Source: an optimization exercise on an open RTL-to-GDS flow (aim: small area, a short achievable clock period and few clock cycles). Production flows keep margins and buffers that such runs may drop. RTL that was checked went through simulation tests only; none was proved equivalent to the original. Some runs may be left out. An edit can pass the tests and still lose a function that they never use. Only the layout flow was run in runs 1, 15 and 16; the RTL was not checked for function there.

**Run 1: wires at chosen ports, followed through buffers**

Scale bar: 100 um.
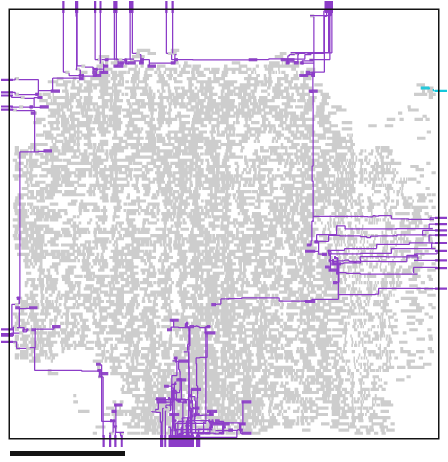
**Run 1: placement view**

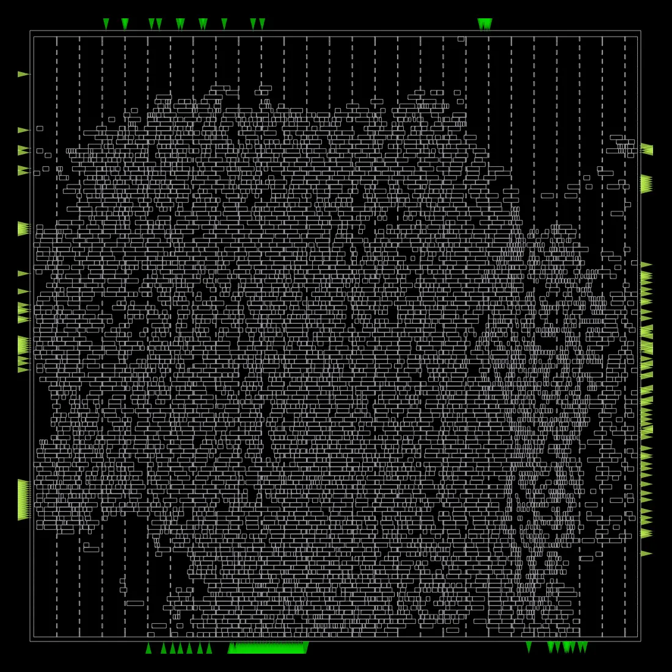
**Run 1: cells by drive strength**

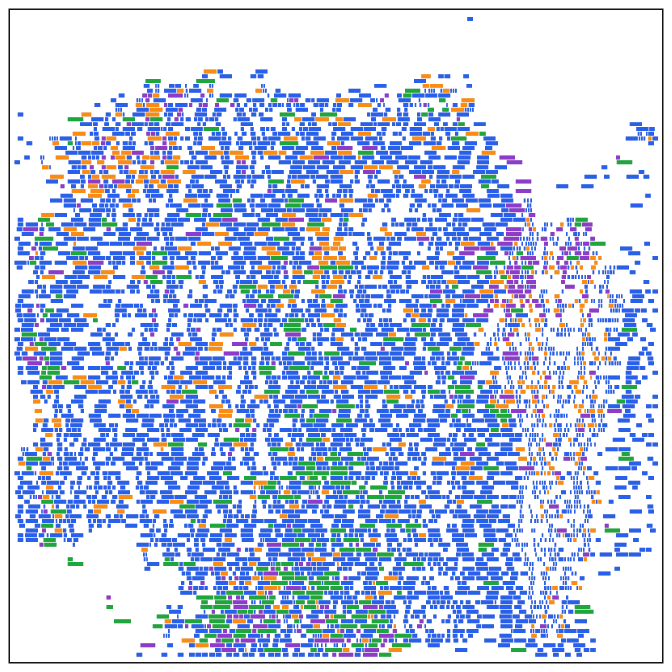
## flow/design.v in outline (module list and top-level ports)
// module mult_fa: 4 lines
// module mult_ha: 4 lines
// module mult: 6323 lines
module mult(input clock, reset, nuke,
            input [63:0] mcand, mplier,
            input start,
            output [63:0] product,
            output done);
  // ...
==> flow/run.sh <==
#!/bin/bash
# synth_recipe.tcl (not shown) runs the flow's synth.tcl, then flattens the netlist and writes it again
# the make line also repeats each setting of config.mk as NAME=value (left out here)
make -C /OpenROAD-flow-scripts/flow DESIGN_CONFIG=/design/flow/config.mk WORK_HOME=/design/flow/orfs CLKGATE_MAP_FILE= SYNTH_SCRIPT=/design/flow/synth_recipe.tcl finish
==> flow/config.mk <==
export PLATFORM = sky130hd
export DESIGN_NAME = mult
export DESIGN_NICKNAME = mult
export VERILOG_FILES = /design/flow/design.v
export SDC_FILE = /design/flow/constraint.sdc
export NUM_CORES = 4
export LEC_CHECK = 0
export ABC_AREA = 1
export CAP_MARGIN = 20
export CORE_MARGIN = 2
export CORE_UTILIZATION = 40
export SETUP_SLACK_MARGIN = 3.6
export SLEW_MARGIN = 20
export SYNTH_HIERARCHICAL = 1
==> flow/constraint.sdc <==
create_clock -name core_clock -period 7.0 [get_ports {clock}]
set_input_delay 1.4000 -clock core_clock [delete_from_list [all_inputs] [get_ports {clock}]]
set_output_delay 1.4000 -clock core_clock [all_outputs]
set_load 0.01 [all_outputs]
==> impl_metrics.csv, run 1 <==
group,metric,value,unit
run_status,status,"complete, no violations",
sta,fmax,0.262,GHz
grt,grt_pass1_wl,345000,um
layout,final_area,65800,um^2
logic_synthesis,synth_area,53900,um^2
grt,grt.overflow.total,0,
route,dr_wl_met3,44600,um
critical_path,crit_fanout,4,
floorplan,die-area,138000,um^2
critical_path,critPathKind,"reg -> reg",
sta,period_share,54.5,%
clock_network,cts.clk_slew.worst_paths,70,ps
floorplan,die_width,371,um
sta,hold_viol,0,
floorplan,dieHeight,371,um
layout,layout_commonest_cell,"xor2_1",
placement,port-buffer-count,196,
flow_run,drv_cap,0,
route,final_antenna_net_count,0,
grt,antenna_found_initial,8,
worst_hold_path,holdCritPathClass,"reg -> reg",
route,route.met2.wl,102000,um
logic_synthesis,syn_nets,6745,
critical_path,critPathMaxStageDelay,720,ps
Back to the opening pictures, 'wires at chosen ports, followed through buffers':
port	color	bits	direction	edge	end cells	buffers	wire
`done`	cyan	1	output	right	1	1	6.10 um
`mplier`	purple	64	input	29 bottom, 17 top, 9 right, 9 left	128	64	5130 um

Back to the opening pictures, 'placement view':
Final Non-Filler Cells: 7439
flip-flop and latch count: 483
sequential portion of the cell area: 14.9%
final core utilization: 49.2%

Back to the opening pictures, 'cells by drive strength':
size	color	cells	share	most used
drive 3 to 4	purple	303	5.4%	buf_4
drive 6 and up	green	299	5.3%	clkbuf_16
drive 2	orange	485	8.6%	fa_2
drive 1 or less	blue	4574	81%	xor2_1

-- run 1: synthesized netlist by cell type --
| cell | instances | area (um^2) |
|---|---|---|
| a21o_2 | 1 | 8.76 |
| a21oi_1 | 41 | 205 |
| a22o_1 | 1 | 8.76 |
| buf_1 | 55 | 206 |
| buf_2 | 122 | 611 |
| clkbuf_1 | 321 | 1200 |
| clkinv_1 | 34 | 128 |
| dfxtp_1 | 483 | 9670 |
| fa_1 | 934 | 18700 |
| ha_1 | 117 | 1460 |
| inv_1 | 376 | 1410 |
| inv_2 | 37 | 139 |
| mux2_2 | 31 | 349 |
| nand2_1 | 581 | 2180 |
| nand2_2 | 25 | 156 |
| nand2_4 | 3 | 33.8 |
| nand3_1 | 46 | 230 |
| nand3_2 | 9 | 90.1 |
| nand4_1 | 15 | 93.8 |
| nor2_1 | 162 | 608 |
| nor2_2 | 18 | 113 |
| nor2_4 | 5 | 56.3 |
| nor3_1 | 10 | 50.1 |
| nor3_2 | 4 | 40.0 |
| nor3_4 | 1 | 16.3 |
| o21ai_0 | 6 | 30.0 |
| o21ai_4 | 1 | 16.3 |
| o21bai_1 | 8 | 60.1 |
| o21bai_2 | 1 | 11.3 |
| o22ai_1 | 1022 | 6390 |
| or2_2 | 1 | 6.26 |
| xnor2_1 | 34 | 298 |
| xor2_1 | 1056 | 9250 |
| xor2_2 | 1 | 16.3 |
-- run 1: final cells by class --
| cell class | count | area (um^2) |
|---|---|---|
| antenna | 10 | 25.0 |
| clock buffer | 70 | 1590 |
| clock inverter | 37 | 513 |
| fill | 11908 | 67800 |
| inverter | 447 | 2190 |
| multi-input combinational | 4134 | 43000 |
| sequential | 483 | 9820 |
| tap | 1768 | 2210 |
| timing repair buffer | 475 | 6360 |
| timing repair inverter | 15 | 123 |
-- run 1: kinds of logic (layout without fill, tap and decap cells) --
logic type	Yosys count	count (layout)
multiplexers	31	31
other	0	10
flip-flops	483	483
adder cells (fa/ha/maj)	1051	1051
AND/OR/NAND/NOR	880	880
AO/OA/AOI/OAI	1081	1081
XOR/XNOR	1091	1091
buffers and inverters	945	1044
-- run 1: through the flow --
| step | std cells | util [%] |
|---|---|---|
| finish | 7439 | 49.2 |
| global route | 7430 | 49.2 |
| detailed placement | 7121 | 42.5 |
| CTS | 7335 | 46.6 |
| global placement | 7120 | 42.5 |
| floorplan | 5562 | - |
-- run 1: worst max-delay path, delay by kind of cell, from the launching register on --
family                   cells  cell delay [ps]
AO/OA/AOI/OAI                4              590
adder cells (fa/ha/maj)      5             2480
flip-flops                   1              320
AND/OR/NAND/NOR              4              280
-- run 1: repair_timing --
item | CTS | global route
cloned | 23 | 32
pin swaps | 130 | 229
gates resized for setup | 529 | 510
endpoints found under the setup margin | 235 | 167
buffers inserted | 84 | 62
-- run 1: per-layer routing --
metal	global-route usage, %	vias to the layer above
li1	-	18380
met1	41.8	23330
met2	50.2	4814
met3	16.7	1744
met4	23.3	20
met5	1.05	-
**Run 1: layout detail**

Region (165, 91) to (205, 131) um. Cells in gray, sequential cells in the stronger gray; small squares are vias.
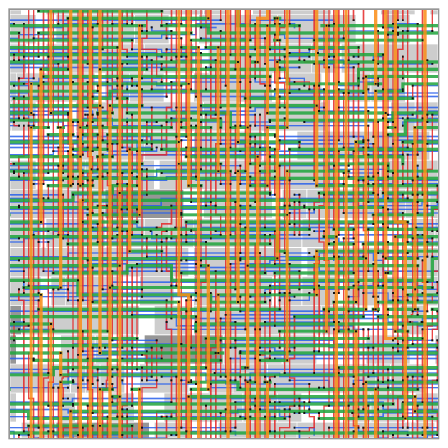

--- run 2: outline of the changes from run 1 ---
flow/design.v: 6333 -> 5987 lines; modules unchanged: 2
  mult: edited, 6323 -> 5977 lines
--- a/flow/config.mk
+++ b/flow/config.mk
@@ -9,6 +9,6 @@
 export CAP_MARGIN = 20
 export CORE_MARGIN = 2
-export CORE_UTILIZATION = 40
-export SETUP_SLACK_MARGIN = 3.6
+export CORE_UTILIZATION = 55
+export SETUP_SLACK_MARGIN = 3.0
 export SLEW_MARGIN = 20
 export SYNTH_HIERARCHICAL = 1
**Run 2: layout detail**

Region (138, 75) to (178, 115) um. Cells in gray, sequential cells in the stronger gray; small squares are vias.
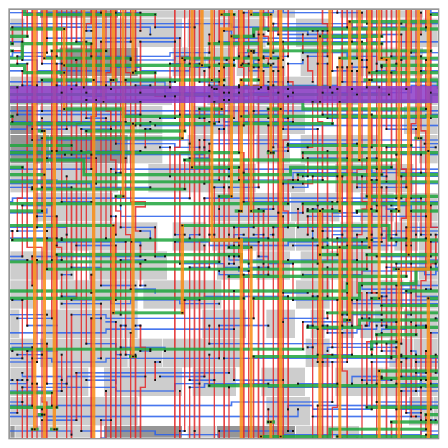
layer	color
met1	blue
met5	purple
met4	orange
met2	red
met3	green
sequential cells in the window	3
most frequent	xor2_1 (20), o22ai_1 (18), fa_1 (13)
cells with their middle in the window	86

**Run 2: placement view**

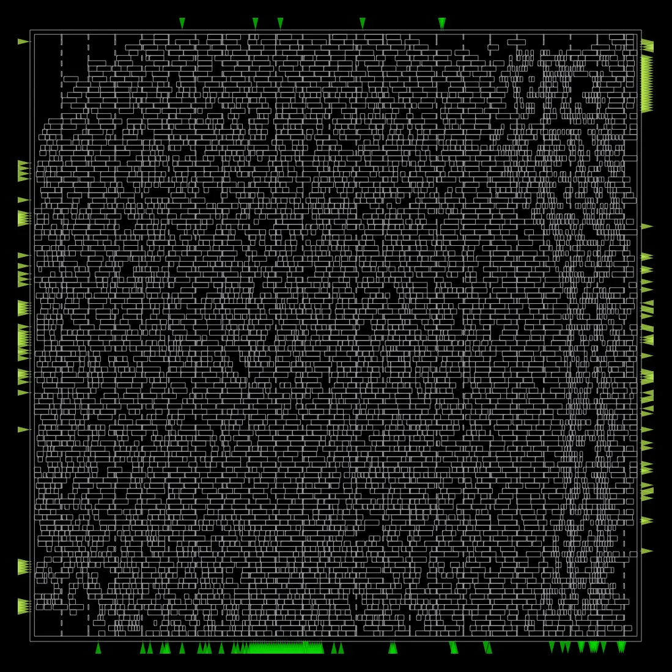
Tap Cells: 1276
core area: 96300 um^2
final core utilization: 63.7%
FILL cells: 7954
Final Non-Filler Cells: 6840

==> impl_metrics.csv, run 2 <==
group,metric,value,unit
run_status,status,"complete, no violations",
critical_path,startpoint_type,"flip-flop",
grt,grt_pass1_wl,339000,um
logic_synthesis,synth_edf_count,0,
logic_synthesis,yosys.area.top_type,"fa_1",
logic_synthesis,ys_top_cells_by_area,"fa_1 (35%), xor2_1 (18%), dfxtp_1 (16%), o22ai_1 (11%), nand2_1 (4.3%)",
grt,grt.overflow.total,0,
sta,fmax,0.236,GHz
clock_network,cts_htree_levels,2,
placement,port-buffer-count,196,
logic_synthesis,yosys-top-cells-count,"xor2_1 (1089), o22ai_1 (955), fa_1 (933)",
route,wl_per_cell,37.2,um
logic_synthesis,synth_top_area_share,35.1,%
critical_path,critPathMaxStageDelay,600,ps
sta,hold_viol,0,
floorplan,dieHeight,315,um
layout,layout_commonest_cell,"xor2_1",
route,first_pass_iters,12,
grt,antenna_found_initial,14,
layout,area.sequential,8450,um^2
floorplan,die-area,99300,um^2
clock_network,cts_buffers,52,
logic_synthesis,synth_async_sr_flop_share,0,%
logic_synthesis,ys.flop_type,"dfxtp_1",
sta,period_share,60.4,%
flow_run,drv_cap,0,
worst_hold_path,holdCritPathClass,"reg -> reg",
clock_network,cts.clk_slew.worst_paths,60,ps
layout,multi_input_area,42700,um^2
critical_path,crit_fanout,5,
critical_path,critPathKind,"reg -> reg",
clock_network,cts-root-buf,"clkbuf_16",
clock_network,clk_path_buf_depth,3,
logic_synthesis,yosysMostFrequentCell,"xor2_1",
Testbench counts for the RTL of run 2, summed over its fixed seeds: cycles 3,376.
**Run 2: cells by drive strength**

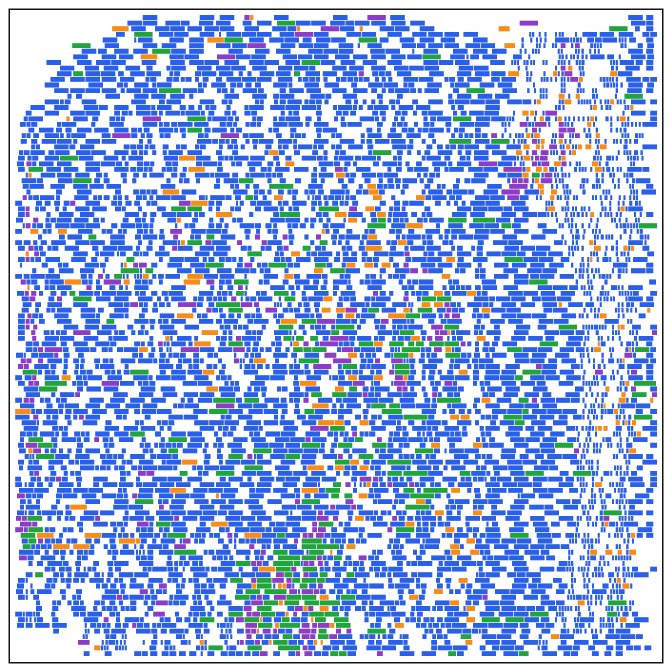
size	color	cells	share	most used
drive 3 to 4	purple	281	5.1%	buf_4
drive 1 or less	blue	4783	86%	xor2_1
drive 6 and up	green	237	4.3%	clkbuf_16
drive 2	orange	248	4.5%	o22ai_2

==> run 2: final cells by class <==
class,count,area share [%]
Antenna cell,15,0.0612
Clock buffer,68,2.35
Clock inverter,28,0.638
Inverter,393,2.78
Multi-Input combinational cell,4205,69.6
Sequential cell,421,13.8
Tap cell,1276,2.60
Timing Repair Buffer,434,8.21
==> run 2: critical path: cells and delay by family (launching register included) <==
| family | cells | cell delay (ps) |
|---|---|---|
| adder cells (fa/ha/maj) | 6 | 2720 |
| AO/OA/AOI/OAI | 4 | 500 |
| flip-flops | 1 | 340 |
| AND/OR/NAND/NOR | 4 | 260 |
| buffers and inverters | 2 | 250 |
==> run 2: metrics by stage <==
step                      cell area, um^2  cells  hold slack, ps
after floorplan                     53200   5500             420
after global placement              55400   6579             423
after detailed placement            55400   6579             429
after CTS                           59600   6757             443
after global routing                61300   6829             453
final                               61400   6840             440
==> run 2: cells by family (layout without fill, tap and decap cells) <==
group,after synthesis,in the layout,share of synthesized area [%]
flip-flops,421,421,15.8
adder cells (fa/ha/maj),1052,1052,37.9
XOR/XNOR,1091,1091,18.0
AND/OR/NAND/NOR,929,953,7.12
AO/OA/AOI/OAI,1106,1109,13.8
buffers and inverters,901,923,7.35
other,0,15,0
==> run 2: what timing repair did <==
action | CTS | global route
gates resized for setup | 285 | 258
pin swaps | 32 | 54
buffers inserted | 61 | 43
gates cloned | 21 | 25
setup endpoints to repair | 348 | 236
==> run 2: per-layer routing <==
metal,track usage [%],wire length [um]
met5,4.01,663
met4,34.7,28400
met3,23.6,44000
met2,68.1,99100
met1,56.7,82000
**Run 2: placement by cell class**

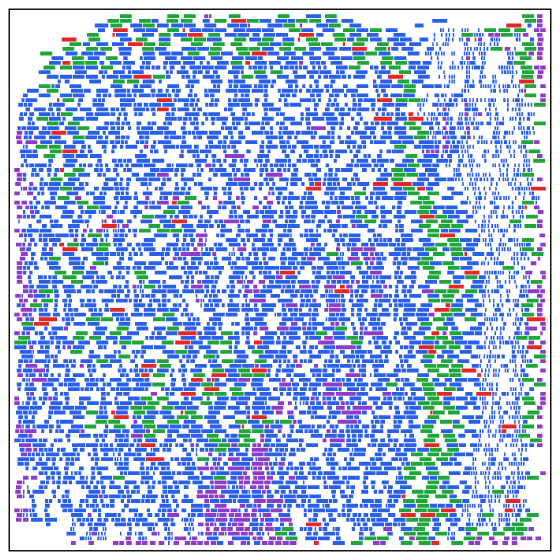

==> run 3, diff against run 2 <==
--- a/flow/config.mk
+++ b/flow/config.mk
@@ -11,3 +11,3 @@
 export CORE_UTILIZATION = 55
-export SETUP_SLACK_MARGIN = 3.0
+export SETUP_SLACK_MARGIN = 2.0
 export SLEW_MARGIN = 20
**Run 3: placement by cell class**

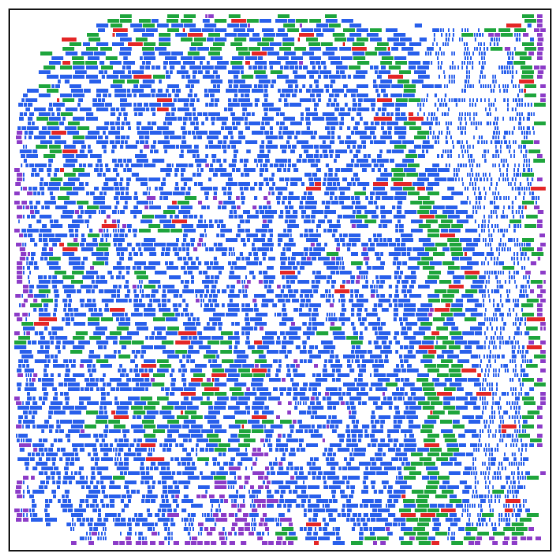
class	color	cells
all other logic	blue	4571
other buffers and delay cells	purple	312
flip-flops	green	421
clock drivers and dummy loads	red	96

**Run 3: layout detail**

Region (138, 75) to (178, 115) um. Cells in gray, sequential cells in the stronger gray; small squares are vias.
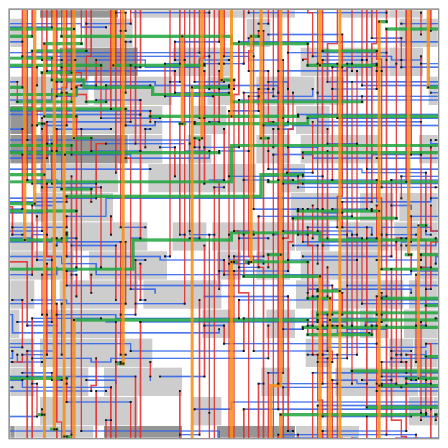
layer	color
met1	blue
met4	orange
met2	red
met3	green
most frequent	xor2_1 (20), o22ai_1 (18), fa_1 (15)
cells with their middle in the window	80
sequential cells in the window	3

==> impl_metrics.csv, run 3 <==
group,metric,value,unit
layout,fin_cells,6687,
floorplan,die-area,99300,um^2
run_status,status,"complete, no violations",
logic_synthesis,yosys.area.top_type,"fa_1",
critical_path,startpoint_type,"input port",
layout,final_area,57300,um^2
logic_synthesis,synth_top_area_share,35.1,%
grt,antenna_found_initial,14,
grt,grt.overflow.total,0,
route,first_pass_iters,9,
critical_path,critPathKind,"in -> reg",
clock_network,cts.clk_slew.worst_paths,60,ps
floorplan,core,96300,um^2
clock_network,cts_buffers,52,
sta,hold_viol,0,
layout,final.fill_count,8413,
flow_run,drv_cap,0,
floorplan,dieHeight,315,um
layout,layout_commonest_cell,"xor2_1",
clock_network,cts_htree_levels,2,
grt,grt_pass1_wl,324000,um
worst_hold_path,holdCritPathClass,"reg -> reg",
critical_path,end_kind,"flip-flop",
clock_network,cts_setup_buffers,0,
logic_synthesis,ys.flop_type,"dfxtp_1",
clock_network,clk_path_buf_depth,3,
layout,area_delta_synth_final,7.71,%
placement,dpl.cell_count,6579,
critical_path,crit_fanout,18,
route,wl_per_cell,33.8,um
logic_synthesis,yosys-top-cells-count,"xor2_1 (1089), o22ai_1 (955), fa_1 (933)",
logic_synthesis,syn_nets,6684,
placement,place_area,55400,um^2
**Run 3: cells by drive strength**

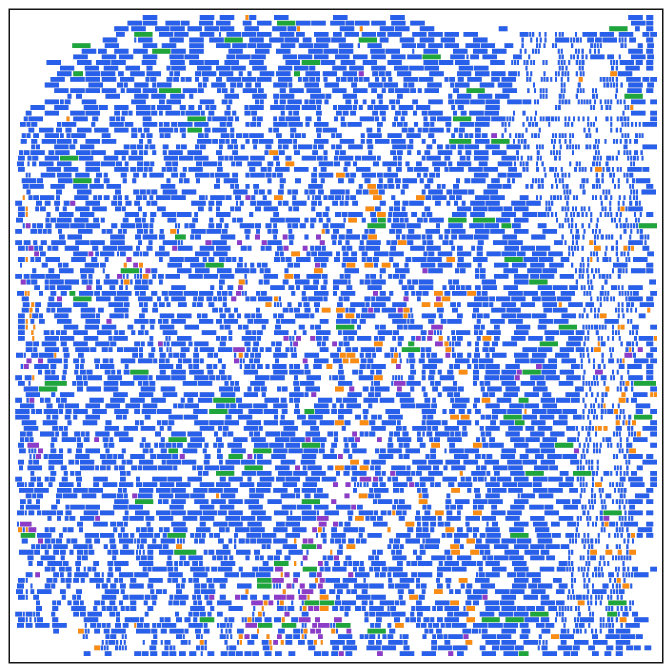
size	color	cells	share	most used
drive 2	orange	197	3.6%	o22ai_2
drive 1 or less	blue	4973	92%	xor2_1
drive 3 to 4	purple	144	2.7%	buf_4
drive 6 and up	green	86	1.6%	clkbuf_16

-- run 3: cell types whose count changed in the layout (fill, tap and decap cells not counted), moves of 23 or more --
| cell | before | now |
|---|---|---|
| buf_6 | 40 | 0 |
| buf_12 | 51 | 12 |
| nand2_1 | 564 | 603 |
| nor2_1 | 156 | 190 |
| nand2_8 | 32 | 0 |
| fa_1 | 902 | 933 |
| fa_2 | 31 | 0 |
| clkdlybuf4s50_1 | 149 | 174 |
| ha_1 | 94 | 119 |
| nand2_4 | 30 | 7 |
-- run 3: cell families (layout without fill, tap and decap cells) --
family | count (synthesis) | after routing | synth area share (%)
flops | 421 | 421 | 15.8
other cells | 0 | 11 | 0
xor+xnor | 1091 | 1091 | 18.0
buf+inv | 901 | 801 | 7.35
compound gates | 1106 | 1106 | 13.8
fa+ha+maj | 1052 | 1052 | 37.9
simple gates | 929 | 929 | 7.12
-- run 3: timing repair --
action / CTS / global route
hold endpoints to repair: 0 / 0
endpoints found under the setup margin: 0 / 5
gates resized for setup: 0 / 5
-- run 3: area by class of cell --
type / count / area (um^2) / area share (%)
diodes: 11 / 27.5 / 0.0480
clock buffers: 68 / 1440 / 2.51
clock inverters: 28 / 392 / 0.683
inverters: 393 / 1490 / 2.59
multi-input cells: 4178 / 41000 / 71.6
flip-flops and latches: 421 / 8430 / 14.7
well taps: 1276 / 1600 / 2.79
repair buffers: 312 / 2900 / 5.06
-- run 3: per-layer routing --
layer	track usage [%]	part of all wire [%]	vias to the layer above
li1	-	-	17834
met1	55.4	35	21816
met2	65.3	41	4129
met3	19.4	15	1294
met4	32.6	9.2	10
met5	0.629	0.066	-
-- run 3: critical path, stage by stage --
cell and delay, ps:
buf_2 560, buf_4 560, nand2_1 130, nand2_1 640, buf_4 470, o22ai_1 140
xor2_1 210, fa_1 480, fa_1 580, fa_1 420
-- run 3: metrics by stage --
step / hold slack (ps) / worst slack, ps / utilization [%]
2_1_floorplan: 420 / 3030 / -
3_3_place_gp: 423 / 1340 / 57.6
3_5_place_dp: 429 / 1390 / 57.6
4_1_cts: 443 / 2080 / 59.5
5_1_grt: 453 / 2020 / 59.5
6_report: 442 / 1910 / 59.5
**Run 3: wires at chosen ports, followed through buffers**

Scale bar: 100 um.
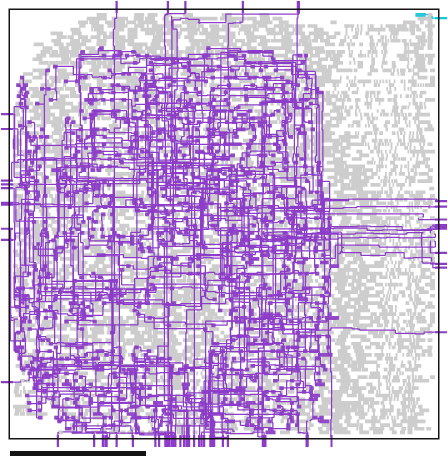

==> run 4, diff against run 3 <==
--- a/flow/config.mk
+++ b/flow/config.mk
@@ -11,3 +11,3 @@
 export CORE_UTILIZATION = 55
-export SETUP_SLACK_MARGIN = 2.0
+export SETUP_SLACK_MARGIN = 2.5
 export SLEW_MARGIN = 20
**Run 4: wires at chosen ports, followed through buffers**

Scale bar: 100 um.
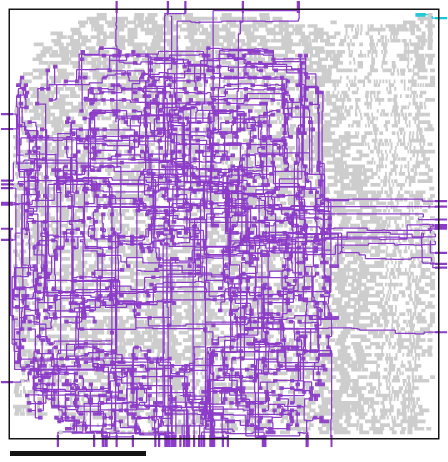
port	color	bits	direction	edge	end cells	buffers	wire
`mplier`	purple	64	input	38 bottom, 10 left, 10 right, 6 top	1214	98	31.8 mm
`done`	cyan	1	output	right	1	1	8.00 um

**Run 4: layout detail**

Region (138, 75) to (178, 115) um. Cells in gray, sequential cells in the stronger gray; small squares are vias.
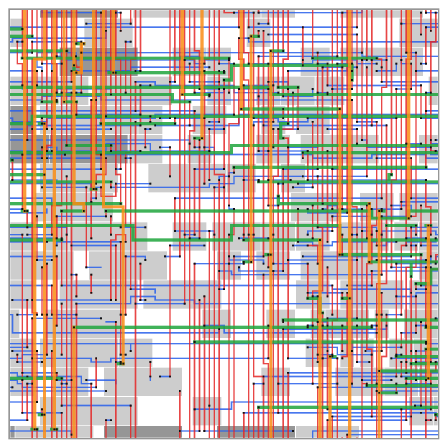
layer	color
met4	orange
met3	green
met2	red
met1	blue
sequential cells in the window	3
cells with their middle in the window	80
most frequent	xor2_1 (20), o22ai_1 (18), fa_1 (15)

**Run 4: placement by cell class**

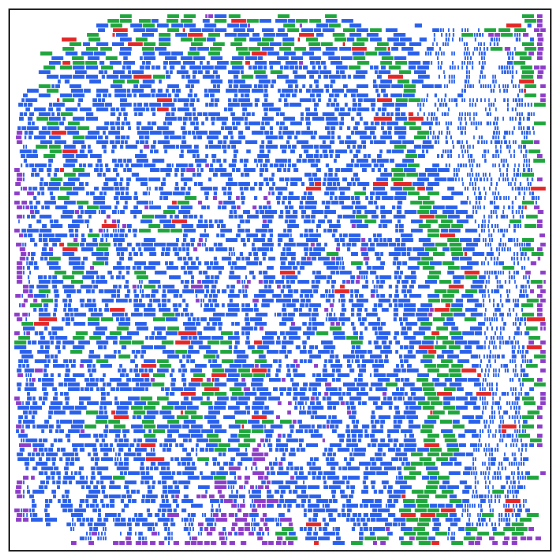
class	color	cells
flip-flops	green	421
other buffers and delay cells	purple	322
clock drivers and dummy loads	red	96
all other logic	blue	4573

==> impl_metrics.csv, run 4 <==
group,metric,value,unit
logic_synthesis,synthAdderAreaFrac,37.9,%
floorplan,core,96300,um^2
floorplan,die-area,99300,um^2
floorplan,die_width,315,um
clock_network,clk_path_buf_depth,3,
layout,fin_cells,6693,
placement,place_area,55400,um^2
worst_hold_path,whs_path_depth,1,
logic_synthesis,synth_top_area_share,35.1,%
logic_synthesis,synth_compound_area_share,13.8,%
logic_synthesis,ys_ff_latch,421,
grt,grt.overflow.total,0,
clock_network,cts_htree_levels,2,
logic_synthesis,yosys-top-cells-count,"xor2_1 (1089), o22ai_1 (955), fa_1 (933)",
logic_synthesis,ys.flop_type,"dfxtp_1",
worst_hold_path,holdCritPathClass,"reg -> reg",
clock_network,cts_buffers,52,
logic_synthesis,synth_area,53200,um^2
layout,layout_commonest_cell,"xor2_1",
critical_path,critPathKind,"in -> reg",
critical_path,crit_fanout,36,
flow_run,drv_cap,0,
route,first_pass_iters,7,
grt,grt_usage,46.0,%
logic_synthesis,ys_top_cells_by_area,"fa_1 (35%), xor2_1 (18%), dfxtp_1 (16%), o22ai_1 (11%), nand2_1 (4.3%)",
route,wl_per_cell,33.9,um
sta,finClkSkew,23.5,ps
layout,area.sequential,8430,um^2
critical_path,startpoint_type,"input port",
clock_network,cts.clk_slew.worst_paths,60,ps
layout,final_area,57600,um^2
clock_network,cts_tree,"yes",
floorplan,dieHeight,315,um
grt,grt_pass1_wl,325000,um
logic_synthesis,syn_nets,6684,
logic_synthesis,yosys.area.top_type,"fa_1",
placement,dpl.cell_count,6579,
layout,multi_input_area,41200,um^2
logic_synthesis,synth_top_family_by_area,"adder cells",
logic_synthesis,synthXorXnorAreaFrac,18.0,%
layout,final.fill_count,8401,
logic_synthesis,synthMuxAreaShare,0,%
run_status,status,"complete, no violations",
clock_network,cts_hold_buf,0,
sta,hold_ws,441,ps
logic_synthesis,synthSimpleGateAreaFrac,7.12,%
sta,hold_viol,0,
layout,largest_reg_flops,64,
critical_path,end_kind,"flip-flop",
grt,antenna_found_initial,12,
layout,area_delta_synth_final,8.33,%
[run 4: kinds of logic after synthesis]
group / Yosys count
fa+ha+maj: 1052
compound gates: 1106
simple gates: 929
xor+xnor: 1091
buf+inv: 901
flops: 421
[run 4: critical path, stage by stage]
cell and delay, ps:
buf_4 430, nor2_1 200, a21oi_4 710, buf_12 330
o22ai_1 140, xor2_1 210, fa_1 560, fa_1 600
fa_1 430
[run 4: layout make-up]
class                      instances  share of cell area, %
antenna                            5                 0.0217
clock buffer                      68                   2.50
clock inverter                    28                  0.679
inverter                         393                   2.59
multi-input combinational       4180                   71.5
sequential                       421                   14.6
tap                             1276                   2.77
timing repair buffer             322                   5.28
[run 4: what timing repair did]
action / 4_1_cts / 5_1_grt
gates resized for setup: 28 / 30
setup buffers: 3 / 7
gates cloned: 1 / 1
endpoints found under the setup margin: 212 / 97
pin swaps: 1 / 3
[run 4: metal layers]
layer / share of wire [%] / up-vias / wire length [um] / global-route usage (%)
met5: 0.033 / - / 74 / 0.629
met2: 41 / 4100 / 93900 / 65.9
met1: 35 / 21949 / 78400 / 55.7
met3: 15 / 1229 / 34000 / 19.6
li1: - / 17857 / - / -
met4: 8.9 / 12 / 20300 / 32.1
[run 4: through the flow]
step / setup slack (ps) / utilization, %
after floorplan: 3030 / -
after global placement: 1340 / 57.6
after detailed placement: 1390 / 57.6
after CTS: 2520 / 59.6
after global routing: 2440 / 59.9
final: 2470 / 59.9
==> run 5, diff against run 4 <==
--- a/flow/config.mk
+++ b/flow/config.mk
@@ -11,3 +11,3 @@
 export CORE_UTILIZATION = 55
-export SETUP_SLACK_MARGIN = 2.5
+export SETUP_SLACK_MARGIN = 3.5
 export SLEW_MARGIN = 20
==> impl_metrics.csv, run 5 <==
group,metric,value,unit
run_status,status,"did not finish",
run_status,lastStage,"global routing",
run_status,error,"[ERROR GRT-0116] Global routing finished with congestion. Check the congestion regions in the DRC Viewer.",
clock_network,cts_buffers,52,
floorplan,io_pins,197,
floorplan,die_width,315,um
logic_synthesis,synth_edf_count,0,
logic_synthesis,yosys-top-cells-count,"xor2_1 (1089), o22ai_1 (955), fa_1 (933)",
clock_network,clk_path_buf_depth,3,
logic_synthesis,synthCells,5500,
logic_synthesis,ys_ff_latch,421,
logic_synthesis,yosys_warnings,7,
logic_synthesis,ys_types,34,
logic_synthesis,yosys.area.top_type,"fa_1",
logic_synthesis,ys_top_cells_by_area,"fa_1 (35%), xor2_1 (18%), dfxtp_1 (16%), o22ai_1 (11%), nand2_1 (4.3%)",
logic_synthesis,syn_nets,6684,
placement,routabilityCongestion,1.05,
floorplan,num_rows,114,
logic_synthesis,synth_area,53200,um^2
clock_network,cts_htree_levels,2,
clock_network,clock-sinks,421,
logic_synthesis,synth_async_sr_flop_share,0,%
logic_synthesis,synth_top_area_share,35.1,%
clock_network,cts-root-buf,"clkbuf_16",
logic_synthesis,ys.flop_type,"dfxtp_1",
floorplan,dieHeight,315,um
placement,place_area,57700,um^2
clock_network,cts_hold_buf,0,
[run 5: cell counts after synthesis]
No cell type changed its count.
[run 5: logic make-up after synthesis]
| group | count (synthesis) | synth area share, % |
|---|---|---|
| compound gates | 1106 | 13.8 |
| xor+xnor | 1091 | 18.0 |
| fa+ha+maj | 1052 | 37.9 |
| buf+inv | 901 | 7.35 |
| flops | 421 | 15.8 |
| simple gates | 929 | 7.12 |
[run 5: through the flow]
| step | worst slack, ps | instances | hold slack, ps | utilization, % |
|---|---|---|---|---|
| 2_1_floorplan | 3150 | 5500 | 420 | - |
| 3_3_place_gp | 1700 | 6585 | 447 | 59.9 |
| 3_5_place_dp | 1640 | 6586 | 456 | 59.9 |
| 4_1_cts | 2830 | 7249 | 456 | 76.6 |
[run 5: timing repair]
item / in CTS
pin swaps: 434
buffers inserted: 374
gates resized for setup: 1487
setup endpoints to repair: 378
gates cloned: 192
==> run 6, diff against run 5 <==
--- a/flow/config.mk
+++ b/flow/config.mk
@@ -10,4 +10,4 @@
 export CORE_MARGIN = 2
-export CORE_UTILIZATION = 55
-export SETUP_SLACK_MARGIN = 3.5
+export CORE_UTILIZATION = 45
+export SETUP_SLACK_MARGIN = 3.0
 export SLEW_MARGIN = 20
**Run 6: cells by drive strength**

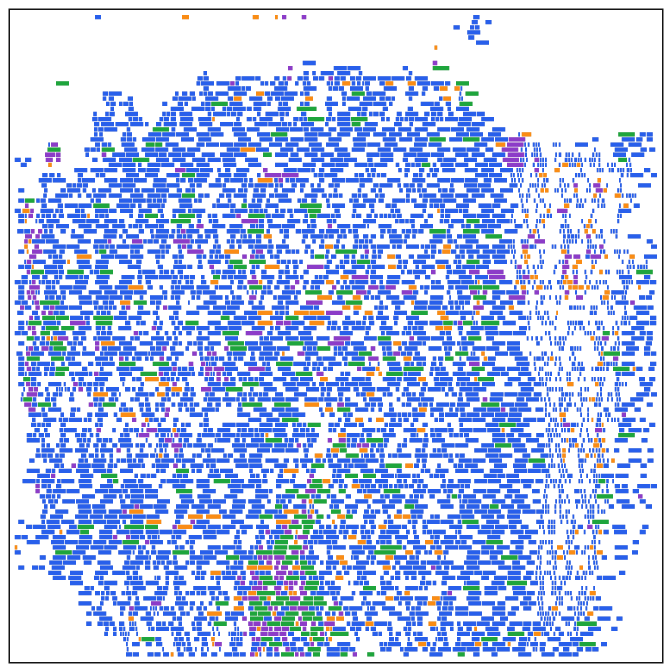
final worst slack: 2730 ps
Repair and plain buffers: 461

**Run 6: layout detail**

Region (154, 84) to (194, 124) um. Cells in gray, sequential cells in the stronger gray; small squares are vias.
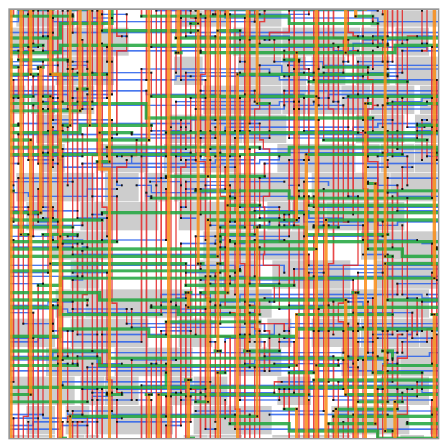

**Run 6: placement by cell class**

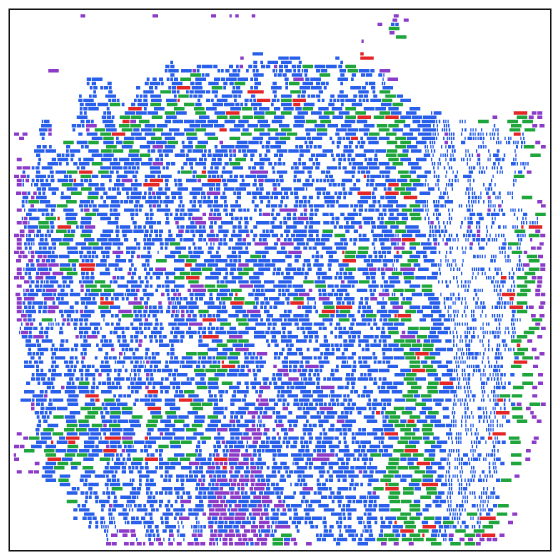
class	color	cells
other buffers and delay cells	purple	461
all other logic	blue	4592
flip-flops	green	421
clock drivers and dummy loads	red	97

==> impl_metrics.csv, run 6 <==
group,metric,value,unit
floorplan,dieHeight,348,um
sta,tightestPinTransition,1200,ps
clock_network,cts-root-buf,"clkbuf_16",
placement,place_area,55900,um^2
clock_network,cts_buffers,52,
logic_synthesis,yosys_warnings,7,
logic_synthesis,yosys.area.top_type,"fa_1",
logic_synthesis,yosys-top-cells-count,"xor2_1 (1089), o22ai_1 (955), fa_1 (933)",
floorplan,io_pins,197,
sta,final.min_clock_period,4270,ps
floorplan,die-area,121000,um^2
logic_synthesis,synthCells,5500,
run_status,status,"complete, no violations",
floorplan,num_rows,126,
logic_synthesis,ys_top_cells_by_area,"fa_1 (35%), xor2_1 (18%), dfxtp_1 (16%), o22ai_1 (11%), nand2_1 (4.3%)",
placement,dpl.cell_count,6843,
logic_synthesis,synth_area,53200,um^2
placement,routabilityCongestion,1.02,
clock_network,cts_htree_levels,2,
logic_synthesis,ys.flop_type,"dfxtp_1",
logic_synthesis,ys_types,34,
route,avgViaCountPerCell,6.77,
logic_synthesis,ys_ff_latch,421,
logic_synthesis,syn_nets,6684,
clock_network,cts_hold_buf,0,
run 6: kinds of logic after synthesis:
family	count (synthesis)	share of synthesized area, %
flip-flops	421	15.8
AND/OR/NAND/NOR	929	7.12
AO/OA/AOI/OAI	1106	13.8
XOR/XNOR	1091	18.0
adder cells (fa/ha/maj)	1052	37.9
buffers and inverters	901	7.35
run 6: area by class of cell:
type                       instances  area (um^2)  area share, %
timing repair inverter             1         7.51         0.0121
clock buffer                      62         1420           2.29
inverter                         393         1690           2.72
timing repair buffer             461         5500           8.87
sequential                       421         8440           13.6
tap                             1536         1920           3.10
clock inverter                    35          450          0.726
multi-input combinational       4198        42500           68.6
antenna                           15         37.5         0.0605
run 6: what timing repair did:
| action | CTS | global route |
|---|---|---|
| buffers inserted | 68 | 57 |
| hold endpoints to repair | 0 | 0 |
| resized for setup | 295 | 253 |
| cloned | 15 | 27 |
| pin swaps | 37 | 67 |
| endpoints found under the setup margin | 355 | 207 |
run 6: metrics by stage:
step	worst slack, ps	hold slack, ps
5_1_grt	2670	462
4_1_cts	2880	429
2_1_floorplan	3030	420
6_report	2730	459
3_5_place_dp	1440	429
3_3_place_gp	1480	422
run 6: per-layer routing:
metal	share of wire, %	vias to the layer above	routed length, um	track usage, %
li1	-	18218	-	-
met1	34	23375	87100	47.5
met2	38	4905	99200	55.0
met3	17	1656	44100	18.5
met4	10	28	26900	27.4
met5	0.25	-	655	1.52
run 6: worst max-delay path: stages, from the launching register on:
cell     delay (ps)
dfxtp_2         320
fa_1            560
fa_1            440
fa_2            350
fa_1            490
fa_2            840
ha_4            300
a21oi_4         270
o21ai_2          90
a21oi_2         110
nand2_1          70
a21oi_2         130
nand2_1          70
nand2_1          50
nand2_1          50
**Run 6: the clock tree on the layout**

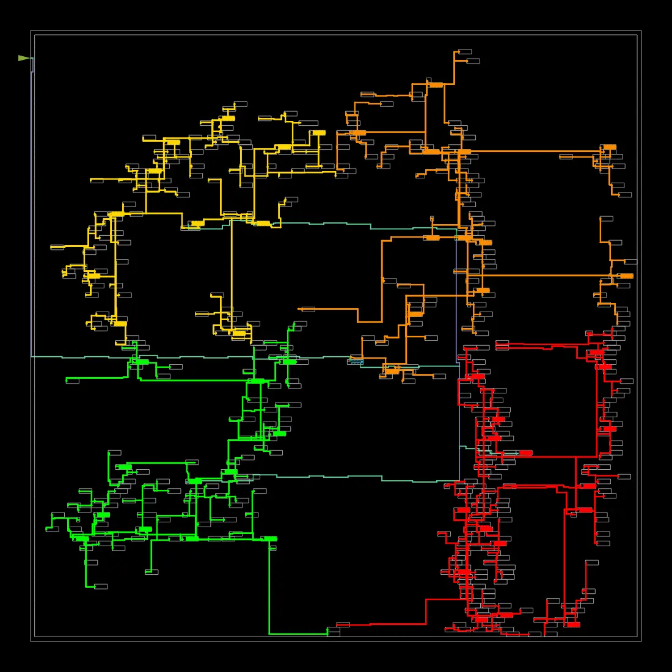

==> run 7, diff against run 6 <==
==> flow/flow/run.sh (new file) <==
#!/bin/bash
set -e
for cfg in config.mk "$FLOW_CONFIG"; do
  [ -n "$cfg" ] && [ -f "$cfg" ] || continue
  grep -q '^export BUFFER_PORTS_ARGS' "$cfg" && continue
  echo 'export BUFFER_PORTS_ARGS = -buffer_cell sky130_fd_sc_hd__buf_2' >> "$cfg"
done
bash standard.sh > standard.log 2>&1
==> flow/standard.sh (new file) <==
#!/bin/bash
# synth_recipe.tcl (not shown) runs the flow's synth.tcl, then flattens the netlist and writes it again
# the make line also repeats each setting of config.mk as NAME=value (left out here)
make -C /OpenROAD-flow-scripts/flow DESIGN_CONFIG=/design/flow/config.mk WORK_HOME=/design/flow/orfs CLKGATE_MAP_FILE= SYNTH_SCRIPT=/design/flow/synth_recipe.tcl "${@:-finish}"
--- a/flow/config.mk
+++ b/flow/config.mk
@@ -10,3 +10,3 @@
 export CORE_MARGIN = 2
-export CORE_UTILIZATION = 45
+export CORE_UTILIZATION = 60
 export SETUP_SLACK_MARGIN = 3.0
@@ -14 +14,2 @@
 export SYNTH_HIERARCHICAL = 1
+export BUFFER_PORTS_ARGS = -buffer_cell sky130_fd_sc_hd__buf_2
removed: flow/run.sh
**Run 7: the clock tree on the layout**

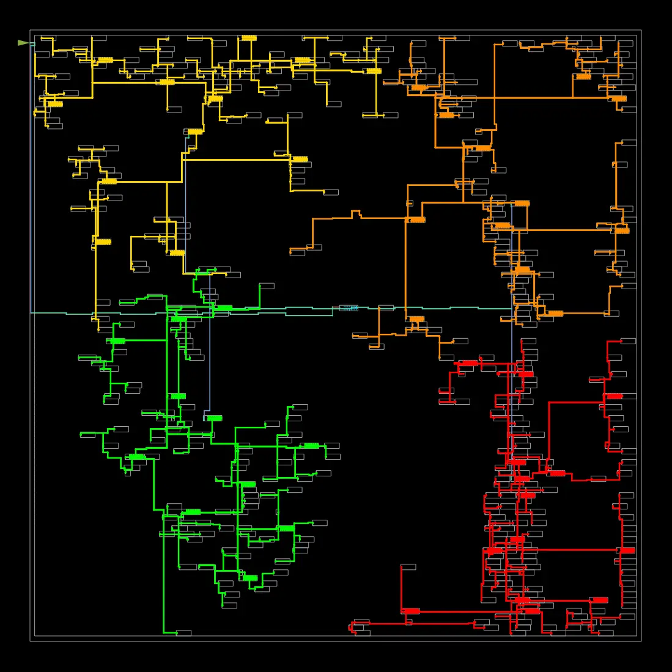
H-tree depth: 2
clk root buf: clkbuf_16
Num Clock Sinks: 421
flip-flop and latch count: 421

**Run 7: placement by cell class**

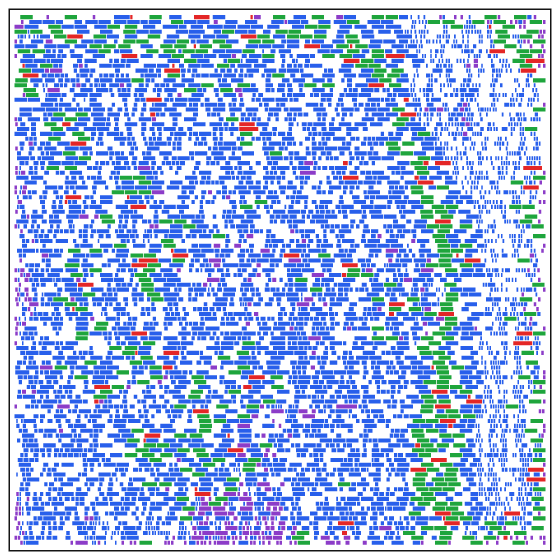
class	color	cells
all other logic	blue	4584
other buffers and delay cells	purple	358
clock drivers and dummy loads	red	91
flip-flops	green	421

**Run 7: placement view**

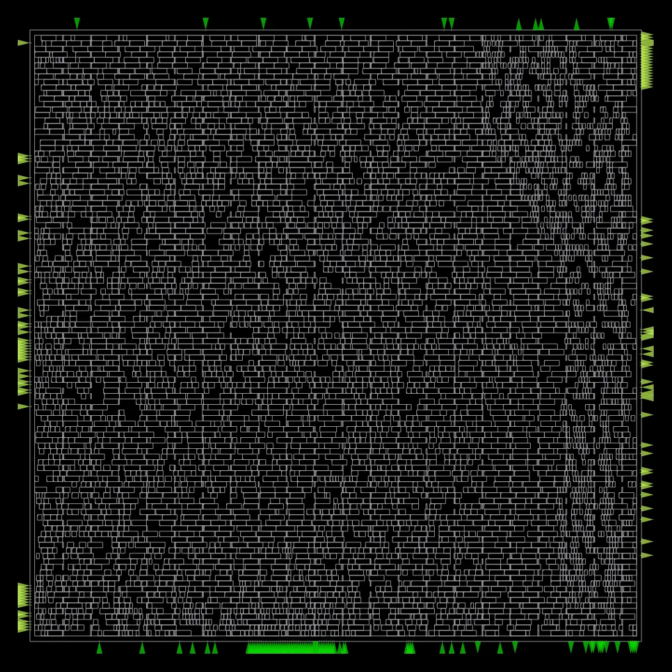
Final Non-Filler Cells: 6626
cell row count: 109
core area: 88100 um^2

==> impl_metrics.csv, run 7 <==
group,metric,value,unit
run_status,status,"complete, no violations",
logic_synthesis,yosys.area.top_type,"fa_1",
logic_synthesis,synthAdderAreaFrac,37.9,%
logic_synthesis,yosys_warnings,7,
logic_synthesis,ys_top_cells_by_area,"fa_1 (35%), xor2_1 (18%), dfxtp_1 (16%), o22ai_1 (11%), nand2_1 (4.3%)",
logic_synthesis,yosysMostFrequentCell,"xor2_1",
placement,routabilityCongestion,1.02,
clock_network,cts_hold_buf,0,
placement,dpl.cell_count,6463,
logic_synthesis,synth_area,53200,um^2
floorplan,die-area,91100,um^2
logic_synthesis,synth_top_family_by_area,"adder cells",
critical_path,critPathArrivalTime,4750,ps
grt,grt_pass1_wl,328000,um
sta,final.min_clock_period,4210,ps
logic_synthesis,synthMuxAreaShare,0,%
route,drtIter0Drc,6856,
logic_synthesis,ys.flop_type,"dfxtp_1",
logic_synthesis,ys_types,34,
logic_synthesis,synth_compound_area_share,13.8,%
logic_synthesis,synthSimpleGateAreaFrac,7.12,%
critical_path,path_cells,"fa_1, fa_1, fa_2, fa_2, fa_1, ha_4, a21oi_4, o21ai_1, a21oi_1, nand2_1, a21oi_2, nand2_1, nand2_1, nand2_2",
logic_synthesis,yosys-top-cells-count,"xor2_1 (1089), o22ai_1 (955), fa_1 (933)",
logic_synthesis,ys_seq_area_share,15.8,%
logic_synthesis,synthCells,5500,
logic_synthesis,ys_ff_latch,421,
sta,tightestPinTransition,1220,ps
logic_synthesis,syn_nets,6684,
critical_path,crit_fanout,2,
critical_path,critPathMaxStageDelay,550,ps
clock_network,cts_buffers,50,
critical_path,cp_slowest_cell,"fa_1",
floorplan,io_pins,197,
floorplan,dieHeight,302,um
critical_path,critPathKind,"reg -> reg",
logic_synthesis,synthXorXnorAreaFrac,18.0,%
## run 7: through the flow
step | util, % | setup slack (ps) | instance area, um^2 | hold WS, ps
finish | 66.2 | 2790 | 58300 | 451
global route | 66.2 | 2800 | 58300 | 469
CTS | 65.0 | 2870 | 57300 | 457
detailed placement | 61.7 | 1570 | 54400 | 441
global placement | 61.7 | 1400 | 54300 | 425
floorplan | - | 3030 | 53200 | 420
## run 7: logic make-up (layout without fill, tap and decap cells)
group / count (synthesis) / in the layout
buffers and inverters: 901 / 842
other: 0 / 7
flip-flops: 421 / 421
adder cells (fa/ha/maj): 1052 / 1052
AO/OA/AOI/OAI: 1106 / 1110
AND/OR/NAND/NOR: 929 / 938
XOR/XNOR: 1091 / 1091
## run 7: critical path, delay by kind of cell, from the launching register on
kind / cells / cell delay (ps)
adders and majority gates: 6 / 2690
AOI/OAI and AO/OA: 4 / 750
DFF: 1 / 360
and+or+nand+nor: 4 / 290
## run 7: area by class of cell
cell class / instances / area, um^2 / share of cell area, %
multi-input combinational: 4191 / 42300 / 72.5
tap: 1165 / 1460 / 2.50
timing repair buffer: 358 / 2900 / 4.97
antenna: 7 / 17.5 / 0.0300
clock inverter: 25 / 350 / 0.601
sequential: 421 / 8450 / 14.5
clock buffer: 66 / 1330 / 2.28
inverter: 393 / 1530 / 2.63
## run 7: what timing repair did
item                       4_1_cts  5_1_grt
gates cloned                     6        9
pin swaps                       31       52
hold endpoints to repair         0        0
resized for setup              160      206
buffers inserted                35       14
setup endpoints to repair      324      219
## run 7: per-layer routing
layer | global-route usage, % | share of wire [%] | up-vias
met3 | 23.7 | 17 | 1634
met1 | 60.3 | 33 | 22395
met2 | 72.1 | 40 | 4704
li1 | - | - | 17966
met5 | 0.207 | 0.072 | -
met4 | 35.0 | 10 | 14
**Run 7: wires at chosen ports, followed through buffers**

Scale bar: 100 um.
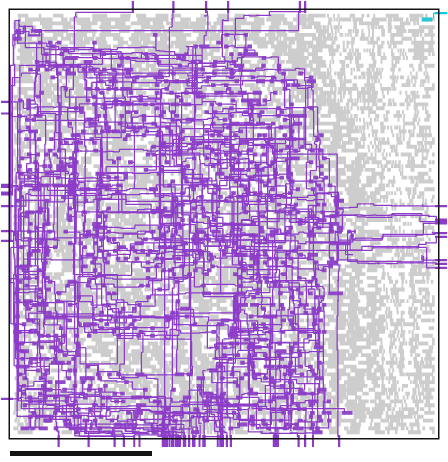

==> run 8, diff against run 7 <==
--- a/flow/config.mk
+++ b/flow/config.mk
@@ -10,3 +10,3 @@
 export CORE_MARGIN = 2
-export CORE_UTILIZATION = 60
+export CORE_UTILIZATION = 55
 export SETUP_SLACK_MARGIN = 3.0
**Run 8: wires at chosen ports, followed through buffers**

Scale bar: 100 um.
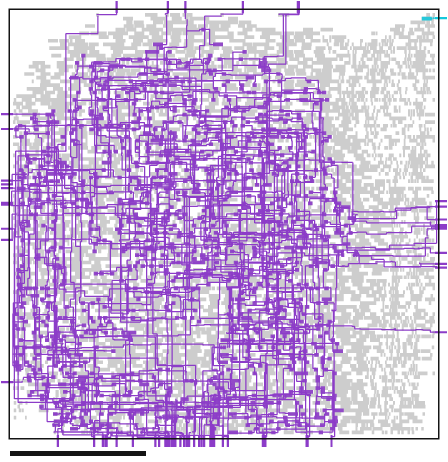
I/O Pins: 197
number of port buffers: 196

**Run 8: the clock tree on the layout**

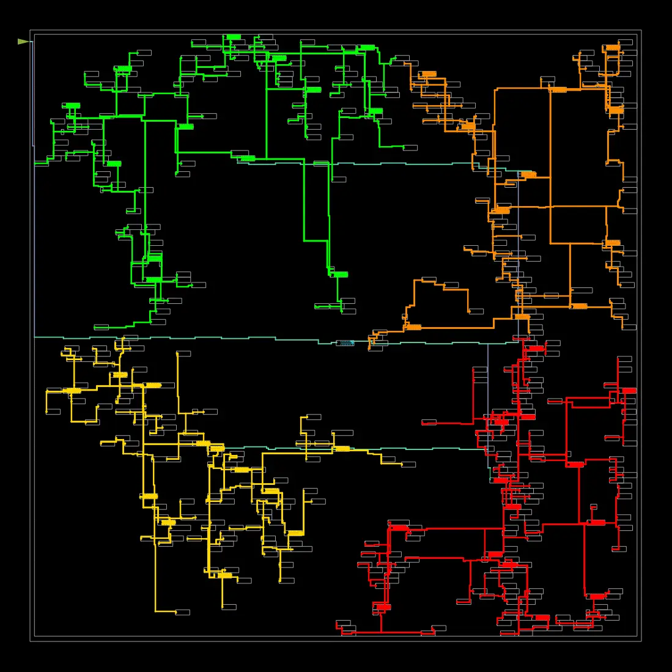
CTS Buf Count: 51

==> impl_metrics.csv, run 8 <==
group,metric,value,unit
logic_synthesis,yosys.area.top_type,"fa_1",
sta,tightestPinTransition,1280,ps
layout,largest_reg_flops,64,
worst_hold_path,whs_path_depth,1,
placement,routabilityCongestion,1.05,
logic_synthesis,synthCells,5500,
critical_path,critPathKind,"reg -> reg",
logic_synthesis,yosys_warnings,7,
logic_synthesis,ys_ff_latch,421,
critical_path,crit_fanout,4,
clock_network,cts.clk_slew.worst_paths,60,ps
clock_network,clk_path_buf_depth,3,
clock_network,cts-root-buf,"clkbuf_16",
run_status,status,"complete, no violations",
route,avgViaCountPerCell,6.73,
route,first_pass_iters,9,
logic_synthesis,ys_types,34,
grt,grt.overflow.total,0,
floorplan,initial_core_util,55.3,%
clock_network,clock-sinks,421,
route,drtIter0Drc,6053,
logic_synthesis,syn_nets,6684,
critical_path,cp.required,7560,ps
logic_synthesis,yosys-top-cells-count,"xor2_1 (1089), o22ai_1 (955), fa_1 (933)",
logic_synthesis,ys_seq_area_share,15.8,%
floorplan,die-area,99300,um^2
floorplan,num_rows,114,
sta,period_share,59.8,%
grt,grt_pass1_wl,324000,um
logic_synthesis,synth_area,53200,um^2
clock_network,cts_hold_buf,0,
critical_path,critPathArrivalTime,4750,ps
logic_synthesis,yosysMostFrequentCell,"xor2_1",
logic_synthesis,synth_top_area_share,35.1,%
sta,final.min_clock_period,4190,ps
clock_network,cts_htree_levels,2,
grt,first_global_vias,46471,
clock_network,cts_tree,"yes",
logic_synthesis,ys_top_cells_by_area,"fa_1 (35%), xor2_1 (18%), dfxtp_1 (16%), o22ai_1 (11%), nand2_1 (4.3%)",
floorplan,die_width,315,um
sta,tns,0,ps
grt,grt_usage,45.5,%
logic_synthesis,ys.flop_type,"dfxtp_1",
floorplan,dieHeight,315,um
**Run 8: placement by cell class**

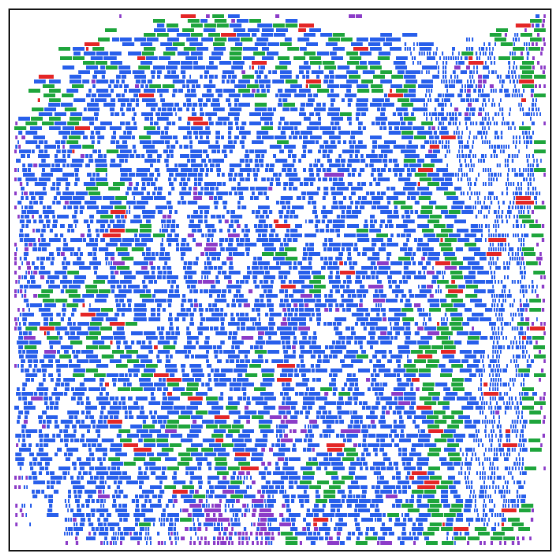
core area: 96300 um^2
Final Cell Area: 58400 um^2

## run 8: cell counts after synthesis
Identical to the previous run, type by type.
## run 8: through the flow
| stage | worst slack [ps] | std cells | instance area [um^2] | utilization, % | hold slack, ps |
|---|---|---|---|---|---|
| 3_5_place_dp | 1580 | 6576 | 54500 | 56.6 | 447 |
| 6_report | 2810 | 6731 | 58400 | 60.7 | 458 |
| 5_1_grt | 2730 | 6730 | 58400 | 60.7 | 474 |
| 4_1_cts | 2820 | 6712 | 57600 | 59.8 | 462 |
| 2_1_floorplan | 3030 | 5500 | 53200 | - | 420 |
| 3_3_place_gp | 1550 | 6576 | 54500 | 56.6 | 422 |
## run 8: area by class of cell
cell class / count / area [um^2]
antenna: 3 / 7.51
clock buffer: 65 / 1390
clock inverter: 28 / 390
fill: 8366 / 37900
inverter: 393 / 1530
multi-input combinational: 4188 / 42200
sequential: 421 / 8430
tap: 1276 / 1600
timing repair buffer: 357 / 2880
## run 8: per-layer routing
metal | share of wire [%] | global-route usage, %
met5 | 0.090 | 0
met4 | 9.5 | 31.4
met3 | 14 | 17.6
met2 | 41 | 66.7
met1 | 35 | 55.3
## run 8: worst max-delay path, stage by stage (launching register included)
cell and delay (ps):
dfxtp_2 330, fa_1 540, fa_1 440, fa_2 360, fa_1 490, fa_2 620
ha_4 280, a21oi_4 380, o21ai_2 120, a21oi_2 130, nand2_1 90, a21oi_2 130
nand2_1 60, nand2_1 50, nand2_1 40
## run 8: logic make-up (layout without fill, tap and decap cells)
| group | count (synthesis) | in the layout | synth area share [%] |
|---|---|---|---|
| AOI/OAI and AO/OA | 1106 | 1112 | 13.8 |
| xor gates and xnor gates | 1091 | 1091 | 18.0 |
| adders and majority gates | 1052 | 1052 | 37.9 |
| and+or+nand+nor | 929 | 933 | 7.12 |
| buffers and inverters | 901 | 843 | 7.35 |
| DFF | 421 | 421 | 15.8 |
| other | 0 | 3 | 0 |
## run 8: what timing repair did
action	in CTS	in global routing
gates resized for setup	169	171
hold endpoints to repair	0	0
gates cloned	9	4
buffers inserted	34	12
pin swaps	37	56
endpoints found under the setup margin	351	170
**Run 8: cells by drive strength**

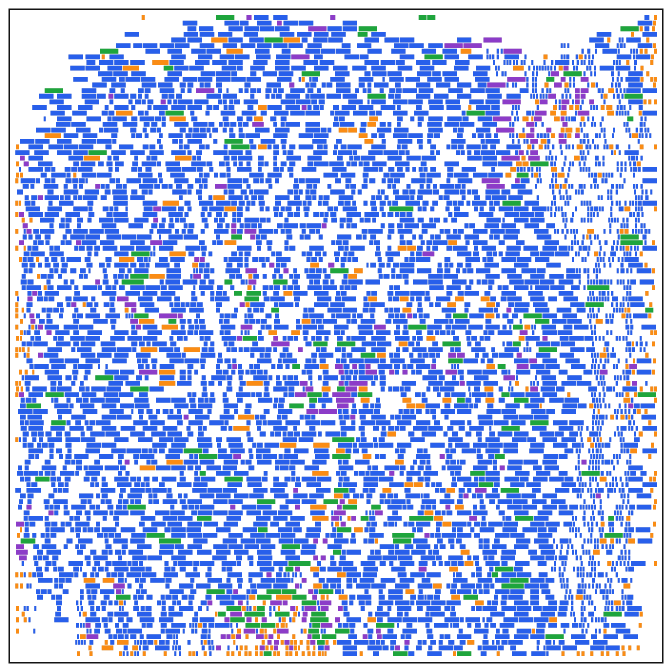

==> run 9, diff against run 8 <==
--- a/flow/config.mk
+++ b/flow/config.mk
@@ -11,2 +11,3 @@
 export CORE_UTILIZATION = 55
+export GPL_ROUTABILITY_DRIVEN = 0
 export SETUP_SLACK_MARGIN = 3.0
**Run 9: cells by drive strength**

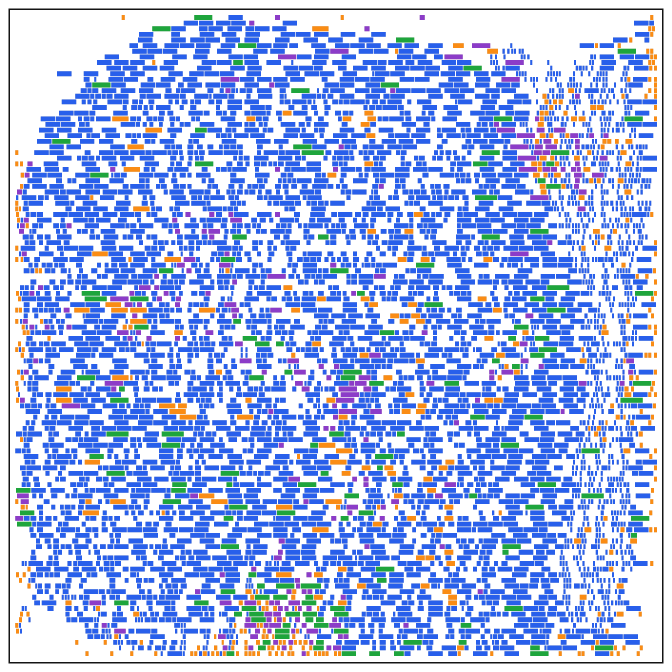
size	color	cells	share	most used
drive 6 and up	green	149	2.7%	clkbuf_16
drive 1 or less	blue	4652	85%	xor2_1
drive 3 to 4	purple	237	4.3%	buf_4
drive 2	orange	432	7.9%	buf_2

**Run 9: wires at chosen ports, followed through buffers**

Scale bar: 100 um.
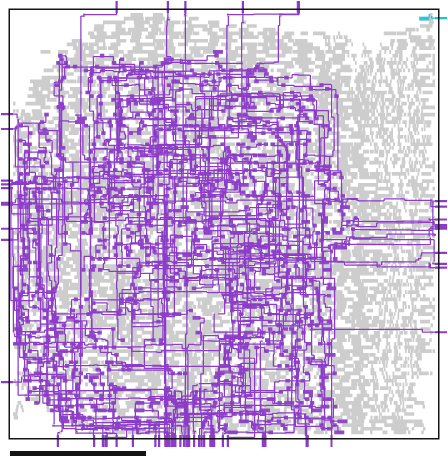
port	color	bits	direction	edge	end cells	buffers	wire
`mplier`	purple	64	input	38 bottom, 10 left, 10 right, 6 top	1221	95	30.4 mm
`done`	cyan	1	output	right	1	1	8.90 um

==> impl_metrics.csv, run 9 <==
group,metric,value,unit
run_status,status,"complete, no violations",
logic_synthesis,yosys.area.top_type,"fa_1",
route,route.met2.wl,93400,um
route,avgViaCountPerCell,6.78,
route,dr_wl_met3,33300,um
clock_network,cts_htree_levels,2,
floorplan,core,96300,um^2
critical_path,cp_slowest_cell,"fa_2",
logic_synthesis,ys.flop_type,"dfxtp_1",
clock_network,cts_tree,"yes",
logic_synthesis,yosysMostFrequentCell,"xor2_1",
sta,hold_ws,450,ps
grt,grt_usage,44.9,%
critical_path,critPathKind,"reg -> reg",
grt,first_global_vias,46372,
logic_synthesis,synth_area,53200,um^2
logic_synthesis,synth_top_area_share,35.1,%
clock_network,cts.clk_slew.worst_paths,60,ps
critical_path,critPathArrivalTime,4690,ps
route,wl_met1,78000,um
critical_path,cp.required,7560,ps
route,routed.top_layer,"met5",
floorplan,die-area,99300,um^2
floorplan,die_width,315,um
logic_synthesis,ys_ff_latch,421,
layout,largest_reg_flops,64,
**Run 9: placement view**

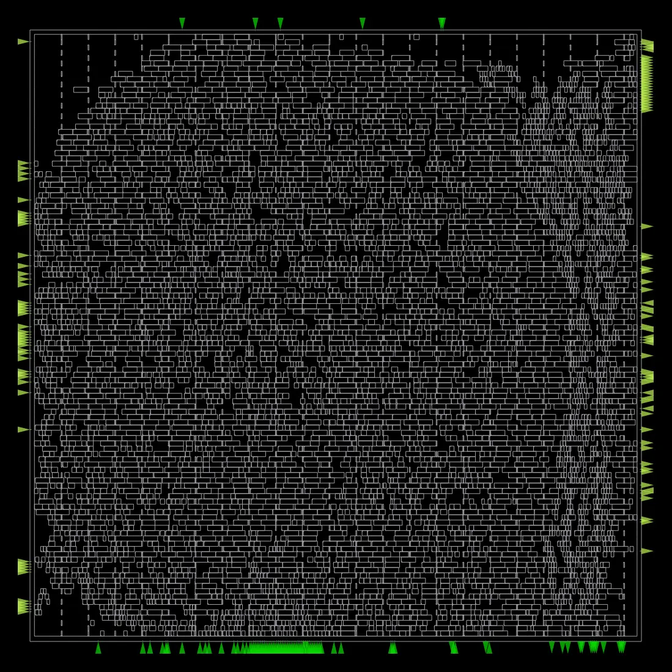
cell row count: 114
Final Non-Filler Cells: 6753

## run 9: kinds of logic (layout without fill, tap and decap cells)
group,after synthesis,in the layout,synth area share (%)
flip-flops,421,421,15.8
buffers and inverters,901,859,7.35
other,0,7,0
AO/OA/AOI/OAI,1106,1115,13.8
AND/OR/NAND/NOR,929,932,7.12
XOR/XNOR,1091,1091,18.0
adder cells (fa/ha/maj),1052,1052,37.9
## run 9: per-stage QoR
step / cell area (um^2) / util (%) / setup WS [ps]
5_1_grt: 58500 / 60.8 / 2770
6_report: 58500 / 60.8 / 2870
4_1_cts: 57400 / 59.6 / 2840
3_5_place_dp: 54500 / 56.6 / 1720
3_3_place_gp: 54500 / 56.6 / 1770
2_1_floorplan: 53200 / - / 3030
## run 9: layout make-up
type / count / area [um^2]
multi-input combinational: 4190 / 42200
fill: 8285 / 37800
sequential: 421 / 8440
timing repair buffer: 370 / 2930
tap: 1276 / 1600
inverter: 393 / 1540
clock buffer: 65 / 1390
clock inverter: 31 / 423
antenna: 7 / 17.5
## run 9: critical path: cells and delay by family (launching register included)
kind                     cells  cell delay [ps]
AO/OA/AOI/OAI                4              720
flip-flops                   1              330
adder cells (fa/ha/maj)      6             2720
AND/OR/NAND/NOR              4              250
## run 9: what timing repair did
| item | in CTS | in global routing |
|---|---|---|
| pin swaps | 22 | 69 |
| setup buffers | 25 | 33 |
| resized for setup | 158 | 175 |
| endpoints found under the setup margin | 309 | 187 |
| gates cloned | 8 | 5 |
## run 9: metal layers
layer	vias up	GRT usage, %
met1	22317	54.1
li1	17969	-
met4	4	30.5
met3	1327	18.8
met5	-	0.532
met2	4164	65.4
**Run 9: layout detail**

Region (138, 75) to (178, 115) um. Cells in gray, sequential cells in the stronger gray; small squares are vias.
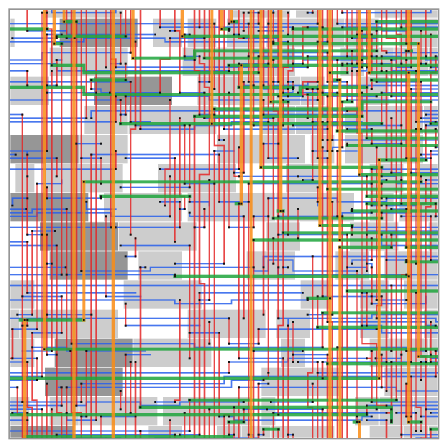

==> run 10, diff against run 9 <==
--- a/flow/config.mk
+++ b/flow/config.mk
@@ -11,3 +11,3 @@
 export CORE_UTILIZATION = 55
-export GPL_ROUTABILITY_DRIVEN = 0
+export CTS_BUF_LIST = sky130_fd_sc_hd__clkbuf_4 sky130_fd_sc_hd__clkbuf_8
 export SETUP_SLACK_MARGIN = 3.0
**Run 10: layout detail**

Region (138, 75) to (178, 115) um. Cells in gray, sequential cells in the stronger gray; small squares are vias.
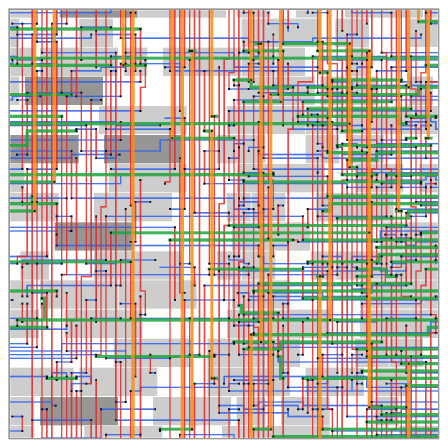
layer	color
met1	blue
met2	red
met4	orange
met3	green
most frequent	xor2_1 (21), fa_1 (20), o22ai_1 (18)
sequential cells in the window	5
cells with their middle in the window	77

**Run 10: wires at chosen ports, followed through buffers**

Scale bar: 100 um.
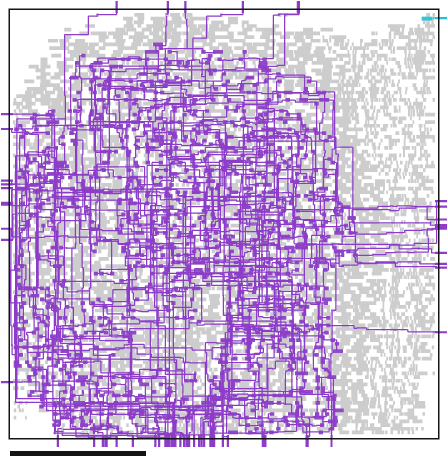
port	color	bits	direction	edge	end cells	buffers	wire
`done`	cyan	1	output	right	1	1	4.30 um
`mplier`	purple	64	input	38 bottom, 10 left, 10 right, 6 top	1218	94	31.0 mm

**Run 10: placement view**

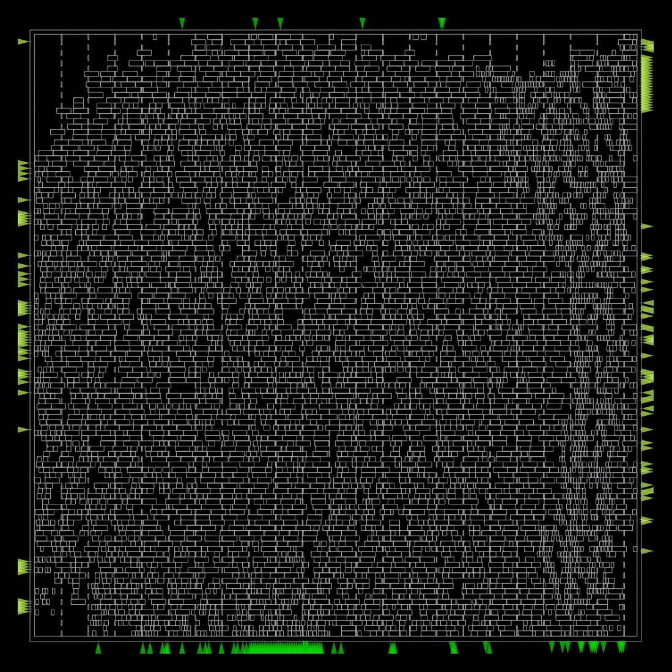
sequential portion of the cell area: 14.5%
FILL cells: 8396
Final Non-Filler Cells: 6783

==> impl_metrics.csv, run 10 <==
group,metric,value,unit
logic_synthesis,syn_nets,6684,
logic_synthesis,synth_compound_area_share,13.8,%
logic_synthesis,yosysMostFrequentCell,"xor2_1",
critical_path,cp.required,7630,ps
critical_path,critPathKind,"reg -> reg",
sta,tns,0,ps
grt,grt.overflow.total,0,
layout,final_area,58200,um^2
clock_network,cts.clk_slew.worst_paths,70,ps
logic_synthesis,synthAdderAreaFrac,37.9,%
logic_synthesis,synth_top_family_by_area,"adder cells",
sta,maxSlewHeadroom,15.6,%
placement,dp_hpwl,152000,um
logic_synthesis,synthXorXnorAreaFrac,18.0,%
floorplan,initial_core_util,55.3,%
worst_hold_path,holdCritPathClass,"reg -> reg",
logic_synthesis,synth_top_area_share,35.1,%
logic_synthesis,synthSimpleGateAreaFrac,7.12,%
critical_path,cp_slowest_cell,"fa_2",
logic_synthesis,ys.flop_type,"dfxtp_1",
layout,largest_reg_flops,64,
floorplan,die_width,315,um
route,avgViaCountPerCell,6.70,
critical_path,critPathArrivalTime,4820,ps
placement,port-buffer-count,196,
floorplan,core,96300,um^2
worst_hold_path,whs_path_depth,1,
critical_path,path_cells,"fa_1, fa_1, fa_1, fa_1, fa_2, ha_4, a21oi_4, o21ai_2, a21oi_2, nand2_1, a21oi_1, nand2_1, nand2_1, nand2_1",
floorplan,die-area,99300,um^2
floorplan,num_rows,114,
grt,antenna_found_initial,5,
run_status,status,"complete, no violations",
critical_path,crit_fanout,4,
logic_synthesis,yosys.area.top_type,"fa_1",
grt,first_global_vias,46527,
sta,period_share,60.0,%
logic_synthesis,synthMuxAreaShare,0,%
logic_synthesis,synth_area,53200,um^2
clock_network,cts_tree,"yes",
placement,place_area,54500,um^2
clock_network,cts_htree_levels,3,
layout,area_delta_synth_final,9.41,%
sta,hold_viol,0,
logic_synthesis,ys_ff_latch,421,
route,drtIter0Drc,5933,
grt,grt_usage,45.5,%
[run 10: metrics by stage]
stage | hold WS [ps] | cells | worst slack (ps) | util (%)
finish | 456 | 6783 | 2800 | 60.5
global route | 472 | 6782 | 2750 | 60.5
CTS | 461 | 6759 | 2780 | 59.6
detailed placement | 447 | 6576 | 1580 | 56.6
global placement | 422 | 6576 | 1550 | 56.6
floorplan | 420 | 5500 | 3030 | -
[run 10: cell type report]
cell class | instances | area (um^2) | area share (%)
flip-flops and latches | 421 | 8440 | 14.5
well taps | 1276 | 1600 | 2.74
clock buffers | 119 | 1550 | 2.66
inverters | 393 | 1510 | 2.60
multi-input cells | 4185 | 42000 | 72.2
repair buffers | 362 | 2830 | 4.87
clock inverters | 24 | 236 | 0.406
diodes | 3 | 7.51 | 0.0129
[run 10: cells by family (layout without fill, tap and decap cells)]
family	Yosys count	in the layout
other	0	3
DFF	421	421
xor gates and xnor gates	1091	1091
and+or+nand+nor	929	930
AOI/OAI and AO/OA	1106	1112
adders and majority gates	1052	1052
buffers and inverters	901	898
[run 10: critical path: cells and delay by family, from the launching register on]
family | cells | cell delay, ps
simple gates | 4 | 240
compound gates | 4 | 780
fa+ha+maj | 6 | 2640
flops | 1 | 370
[run 10: per-layer routing]
layer,global-route usage (%),part of all wire (%)
met5,0,0.013
met4,32.0,8.9
met3,17.7,15
met2,66.7,42
met1,54.8,35
[run 10: timing repair]
| action | in CTS | in global routing |
|---|---|---|
| setup endpoints to repair | 314 | 221 |
| setup buffers | 33 | 19 |
| gates resized for setup | 146 | 150 |
| gates cloned | 7 | 2 |
| hold endpoints to repair | 0 | 0 |
| pin swaps | 29 | 51 |
**Run 10: the clock tree on the layout**

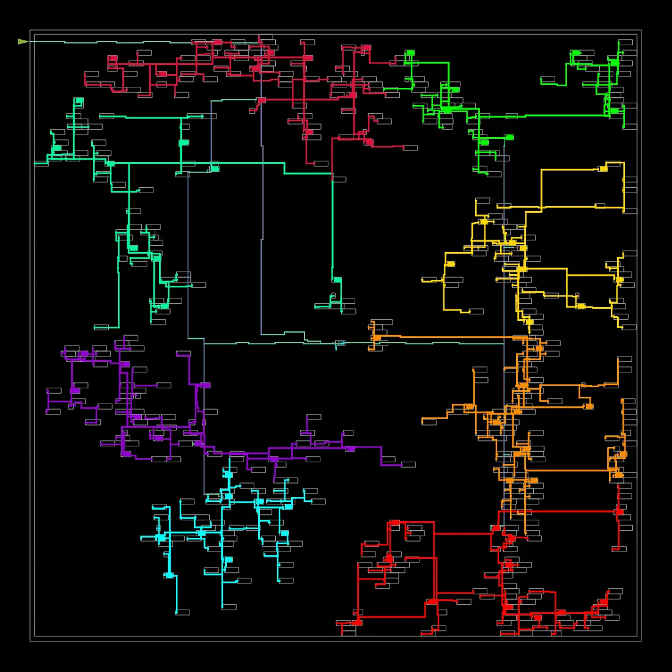

## Run 11: large edit since run 10, in outline
flow/design.v: 5987 -> 5987 lines; modules unchanged: 2
  mult: edited, 5977 -> 5977 lines
--- a/flow/config.mk
+++ b/flow/config.mk
@@ -10,7 +10,6 @@
 export CORE_MARGIN = 2
 export CORE_UTILIZATION = 55
-export CTS_BUF_LIST = sky130_fd_sc_hd__clkbuf_4 sky130_fd_sc_hd__clkbuf_8
 export SETUP_SLACK_MARGIN = 3.0
-export SLEW_MARGIN = 20
+export SLEW_MARGIN = 75
 export SYNTH_HIERARCHICAL = 1
 export BUFFER_PORTS_ARGS = -buffer_cell sky130_fd_sc_hd__buf_2
**Run 11: the clock tree on the layout**

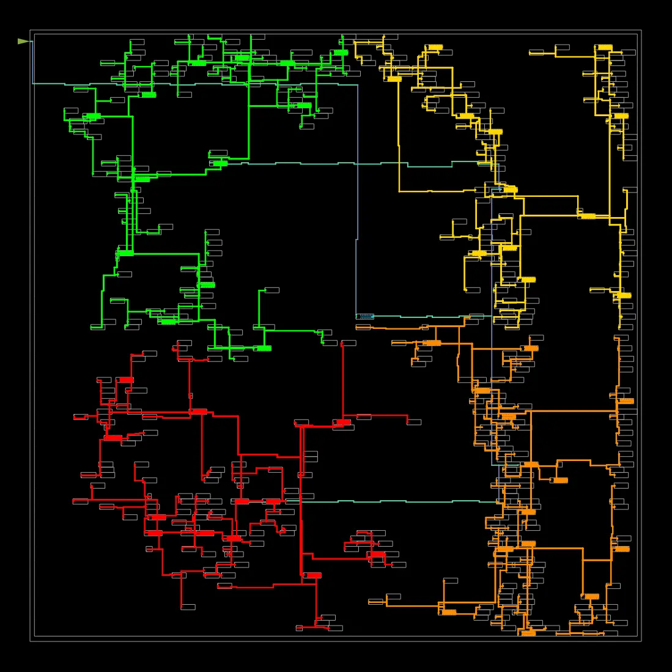
CTS Buf Count: 52

**Run 11: layout detail**

Region (137, 74) to (177, 114) um. Cells in gray, sequential cells in the stronger gray; small squares are vias.
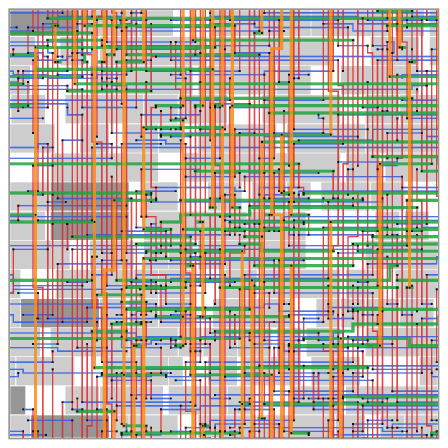
layer	color
met4	orange
met2	red
met1	blue
met3	green
cells with their middle in the window	107
sequential cells in the window	5
most frequent	xor2_1 (28), o22ai_1 (20), fa_1 (16)

**Run 11: placement by cell class**

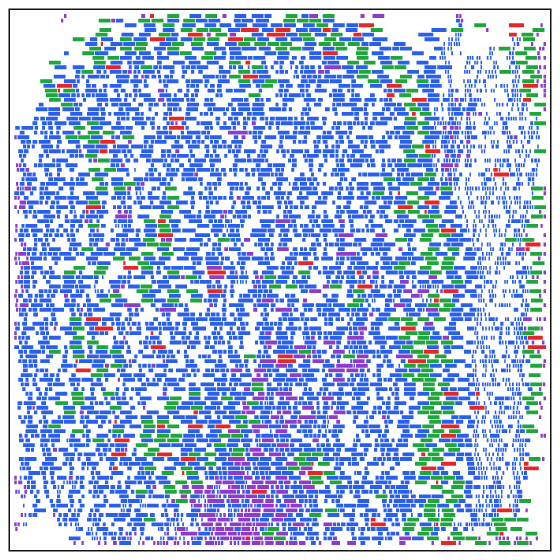
class	color	cells
other buffers and delay cells	purple	448
clock drivers and dummy loads	red	98
flip-flops	green	421
all other logic	blue	4551

==> impl_metrics.csv, run 11 <==
group,metric,value,unit
sta,maxSlewHeadroom,72.6,%
grt,grt_usage,44.9,%
placement,place_ws,2150,ps
sta,tns,0,ps
critical_path,critPathKind,"reg -> reg",
floorplan,die_width,315,um
worst_hold_path,whs_path_depth,1,
sta,hold_viol,0,
logic_synthesis,yosys.area.top_type,"fa_1",
floorplan,num_rows,114,
logic_synthesis,ys_ff_latch,421,
grt,first_global_vias,46645,
floorplan,core,96300,um^2
route,drtIter0Drc,5954,
placement,port-buffer-count,196,
logic_synthesis,synth_area,53200,um^2
floorplan,initial_core_util,55.2,%
clock_network,cts_htree_levels,2,
clock_network,cts_tree,"yes",
worst_hold_path,holdCritPathClass,"reg -> reg",
critical_path,cp.required,7540,ps
run_status,status,"complete, no violations",
Testbench counts for the RTL of run 11, summed over its fixed seeds: cycles 3,376.
[run 11: cell count changes after synthesis, sizes merged, moves of 2 or more]
cell    change
nand2      -16
buf         +3
nand4       +2
nand3       -3
inv         -8
o21bai      +2
ha          -2
clkbuf      -3
[run 11: per-layer routing]
metal / track usage [%] / up-vias / routed length, um
li1: - / 18078 / -
met2: 66.2 / 4091 / 93900
met3: 16.9 / 1259 / 32300
met1: 55.3 / 22295 / 78500
met5: 0.725 / - / 149
met4: 29.0 / 10 / 19500
[run 11: timing repair]
action	in CTS	in global routing
gates cloned	2	5
resized for setup	90	113
setup buffers	8	13
pin swaps	33	48
setup endpoints to repair	58	114
[run 11: logic make-up (layout without fill, tap and decap cells)]
| family | count (synthesis) | count (layout) | share of synthesized area, % |
|---|---|---|---|
| AOI/OAI and AO/OA | 1111 | 1111 | 13.9 |
| xor gates and xnor gates | 1091 | 1091 | 18.0 |
| adders and majority gates | 1051 | 1051 | 37.9 |
| buffers and inverters | 893 | 931 | 7.30 |
| DFF | 421 | 421 | 15.9 |
| other | 0 | 6 | 0 |
| and+or+nand+nor | 912 | 913 | 7.03 |
[run 11: through the flow]
step           std cells  area (um^2)  hold slack (ps)  utilization [%]
2_1_floorplan       5479        53200              420                -
3_3_place_gp        6550        54400              429             56.5
3_5_place_dp        6665        57200              455             59.4
4_1_cts             6773        59600              463             61.9
5_1_grt             6796        60400              486             62.7
6_report            6800        60400              457             62.7
[run 11: layout make-up]
class	instances	area (um^2)
diodes	6	15.0
clock buffers	67	1460
clock inverters	31	408
fillers	8046	35900
inverters	385	1610
multi-input cells	4166	42100
flip-flops and latches	421	8430
well taps	1276	1600
repair buffers	448	4750
[run 11: critical path, cell delays in order, from the launching register on]
cell     delay, ps
dfxtp_2        320
fa_2           460
fa_2           450
fa_2           350
fa_1           500
fa_2           620
ha_4           270
a21oi_4        280
o21ai_1        120
a21oi_1        180
nand2_1        110
a21oi_2        140
nand2_1         70
nand2_1         50
nand2_1         60
**Run 11: wires at chosen ports, followed through buffers**

Scale bar: 100 um.
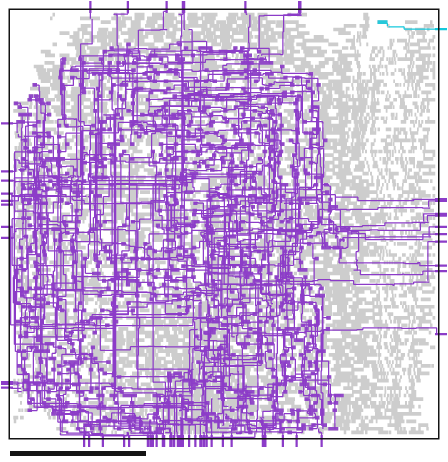

==> run 12, diff against run 11 <==
--- a/flow/config.mk
+++ b/flow/config.mk
@@ -12,3 +12,3 @@
 export SETUP_SLACK_MARGIN = 3.0
-export SLEW_MARGIN = 75
+export SLEW_MARGIN = 20
 export SYNTH_HIERARCHICAL = 1
**Run 12: wires at chosen ports, followed through buffers**

Scale bar: 100 um.
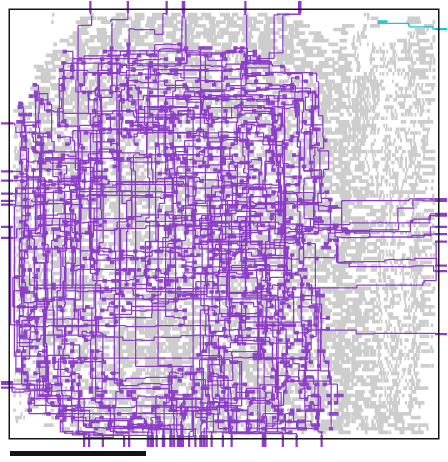

**Run 12: layout detail**

Region (137, 74) to (177, 114) um. Cells in gray, sequential cells in the stronger gray; small squares are vias.
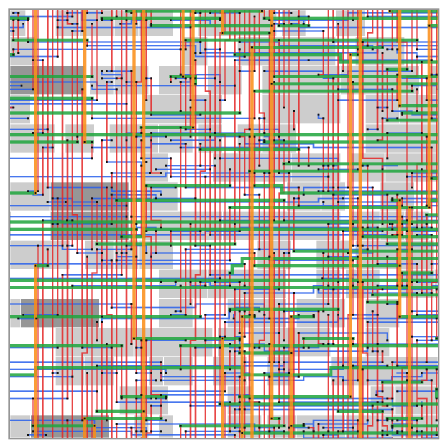
layer	color
met2	red
met1	blue
met3	green
met4	orange
most frequent	xor2_1 (27), o22ai_1 (21), fa_1 (17)
cells with their middle in the window	93
sequential cells in the window	5

**Run 12: cells by drive strength**

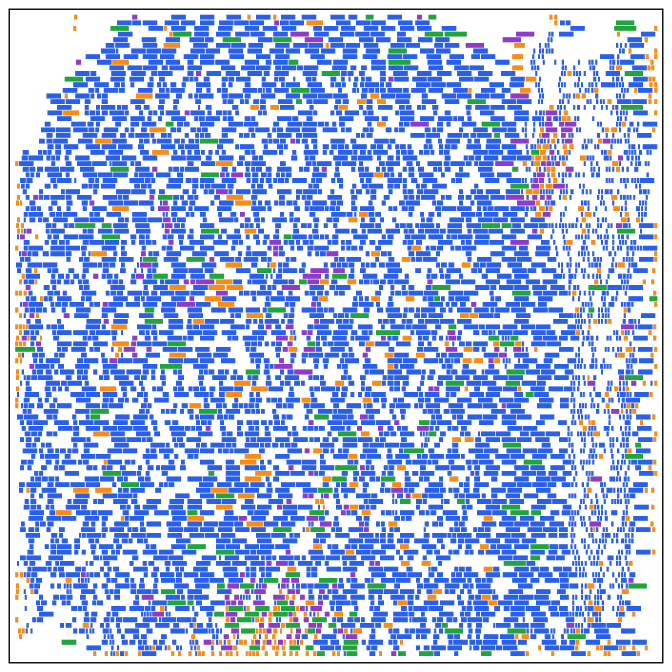
size	color	cells	share	most used
drive 6 and up	green	144	2.7%	clkbuf_16
drive 2	orange	459	8.4%	buf_2
drive 3 to 4	purple	223	4.1%	buf_4
drive 1 or less	blue	4606	85%	xor2_1

==> impl_metrics.csv, run 12 <==
group,metric,value,unit
critical_path,path_depth,14,
layout,nNetsFinal,6572,
logic_synthesis,yosys-top-cells-count,"xor2_1 (1088), o22ai_1 (957), fa_1 (934)",
sta,maxSlewHeadroom,19.9,%
placement,place_ws,1580,ps
critical_path,cp_slowest_cell,"fa_2",
route,dr_wl_met3,33300,um
sta,hold_viol,0,
floorplan,core,96300,um^2
placement,dpl.cell_count,6550,
layout,area.sequential,8430,um^2
sta,fmax,0.242,GHz
clock_network,cts_htree_levels,2,
route,route.met2.wl,92600,um
route,wl_met1,78900,um
run_status,status,"complete, no violations",
critical_path,critPathBufInv,0,
layout,multi_input_area,42100,um^2
route,drtIter0Drc,5767,
critical_path,cp_top_family,"adder cells",
floorplan,num_rows,114,
route,avgViaCountPerCell,6.73,
grt,first_global_vias,46228,
layout,final.fill_count,8343,
layout,drive_gt1_share,15.2,%
layout,fin_cells,6711,
logic_synthesis,synth_area,53200,um^2
critical_path,path_cells,"fa_2, fa_2, fa_2, fa_1, fa_2, ha_4, a21oi_4, o21ai_1, a21oi_2, nand2_1, a21oi_2, nand2_1, nand2_1, nand2_1",
clock_network,cts_tree,"yes",
clock_network,clock_latency,680,ps
critical_path,critPathKind,"reg -> reg",
logic_synthesis,ys_ff_latch,421,
critical_path,critPathMaxStageDelay,620,ps
worst_hold_path,whs_path_depth,1,
grt,grt_usage,45.1,%
logic_synthesis,syn_nets,6662,
logic_synthesis,yosys.area.top_type,"fa_1",
floorplan,die_width,315,um
route,drc,0,
placement,port-buffer-count,196,
critical_path,cp.required,7550,ps
worst_hold_path,holdCritPathClass,"reg -> reg",
route,routed.top_layer,"met5",
sta,tns,0,ps
-- run 12: cell count changes in the layout (fill, tap and decap cells not counted), moves of 7 or more --
| cell | before | now |
|---|---|---|
| inv_1 | 319 | 326 |
| clkinv_4 | 12 | 4 |
| inv_8 | 7 | 0 |
| buf_4 | 76 | 122 |
| inv_2 | 21 | 31 |
| buf_12 | 68 | 21 |
| nand2_4 | 9 | 16 |
| buf_6 | 37 | 20 |
| buf_2 | 190 | 176 |
| buf_8 | 43 | 8 |
| buf_16 | 21 | 3 |
-- run 12: cell type report --
| cell class | count | share of cell area (%) |
|---|---|---|
| multi-input combinational | 4174 | 72.4 |
| tap | 1276 | 2.74 |
| clock inverter | 33 | 0.679 |
| clock buffer | 64 | 2.49 |
| antenna | 3 | 0.0129 |
| timing repair buffer | 355 | 4.69 |
| sequential | 421 | 14.5 |
| inverter | 385 | 2.55 |
-- run 12: kinds of logic after synthesis --
logic type	after synthesis	synth area share, %
AOI/OAI and AO/OA	1111	13.9
xor gates and xnor gates	1091	18.0
adders and majority gates	1051	37.9
buffers and inverters	893	7.30
DFF	421	15.9
and+or+nand+nor	912	7.03
-- run 12: repair_timing --
action	CTS	global route
endpoints found under the setup margin	336	171
cloned	8	3
gates resized for setup	173	167
buffers inserted	27	21
pin swaps	32	56
-- run 12: per-layer routing --
layer / track usage, % / up-vias
li1: - / 17886
met1: 55.5 / 22013
met2: 65.6 / 4053
met3: 17.8 / 1203
met4: 30.2 / 8
met5: 0 / -
-- run 12: stage by stage --
step / area (um^2) / hold WS, ps / utilization (%)
floorplan: 53200 / 420 / -
global placement: 54400 / 429 / 56.5
detailed placement: 54400 / 435 / 56.5
CTS: 57300 / 448 / 59.6
global route: 58200 / 465 / 60.5
finish: 58200 / 446 / 60.5
-- run 12: worst reg2reg max path, delay by kind of cell, from the launching register on --
kind	cells	cell delay, ps
adder cells (fa/ha/maj)	6	2670
AO/OA/AOI/OAI	4	730
flip-flops	1	320
AND/OR/NAND/NOR	4	280
**Run 12: placement view**

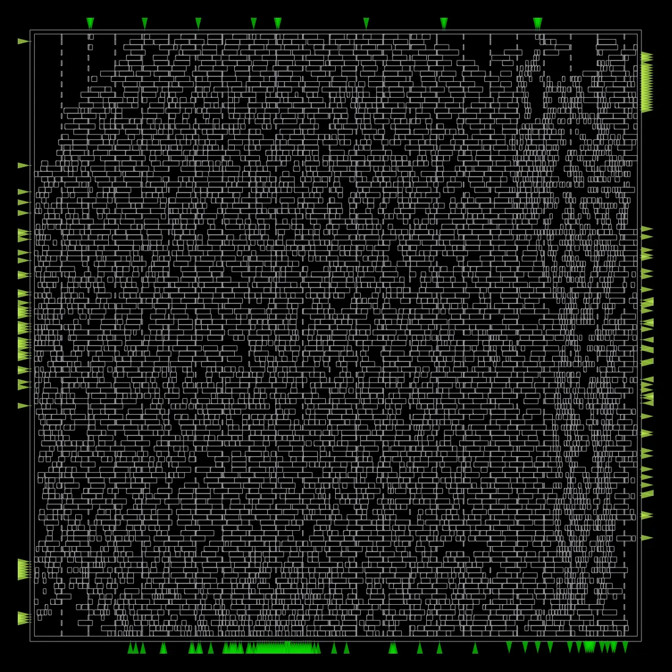

==> run 13, diff against run 12 <==
--- a/flow/config.mk
+++ b/flow/config.mk
@@ -11,2 +11,3 @@
 export CORE_UTILIZATION = 55
+export GPL_ROUTABILITY_DRIVEN = 0
 export SETUP_SLACK_MARGIN = 3.0
**Run 13: placement view**

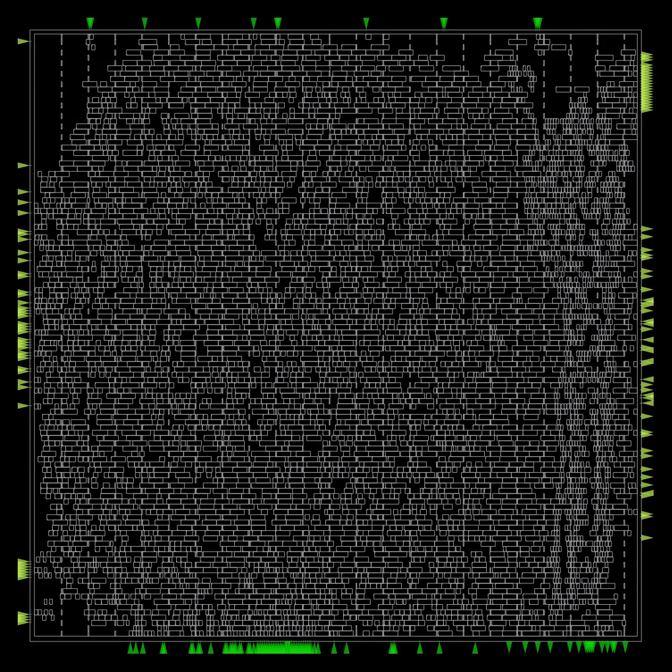
FILL cells: 8242
Final Non-Filler Cells: 6727
sequential portion of the cell area: 14.4%

**Run 13: cells by drive strength**

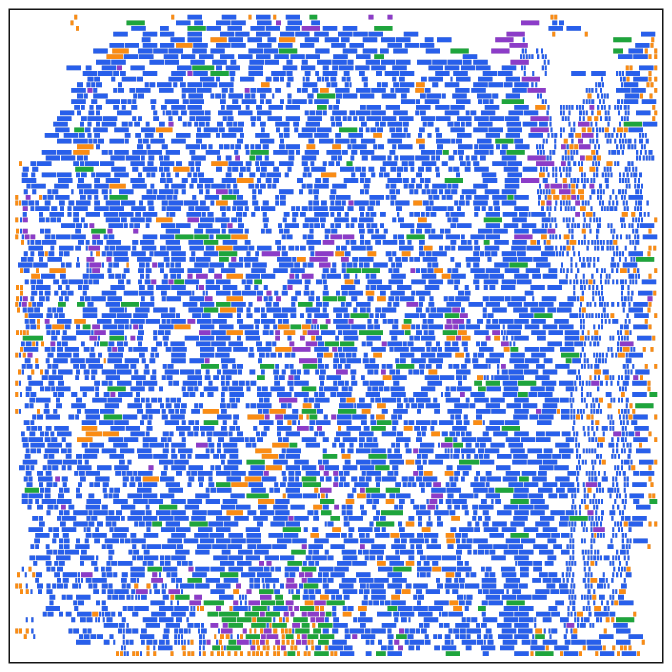
Final Cell Area: 58700 um^2
final worst slack: 2860 ps
Repair and plain buffers: 369
Area Overhead vs Synth: 10.4%

**Run 13: placement by cell class**

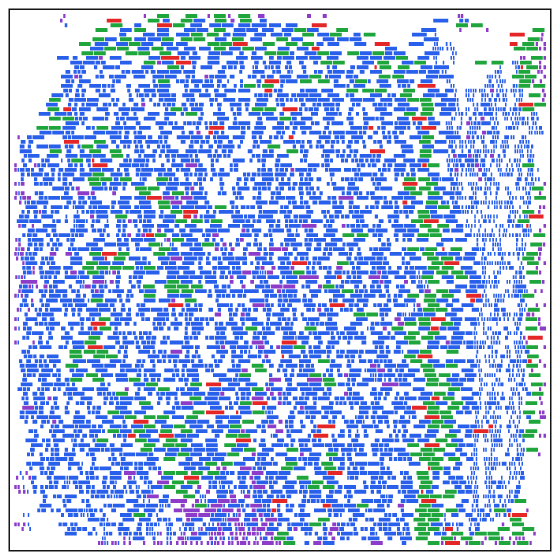
class	color	cells
clock drivers and dummy loads	red	86
all other logic	blue	4569
other buffers and delay cells	purple	369
flip-flops	green	421

==> impl_metrics.csv, run 13 <==
group,metric,value,unit
worst_hold_path,holdCritPathClass,"reg -> reg",
grt,first_global_vias,47645,
floorplan,die-area,99200,um^2
critical_path,cp_top_family,"adder cells",
sta,fmax,0.242,GHz
grt,grt_usage,46.9,%
logic_synthesis,yosys.area.top_type,"fa_1",
logic_synthesis,synthXorXnorAreaFrac,18.0,%
clock_network,clock_latency,660,ps
logic_synthesis,synth_area,53200,um^2
route,drtIter0Drc,6549,
route,drc,0,
critical_path,path_depth,14,
floorplan,core,96300,um^2
logic_synthesis,synthMuxAreaShare,0,%
sta,tns,0,ps
critical_path,cp_slowest_cell,"fa_2",
layout,drive_gt1_share,15.2,%
logic_synthesis,synthSimpleGateAreaFrac,7.03,%
logic_synthesis,ys_ff_latch,421,
route,routed.top_layer,"met5",
critical_path,critPathArrivalTime,4660,ps
logic_synthesis,syn_nets,6662,
clock_network,cts_tree,"yes",
clock_network,cts_htree_levels,2,
sta,maxSlewHeadroom,15.5,%
critical_path,cp.required,7520,ps
route,route.met2.wl,94100,um
sta,hold_ws,433,ps
logic_synthesis,synth_top_family_by_area,"adder cells",
critical_path,critPathMaxStageDelay,600,ps
placement,place_area,54400,um^2
route,wl_met1,80300,um
worst_hold_path,whs_path_depth,1,
critical_path,critPathKind,"reg -> reg",
sta,hold_viol,0,
floorplan,num_rows,114,
route,avgViaCountPerCell,6.97,
floorplan,die_width,315,um
sta,tightestPinTransition,1270,ps
logic_synthesis,synth_compound_area_share,13.9,%
logic_synthesis,ys.flop_type,"dfxtp_1",
grt,grt_pass1_wl,332000,um
logic_synthesis,synthAdderAreaFrac,37.9,%
clock_network,cts_hold_buf,0,
logic_synthesis,yosys-top-cells-count,"xor2_1 (1088), o22ai_1 (957), fa_1 (934)",
layout,nNetsFinal,6593,
critical_path,startpoint_type,"flip-flop",
layout,layout_common_cells,"xor2_1 (1083), o22ai_1 (955), fa_1 (898), nand2_1 (550), dfxtp_1 (418)",
critical_path,path_cells,"fa_1, ha_1, fa_1, fa_1, fa_2, ha_4, a21oi_4, o21ai_1, a21oi_1, nand2_1, a21oi_2, nand2_1, nand2_1, nand2_2",
run_status,status,"complete, no violations",
grt,grt_max_degree,63,
route,dr_wl_met3,39800,um
placement,port-buffer-count,196,
## run 13: layout make-up
type                       count  area, um^2
multi-input combinational   4184       42400
tap                         1276        1600
inverter                     385        1500
sequential                   421        8430
fill                        8242       37600
clock buffer                  66        1400
clock inverter                20         239
antenna                        6        15.0
timing repair buffer         369        3110
## run 13: metrics by stage
stage          setup slack [ps]  cells  util [%]
4_1_cts                    2940   6686      59.8
2_1_floorplan              3030   5479         -
3_5_place_dp               1500   6551      56.5
6_report                   2860   6727      61.0
5_1_grt                    2830   6723      61.0
3_3_place_gp               1520   6551      56.5
## run 13: cell families (layout without fill, tap and decap cells)
| group | after synthesis | count (layout) |
|---|---|---|
| compound gates | 1111 | 1118 |
| xor+xnor | 1091 | 1091 |
| fa+ha+maj | 1051 | 1051 |
| simple gates | 912 | 924 |
| buf+inv | 893 | 840 |
| flops | 421 | 421 |
| other cells | 0 | 6 |
## run 13: per-layer routing
metal  global-route usage [%]  vias up
met4                     33.9       26
li1                         -    17941
met1                     55.5    22623
met3                     23.2     1655
met2                     65.7     4618
met5                     2.51        -
## run 13: worst reg2reg max path: cells and delay by family, from the launching register on
family	cells	cell delay [ps]
fa+ha+maj	6	2680
compound gates	4	700
flops	1	320
simple gates	4	320
## run 13: repair_timing
item                       CTS  global route
cloned                      11            12
setup endpoints to repair  335           170
buffers inserted            38            22
pin swaps                   38            47
resized for setup          193           160
**Run 13: the clock tree on the layout**

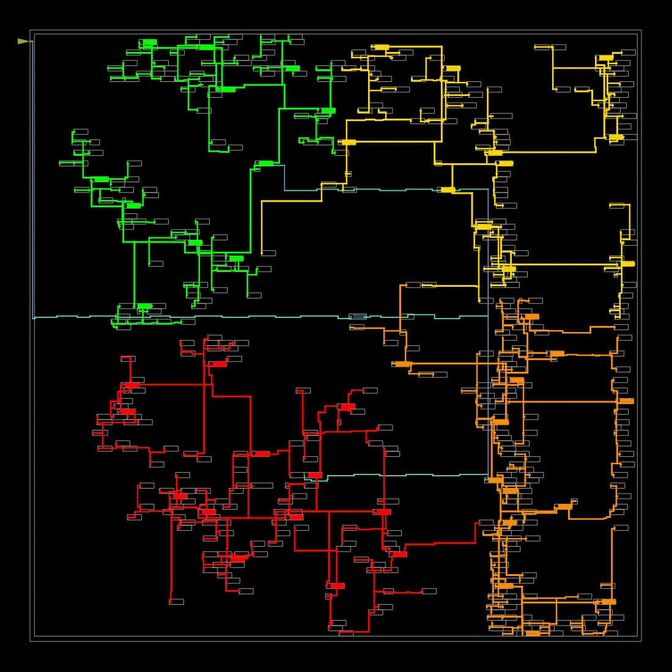

==> run 14, diff against run 13 <==
--- a/flow/config.mk
+++ b/flow/config.mk
@@ -11,3 +11,3 @@
 export CORE_UTILIZATION = 55
-export GPL_ROUTABILITY_DRIVEN = 0
+export PLACE_DENSITY = 0.68
 export SETUP_SLACK_MARGIN = 3.0
**Run 14: the clock tree on the layout**

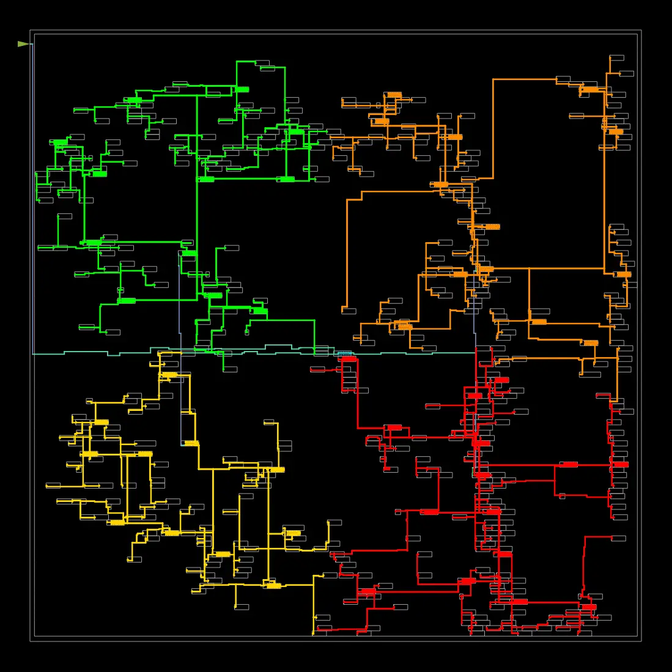

**Run 14: layout detail**

Region (137, 74) to (177, 114) um. Cells in gray, sequential cells in the stronger gray; small squares are vias.
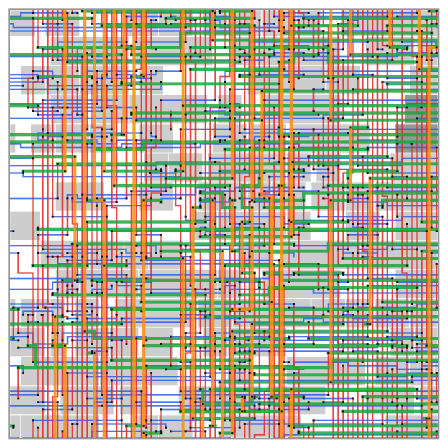
layer	color
met3	green
met1	blue
met2	red
met4	orange
sequential cells in the window	1
cells with their middle in the window	107
most frequent	xor2_1 (36), o22ai_1 (30), fa_1 (19)

==> impl_metrics.csv, run 14 <==
group,metric,value,unit
placement,port-buffer-count,196,
logic_synthesis,synth_area,53200,um^2
grt,grt_usage,45.4,%
floorplan,die-area,99200,um^2
route,drtIter0Drc,7191,
logic_synthesis,yosys-top-cells-count,"xor2_1 (1088), o22ai_1 (957), fa_1 (934)",
floorplan,die_width,315,um
run_status,status,"complete, no violations",
floorplan,core,96300,um^2
logic_synthesis,ys_ff_latch,421,
critical_path,startpoint_type,"flip-flop",
sta,hold_ws,453,ps
critical_path,cp_slowest_cell,"fa_2",
placement,place_area,54400,um^2
worst_hold_path,holdCritPathClass,"reg -> reg",
critical_path,critPathMaxStageDelay,560,ps
layout,area_delta_synth_final,9.41,%
floorplan,num_rows,114,
clock_network,cts_hold_buf,0,
clock_network,cts_htree_levels,2,
grt,first_global_vias,47601,
layout,layout_common_cells,"xor2_1 (1088), o22ai_1 (954), fa_1 (893), nand2_1 (545), dfxtp_1 (417)",
sta,hold_viol,0,
route,via_count,46551,
critical_path,path_cells,"fa_2, fa_2, fa_2, fa_2, fa_2, ha_4, a21oi_4, o21ai_2, a21oi_2, nand2_1, a21oi_2, nand2_1, nand2_1, nand2_1",
route,drc,0,
placement,routabilityCongestion,1.02,
logic_synthesis,ys_seq_area_share,15.9,%
logic_synthesis,synthCells,5479,
sta,tightestPinTransition,1310,ps
grt,grt_max_degree,63,
route,avgViaCountPerCell,6.95,
flow_run,drv_cap,0,
clock_network,cts_tree,"yes",
grt,grt_pass1_wl,325000,um
logic_synthesis,yosysMostFrequentCell,"xor2_1",
sta,tns,0,ps
logic_synthesis,ys.flop_type,"dfxtp_1",
clock_network,clock_latency,670,ps
critical_path,critPathKind,"reg -> reg",
critical_path,cp.required,7540,ps
logic_synthesis,syn_nets,6662,
layout,final_util,60.4,%
logic_synthesis,yosys.area.top_type,"fa_1",
critical_path,r2r_slack,2850,ps
layout,drive_gt1_share,14.7,%
layout,nNetsFinal,6559,
**Run 14: placement by cell class**

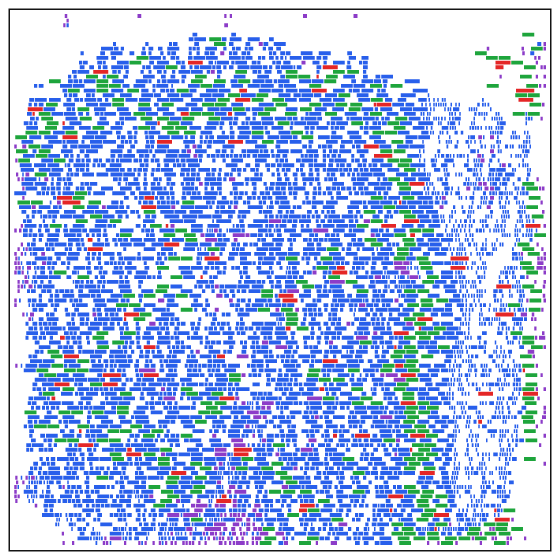
class	color	cells
other buffers and delay cells	purple	344
all other logic	blue	4557
flip-flops	green	421
clock drivers and dummy loads	red	96

==> run 14: cell counts after synthesis <==
Identical to the previous run, type by type.
==> run 14: cell type report <==
cell class | count | area [um^2]
fill | 8113 | 38100
sequential | 421 | 8430
inverter | 385 | 1480
antenna | 5 | 12.5
tap | 1276 | 1600
clock inverter | 28 | 378
timing repair buffer | 344 | 2720
clock buffer | 68 | 1430
multi-input combinational | 4172 | 42100
==> run 14: cell families after synthesis <==
kind of cell,Yosys count,share of synthesized area [%]
flops,421,15.9
compound gates,1111,13.9
xor+xnor,1091,18.0
simple gates,912,7.03
fa+ha+maj,1051,37.9
buf+inv,893,7.30
==> run 14: per-layer routing <==
metal,GRT usage [%],wire (um)
met1,54.2,75500
met2,64.0,90500
met3,22.6,39100
met4,31.1,21400
met5,1.11,265
==> run 14: timing repair <==
item	in CTS	in global routing
endpoints found under the hold margin	0	0
resized for setup	170	179
cloned	4	6
setup endpoints to repair	343	230
pin swaps	30	71
setup buffers	29	10
==> run 14: metrics by stage <==
step | instances | setup slack, ps
final | 6699 | 2850
after global routing | 6695 | 2790
after CTS | 6678 | 2960
after detailed placement | 6549 | 1660
after global placement | 6548 | 1670
after floorplan | 5479 | 3030
**Run 14: cells by drive strength**

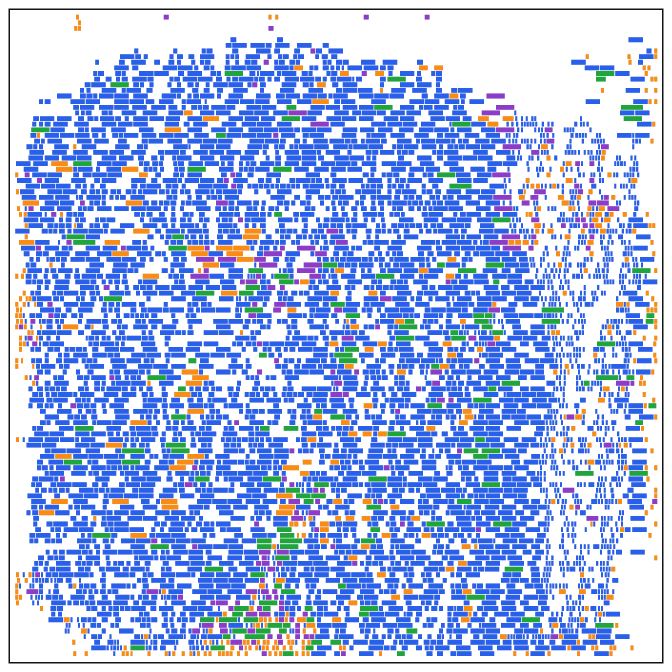

## Run 15: large edit since run 14, in outline
flow/design.v: 5987 -> 5987 lines; modules unchanged: 0
  mult_stage: new, 11 lines
  mult: edited, 5977 -> 5974 lines
  removed: mult_fa, mult_ha
==> module mult_stage as of run 15 <==
module mult_stage #(parameter N = 2) (
  input clock, reset, nuke, start,
  output done
);
  reg [N-1:0] v;
  assign done = v[N-1];
  always @(posedge clock) begin
    if (reset || nuke) v <= {N{1'b0}};
    else v <= {v, start};
  end
endmodule
==> flow/run.sh (new file) <==
#!/bin/bash
# synth_recipe.tcl (not shown) runs the flow's synth.tcl, then flattens the netlist and writes it again
# the make line also repeats each setting of config.mk as NAME=value (left out here)
make -C /OpenROAD-flow-scripts/flow DESIGN_CONFIG=/design/flow/config.mk WORK_HOME=/design/flow/orfs CLKGATE_MAP_FILE= SYNTH_SCRIPT=/design/flow/synth_recipe.tcl finish
==> flow/config.mk (replaced) <==
export PLATFORM = sky130hd
export DESIGN_NAME = mult
export DESIGN_NICKNAME = mult
export VERILOG_FILES = /design/flow/design.v
export SDC_FILE = /design/flow/constraint.sdc
export NUM_CORES = 4
export LEC_CHECK = 0
export ABC_AREA = 1
export CAP_MARGIN = 20
export CORE_MARGIN = 2
export CORE_UTILIZATION = 40
export SLEW_MARGIN = 20
removed: flow/flow/run.sh
removed: flow/standard.sh
**Run 15: cells by drive strength**

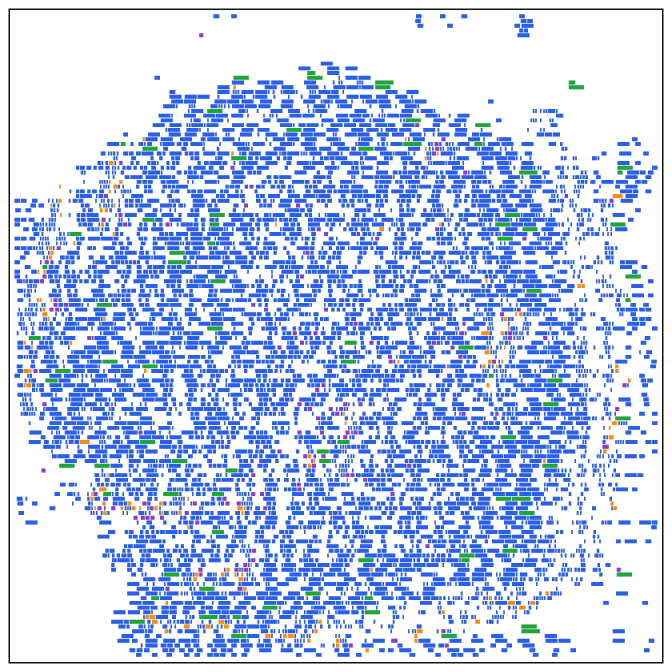
size	color	cells	share	most used
drive 3 to 4	purple	127	2.0%	buf_4
drive 1 or less	blue	5859	94%	inv_1
drive 6 and up	green	87	1.4%	clkbuf_16
drive 2	orange	142	2.3%	inv_2

**Run 15: placement view**

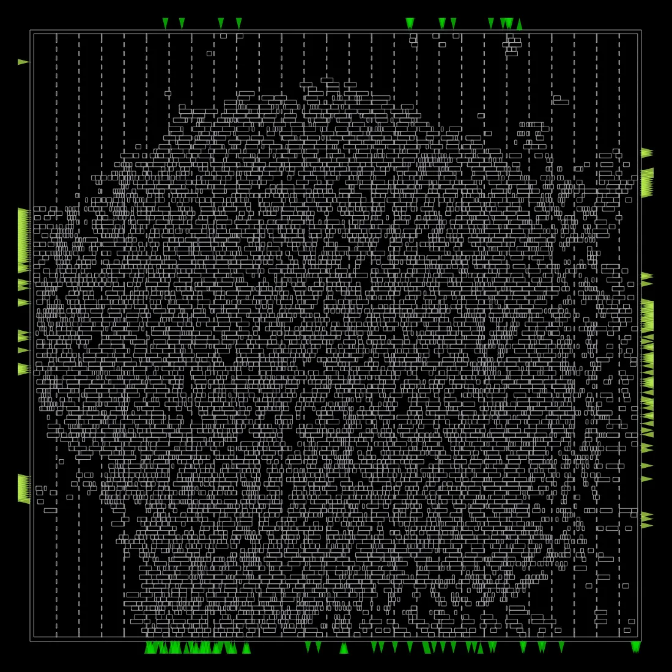
sequential portion of the cell area: 14.0%
Tap Cells: 1794
FILL cells: 13368

==> impl_metrics.csv, run 15 <==
group,metric,value,unit
layout,nNetsFinal,7312,
route,drtIter0Drc,6362,
sta,layout_setup_ws,1590,ps
grt,first_global_vias,47689,
logic_synthesis,synth_area,55000,um^2
layout,area_delta_synth_final,9.43,%
placement,routabilityCongestion,0.994,
logic_synthesis,yosys-top-cells-count,"inv_1 (1165), xor2_1 (1067), o22ai_1 (996)",
critical_path,path_cells,"clkdlybuf4s50_1, inv_4, nand2_1, nand2_1, nand2_2, o22ai_1, xor2_1, fa_1, inv_1, fa_1, inv_1, fa_1, inv_1",
logic_synthesis,ys_ff_latch,421,
placement,place_ws,1120,ps
placement,port-buffer-count,196,
clock_network,cts_hold_buf,0,
floorplan,num_rows,136,
floorplan,core,137000,um^2
clock_network,clock_latency,670,ps
route,via_count,46982,
logic_synthesis,syn_nets,7423,
logic_synthesis,synthCells,6285,
grt,grt_max_degree,63,
clock_network,post_cts_resized,0,
clock_network,cts_setup_buffers,0,
run_status,status,"complete, no violations",
logic_synthesis,yosysMostFrequentCell,"inv_1",
critical_path,cp.required,7570,ps
clock_network,cts_htree_levels,2,
layout,multi_input_area,40000,um^2
logic_synthesis,ys.flop_type,"dfxtp_1",
sta,tightestPinTransition,1250,ps
layout,area.sequential,8430,um^2
route,avgViaCountPerCell,5.86,
critical_path,critPathKind,"in -> reg",
grt,grt_usage,31.1,%
layout,drive_gt1_share,5.73,%
logic_synthesis,yosys.area.top_type,"fa_1",
**Run 15: placement by cell class**

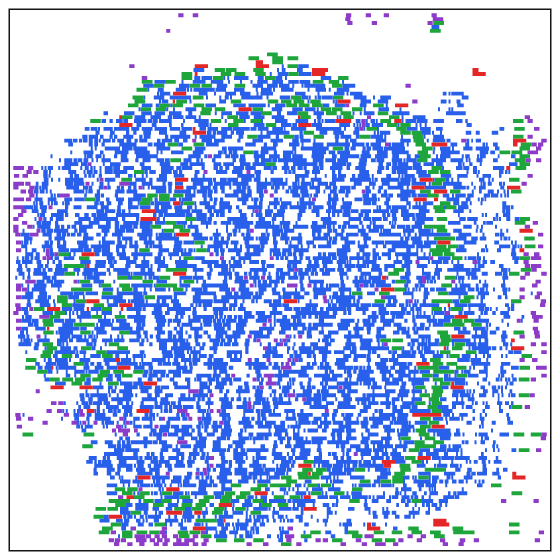
class	color	cells
all other logic	blue	5379
other buffers and delay cells	purple	320
clock drivers and dummy loads	red	95
flip-flops	green	421

==> run 15: cell count changes in the layout (fill, tap and decap cells not counted), sizes merged, moves of 11 or more <==
cell,change
nand3,+40
inv,+851
a31oi,+11
nor2,-35
xnor2,+49
fa,-46
o22ai,-24
xor2,-20
nand2,-127
buf,-208
o21ai,+80
clkdlybuf4s50,+196
==> run 15: per-stage QoR <==
step	cells	cell area, um^2	hold WS (ps)
floorplan	6285	55000	420
global placement	7914	58400	445
detailed placement	7914	58400	450
CTS	8009	60200	459
global route	8011	60200	475
finish	8014	60200	454
==> run 15: routing by layer <==
layer / global-route usage, % / wire, um
met3: 12.2 / 31500
met1: 39.6 / 83700
met5: 0.309 / 180
met4: 15.5 / 13300
met2: 45.7 / 93600
==> run 15: logic make-up (layout without fill, tap and decap cells) <==
kind of cell | count (synthesis) | count (layout) | synth area share, %
xor gates and xnor gates | 1120 | 1120 | 17.8
other | 0 | 5 | 0
AOI/OAI and AO/OA | 1217 | 1217 | 13.7
adders and majority gates | 1006 | 1006 | 35.0
buffers and inverters | 1720 | 1650 | 12.1
DFF | 421 | 421 | 15.3
and+or+nand+nor | 801 | 801 | 6.10
==> run 15: final cells by class <==
| cell class | count | area share, % |
|---|---|---|
| diodes | 5 | 0.0208 |
| clock inverters | 25 | 0.571 |
| flip-flops and latches | 421 | 14.0 |
| inverters | 1235 | 7.75 |
| repair buffers | 320 | 5.03 |
| multi-input cells | 4144 | 66.4 |
| clock buffers | 70 | 2.48 |
| well taps | 1794 | 3.73 |
**Run 15: layout detail**

Region (167, 92) to (207, 132) um. Cells in gray, sequential cells in the stronger gray; small squares are vias.
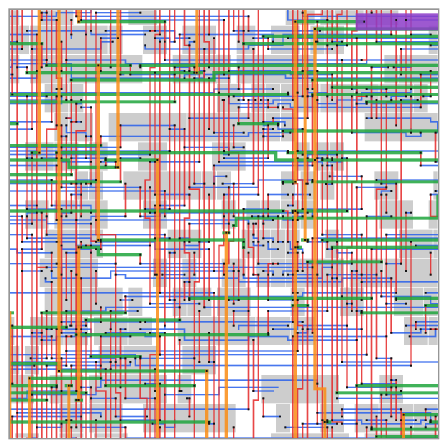

--- run 16: outline of the changes from run 15 ---
flow/design.v: 5987 -> 6265 lines; modules unchanged: 0
  mult_stage: edited, 11 -> 6 lines
  mult: edited, 5974 -> 6257 lines
==> module mult_stage as of run 16 <==
module mult_stage (
  input clock, reset, nuke, start,
  output reg done
);
  always @(posedge clock) done <= start & ~reset & ~nuke;
endmodule
--- a/flow/config.mk
+++ b/flow/config.mk
@@ -6,5 +6,4 @@
 export NUM_CORES = 4
 export LEC_CHECK = 0
-export ABC_AREA = 1
 export CAP_MARGIN = 20
 export CORE_MARGIN = 2
**Run 16: layout detail**

Region (183, 102) to (223, 142) um. Cells in gray, sequential cells in the stronger gray; small squares are vias.
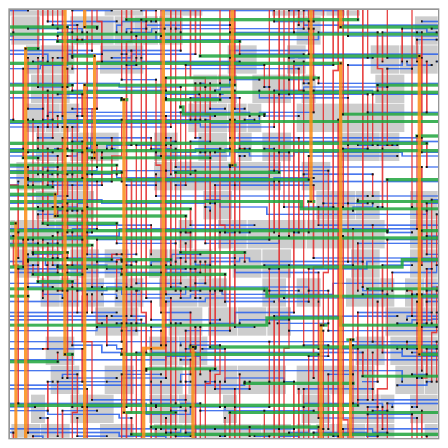

**Run 16: wires at chosen ports, followed through buffers**

Scale bar: 100 um.
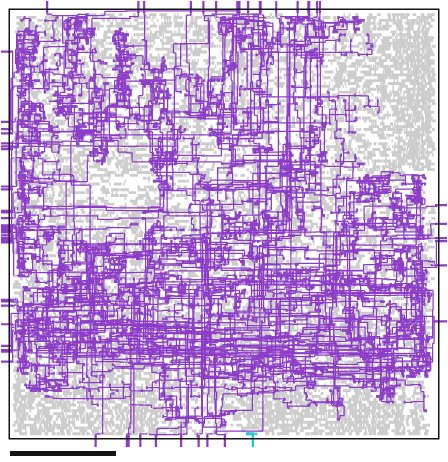
port	color	bits	direction	edge	end cells	buffers	wire
`mplier`	purple	64	input	31 left, 18 top, 9 bottom, 6 right	2884	521	61.3 mm
`done`	cyan	1	output	bottom	1	1	8.50 um

**Run 16: placement by cell class**

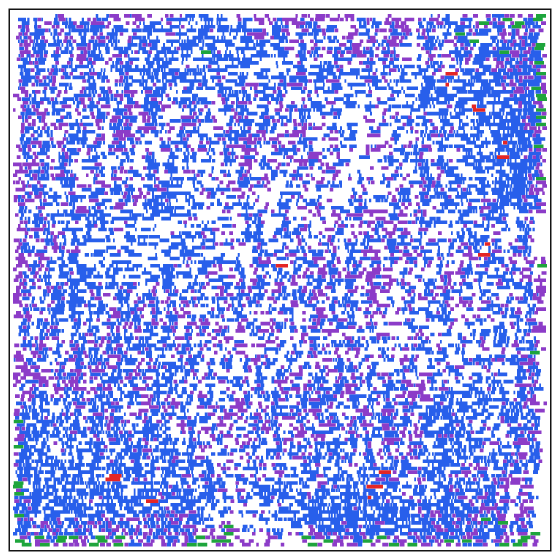
class	color	cells
flip-flops	green	65
other buffers and delay cells	purple	2669
all other logic	blue	7969
clock drivers and dummy loads	red	16

==> impl_metrics.csv, run 16 <==
group,metric,value,unit
logic_synthesis,yosys-top-cells-count,"clkbuf_1 (1042), a21oi_1 (1028), nand2_1 (979)",
floorplan,core,160000,um^2
grt,grt_max_degree,50,
layout,drive_gt1_share,31.4,%
layout,final_area,90900,um^2
placement,routabilityCongestion,1.12,
route,drtIter0Drc,13492,
critical_path,cp.required,7400,ps
logic_synthesis,syn_nets,10461,
route,via_count,83779,
route,avgViaCountPerCell,6.50,
placement,place_ws,-2490,ps
clock_network,clk_path_buf_depth,2,
logic_synthesis,synth_area,64500,um^2
logic_synthesis,synth_top_area_share,27.9,%
placement,port-buffer-count,196,
critical_path,critPathKind,"in -> reg",
logic_synthesis,yosys.area.top_type,"fa_1",
logic_synthesis,ys.flop_type,"dfxtp_1",
sta,tightestPinTransition,1050,ps
grt,first_global_vias,77265,
placement,dp_hpwl,352000,um
logic_synthesis,ys_ff_latch,65,
placement,place_area,85700,um^2
layout,nNetsFinal,11869,
run_status,status,"finished with violations",
run_status,so.violations,"negative setup slack",
grt,grt_usage,50.7,%
logic_synthesis,synthCells,9306,
sta,layout_setup_ws,-952,ps
sta,final-setup-viol-count,29,
clock_network,cts_htree_levels,3,
layout,area_delta_synth_final,41.0,%
[run 16: cell types whose count changed after synthesis, moves of 233 or more]
cell      change
a211oi_1    +244
clkbuf_1    +724
xor2_1      -949
a221oi_1    +262
a22oi_1     +459
nor2_1      +585
a21oi_1     +947
o22ai_1     -577
inv_1       -267
maj3_1      +233
o21ai_0     +545
dfxtp_1     -356
nand2_1     +520
[run 16: critical path, cell delays in order]
cell	delay (ps)
buf_4	210
buf_4	210
buf_4	180
nand2b_1	230
buf_4	250
o21ai_0	140
a21oi_1	140
fa_1	570
fa_1	710
inv_1	90
fa_1	490
inv_1	70
fa_1	530
inv_1	90
fa_1	420
inv_1	80
fa_1	440
fa_2	730
ha_2	380
nand4_1	150
buf_4	140
nor2_2	40
a32o_1	290
nor4_4	320
[run 16: per-stage QoR]
stage / std cells / util, %
after floorplan: 9306 / -
after global placement: 12711 / 53.4
after detailed placement: 12711 / 53.4
after CTS: 12815 / 55.3
after global routing: 12881 / 56.7
final: 12891 / 56.7
[run 16: area by class of cell]
type / count / area (um^2)
inverters: 906 / 3430
repair buffers: 2669 / 24400
multi-input cells: 7063 / 58800
flip-flops and latches: 65 / 1300
fillers: 15199 / 69400
well taps: 2160 / 2700
clock buffers: 9 / 225
diodes: 12 / 30.0
clock inverters: 7 / 82.6
[run 16: layer usage]
metal | GRT usage [%] | wire length (um) | vias up
met3 | 19.3 | 63400 | 1582
met4 | 38.1 | 42600 | 28
li1 | - | - | 34940
met2 | 68.8 | 166000 | 6631
met5 | 0 | 254 | -
met1 | 64.6 | 160000 | 40598
[run 16: cell families (layout without fill, tap and decap cells)]
| kind of cell | after synthesis | count (layout) | share of synthesized area, % |
|---|---|---|---|
| buffers and inverters | 2180 | 3591 | 12.7 |
| and+or+nand+nor | 2096 | 2098 | 13.6 |
| adders and majority gates | 1256 | 1256 | 33.9 |
| other | 0 | 12 | 0 |
| AOI/OAI and AO/OA | 3423 | 3423 | 33.7 |
| DFF | 65 | 65 | 2.02 |
| muxes | 15 | 15 | 0.246 |
| xor gates and xnor gates | 271 | 271 | 3.74 |
[run 16: what timing repair did]
item / CTS / global route
gates cloned: 7 / 4
buffers inserted: 87 / 66
hold buffers: 0 / 0
resized for setup: 520 / 469
pin swaps: 121 / 215
endpoints found under the setup margin: 42 / 41

static timing again, ports no longer ideal:
Ports are ideal in the flow. The routed layouts listed here were re-timed in OpenROAD.
Step 1: set_driving_cell puts a clkbuf_16 on clock and a buf_2 on each other input, an assumption about the parent block.
Step 2, shift: input delay + t, output delay - t, t = (earliest + latest rising clock arrival at the registers) / 2. This alone moves slack from input paths to output paths.
Slacks: ideal ports / drivers / drivers and shift; pairs: ideal ports / drivers.
| run | t, ns | setup slack, ns | hold slack, ns | clock arrival spread, ns | worst register clock-pin slew, ns |
|---|---|---|---|---|---|
| run 1 | 0.764 | 3.185 / 3.185 / 3.185 | 0.375 / 0.375 / 0.375 | 0.050 / 0.050 | 0.07 / 0.07 |
| run 2 | 0.778 | 2.771 / 2.771 / 2.092 | 0.440 / 0.440 / 0.440 | 0.036 / 0.036 | 0.08 / 0.08 |
| run 3 | 0.760 | 1.909 / 1.846 / 1.086 | 0.442 / 0.442 / 0.442 | 0.026 / 0.026 | 0.08 / 0.08 |
| run 4 | 0.766 | 2.473 / 2.463 / 1.696 | 0.441 / 0.441 / 0.441 | 0.026 / 0.025 | 0.08 / 0.08 |
| run 6 | 0.794 | 2.732 / 2.732 / 2.111 | 0.459 / 0.459 / 0.459 | 0.045 / 0.045 | 0.08 / 0.08 |
| run 7 | 0.722 | 2.787 / 2.787 / 2.204 | 0.451 / 0.451 / 0.451 | 0.029 / 0.029 | 0.08 / 0.08 |
| run 8 | 0.756 | 2.814 / 2.814 / 2.186 | 0.458 / 0.458 / 0.458 | 0.037 / 0.036 | 0.07 / 0.07 |
| run 9 | 0.754 | 2.870 / 2.870 / 2.218 | 0.450 / 0.450 / 0.450 | 0.031 / 0.031 | 0.07 / 0.07 |
| run 10 | 0.824 | 2.803 / 2.803 / 2.138 | 0.456 / 0.456 / 0.456 | 0.076 / 0.075 | 0.07 / 0.07 |
| run 11 | 0.746 | 2.871 / 2.871 / 2.210 | 0.457 / 0.457 / 0.457 | 0.046 / 0.045 | 0.07 / 0.07 |
| run 12 | 0.748 | 2.870 / 2.870 / 2.191 | 0.446 / 0.446 / 0.446 | 0.034 / 0.035 | 0.07 / 0.07 |
| run 13 | 0.728 | 2.865 / 2.865 / 2.225 | 0.433 / 0.433 / 0.433 | 0.035 / 0.035 | 0.07 / 0.07 |
| run 14 | 0.738 | 2.853 / 2.853 / 2.231 | 0.453 / 0.453 / 0.453 | 0.033 / 0.033 | 0.07 / 0.07 |
| run 15 | 0.750 | 1.587 / 1.648 / 0.897 | 0.454 / 0.454 / 0.454 | 0.037 / 0.037 | 0.07 / 0.07 |
| run 16 | 0.568 | -0.952 / -0.887 / -1.455 | 1.459 / 1.397 / 1.965 | 0.052 / 0.052 | 0.13 / 0.13 |
The setup slack of run 3, which loses most, moves by -0.063 ns with the drivers and by -0.823 ns with both steps.
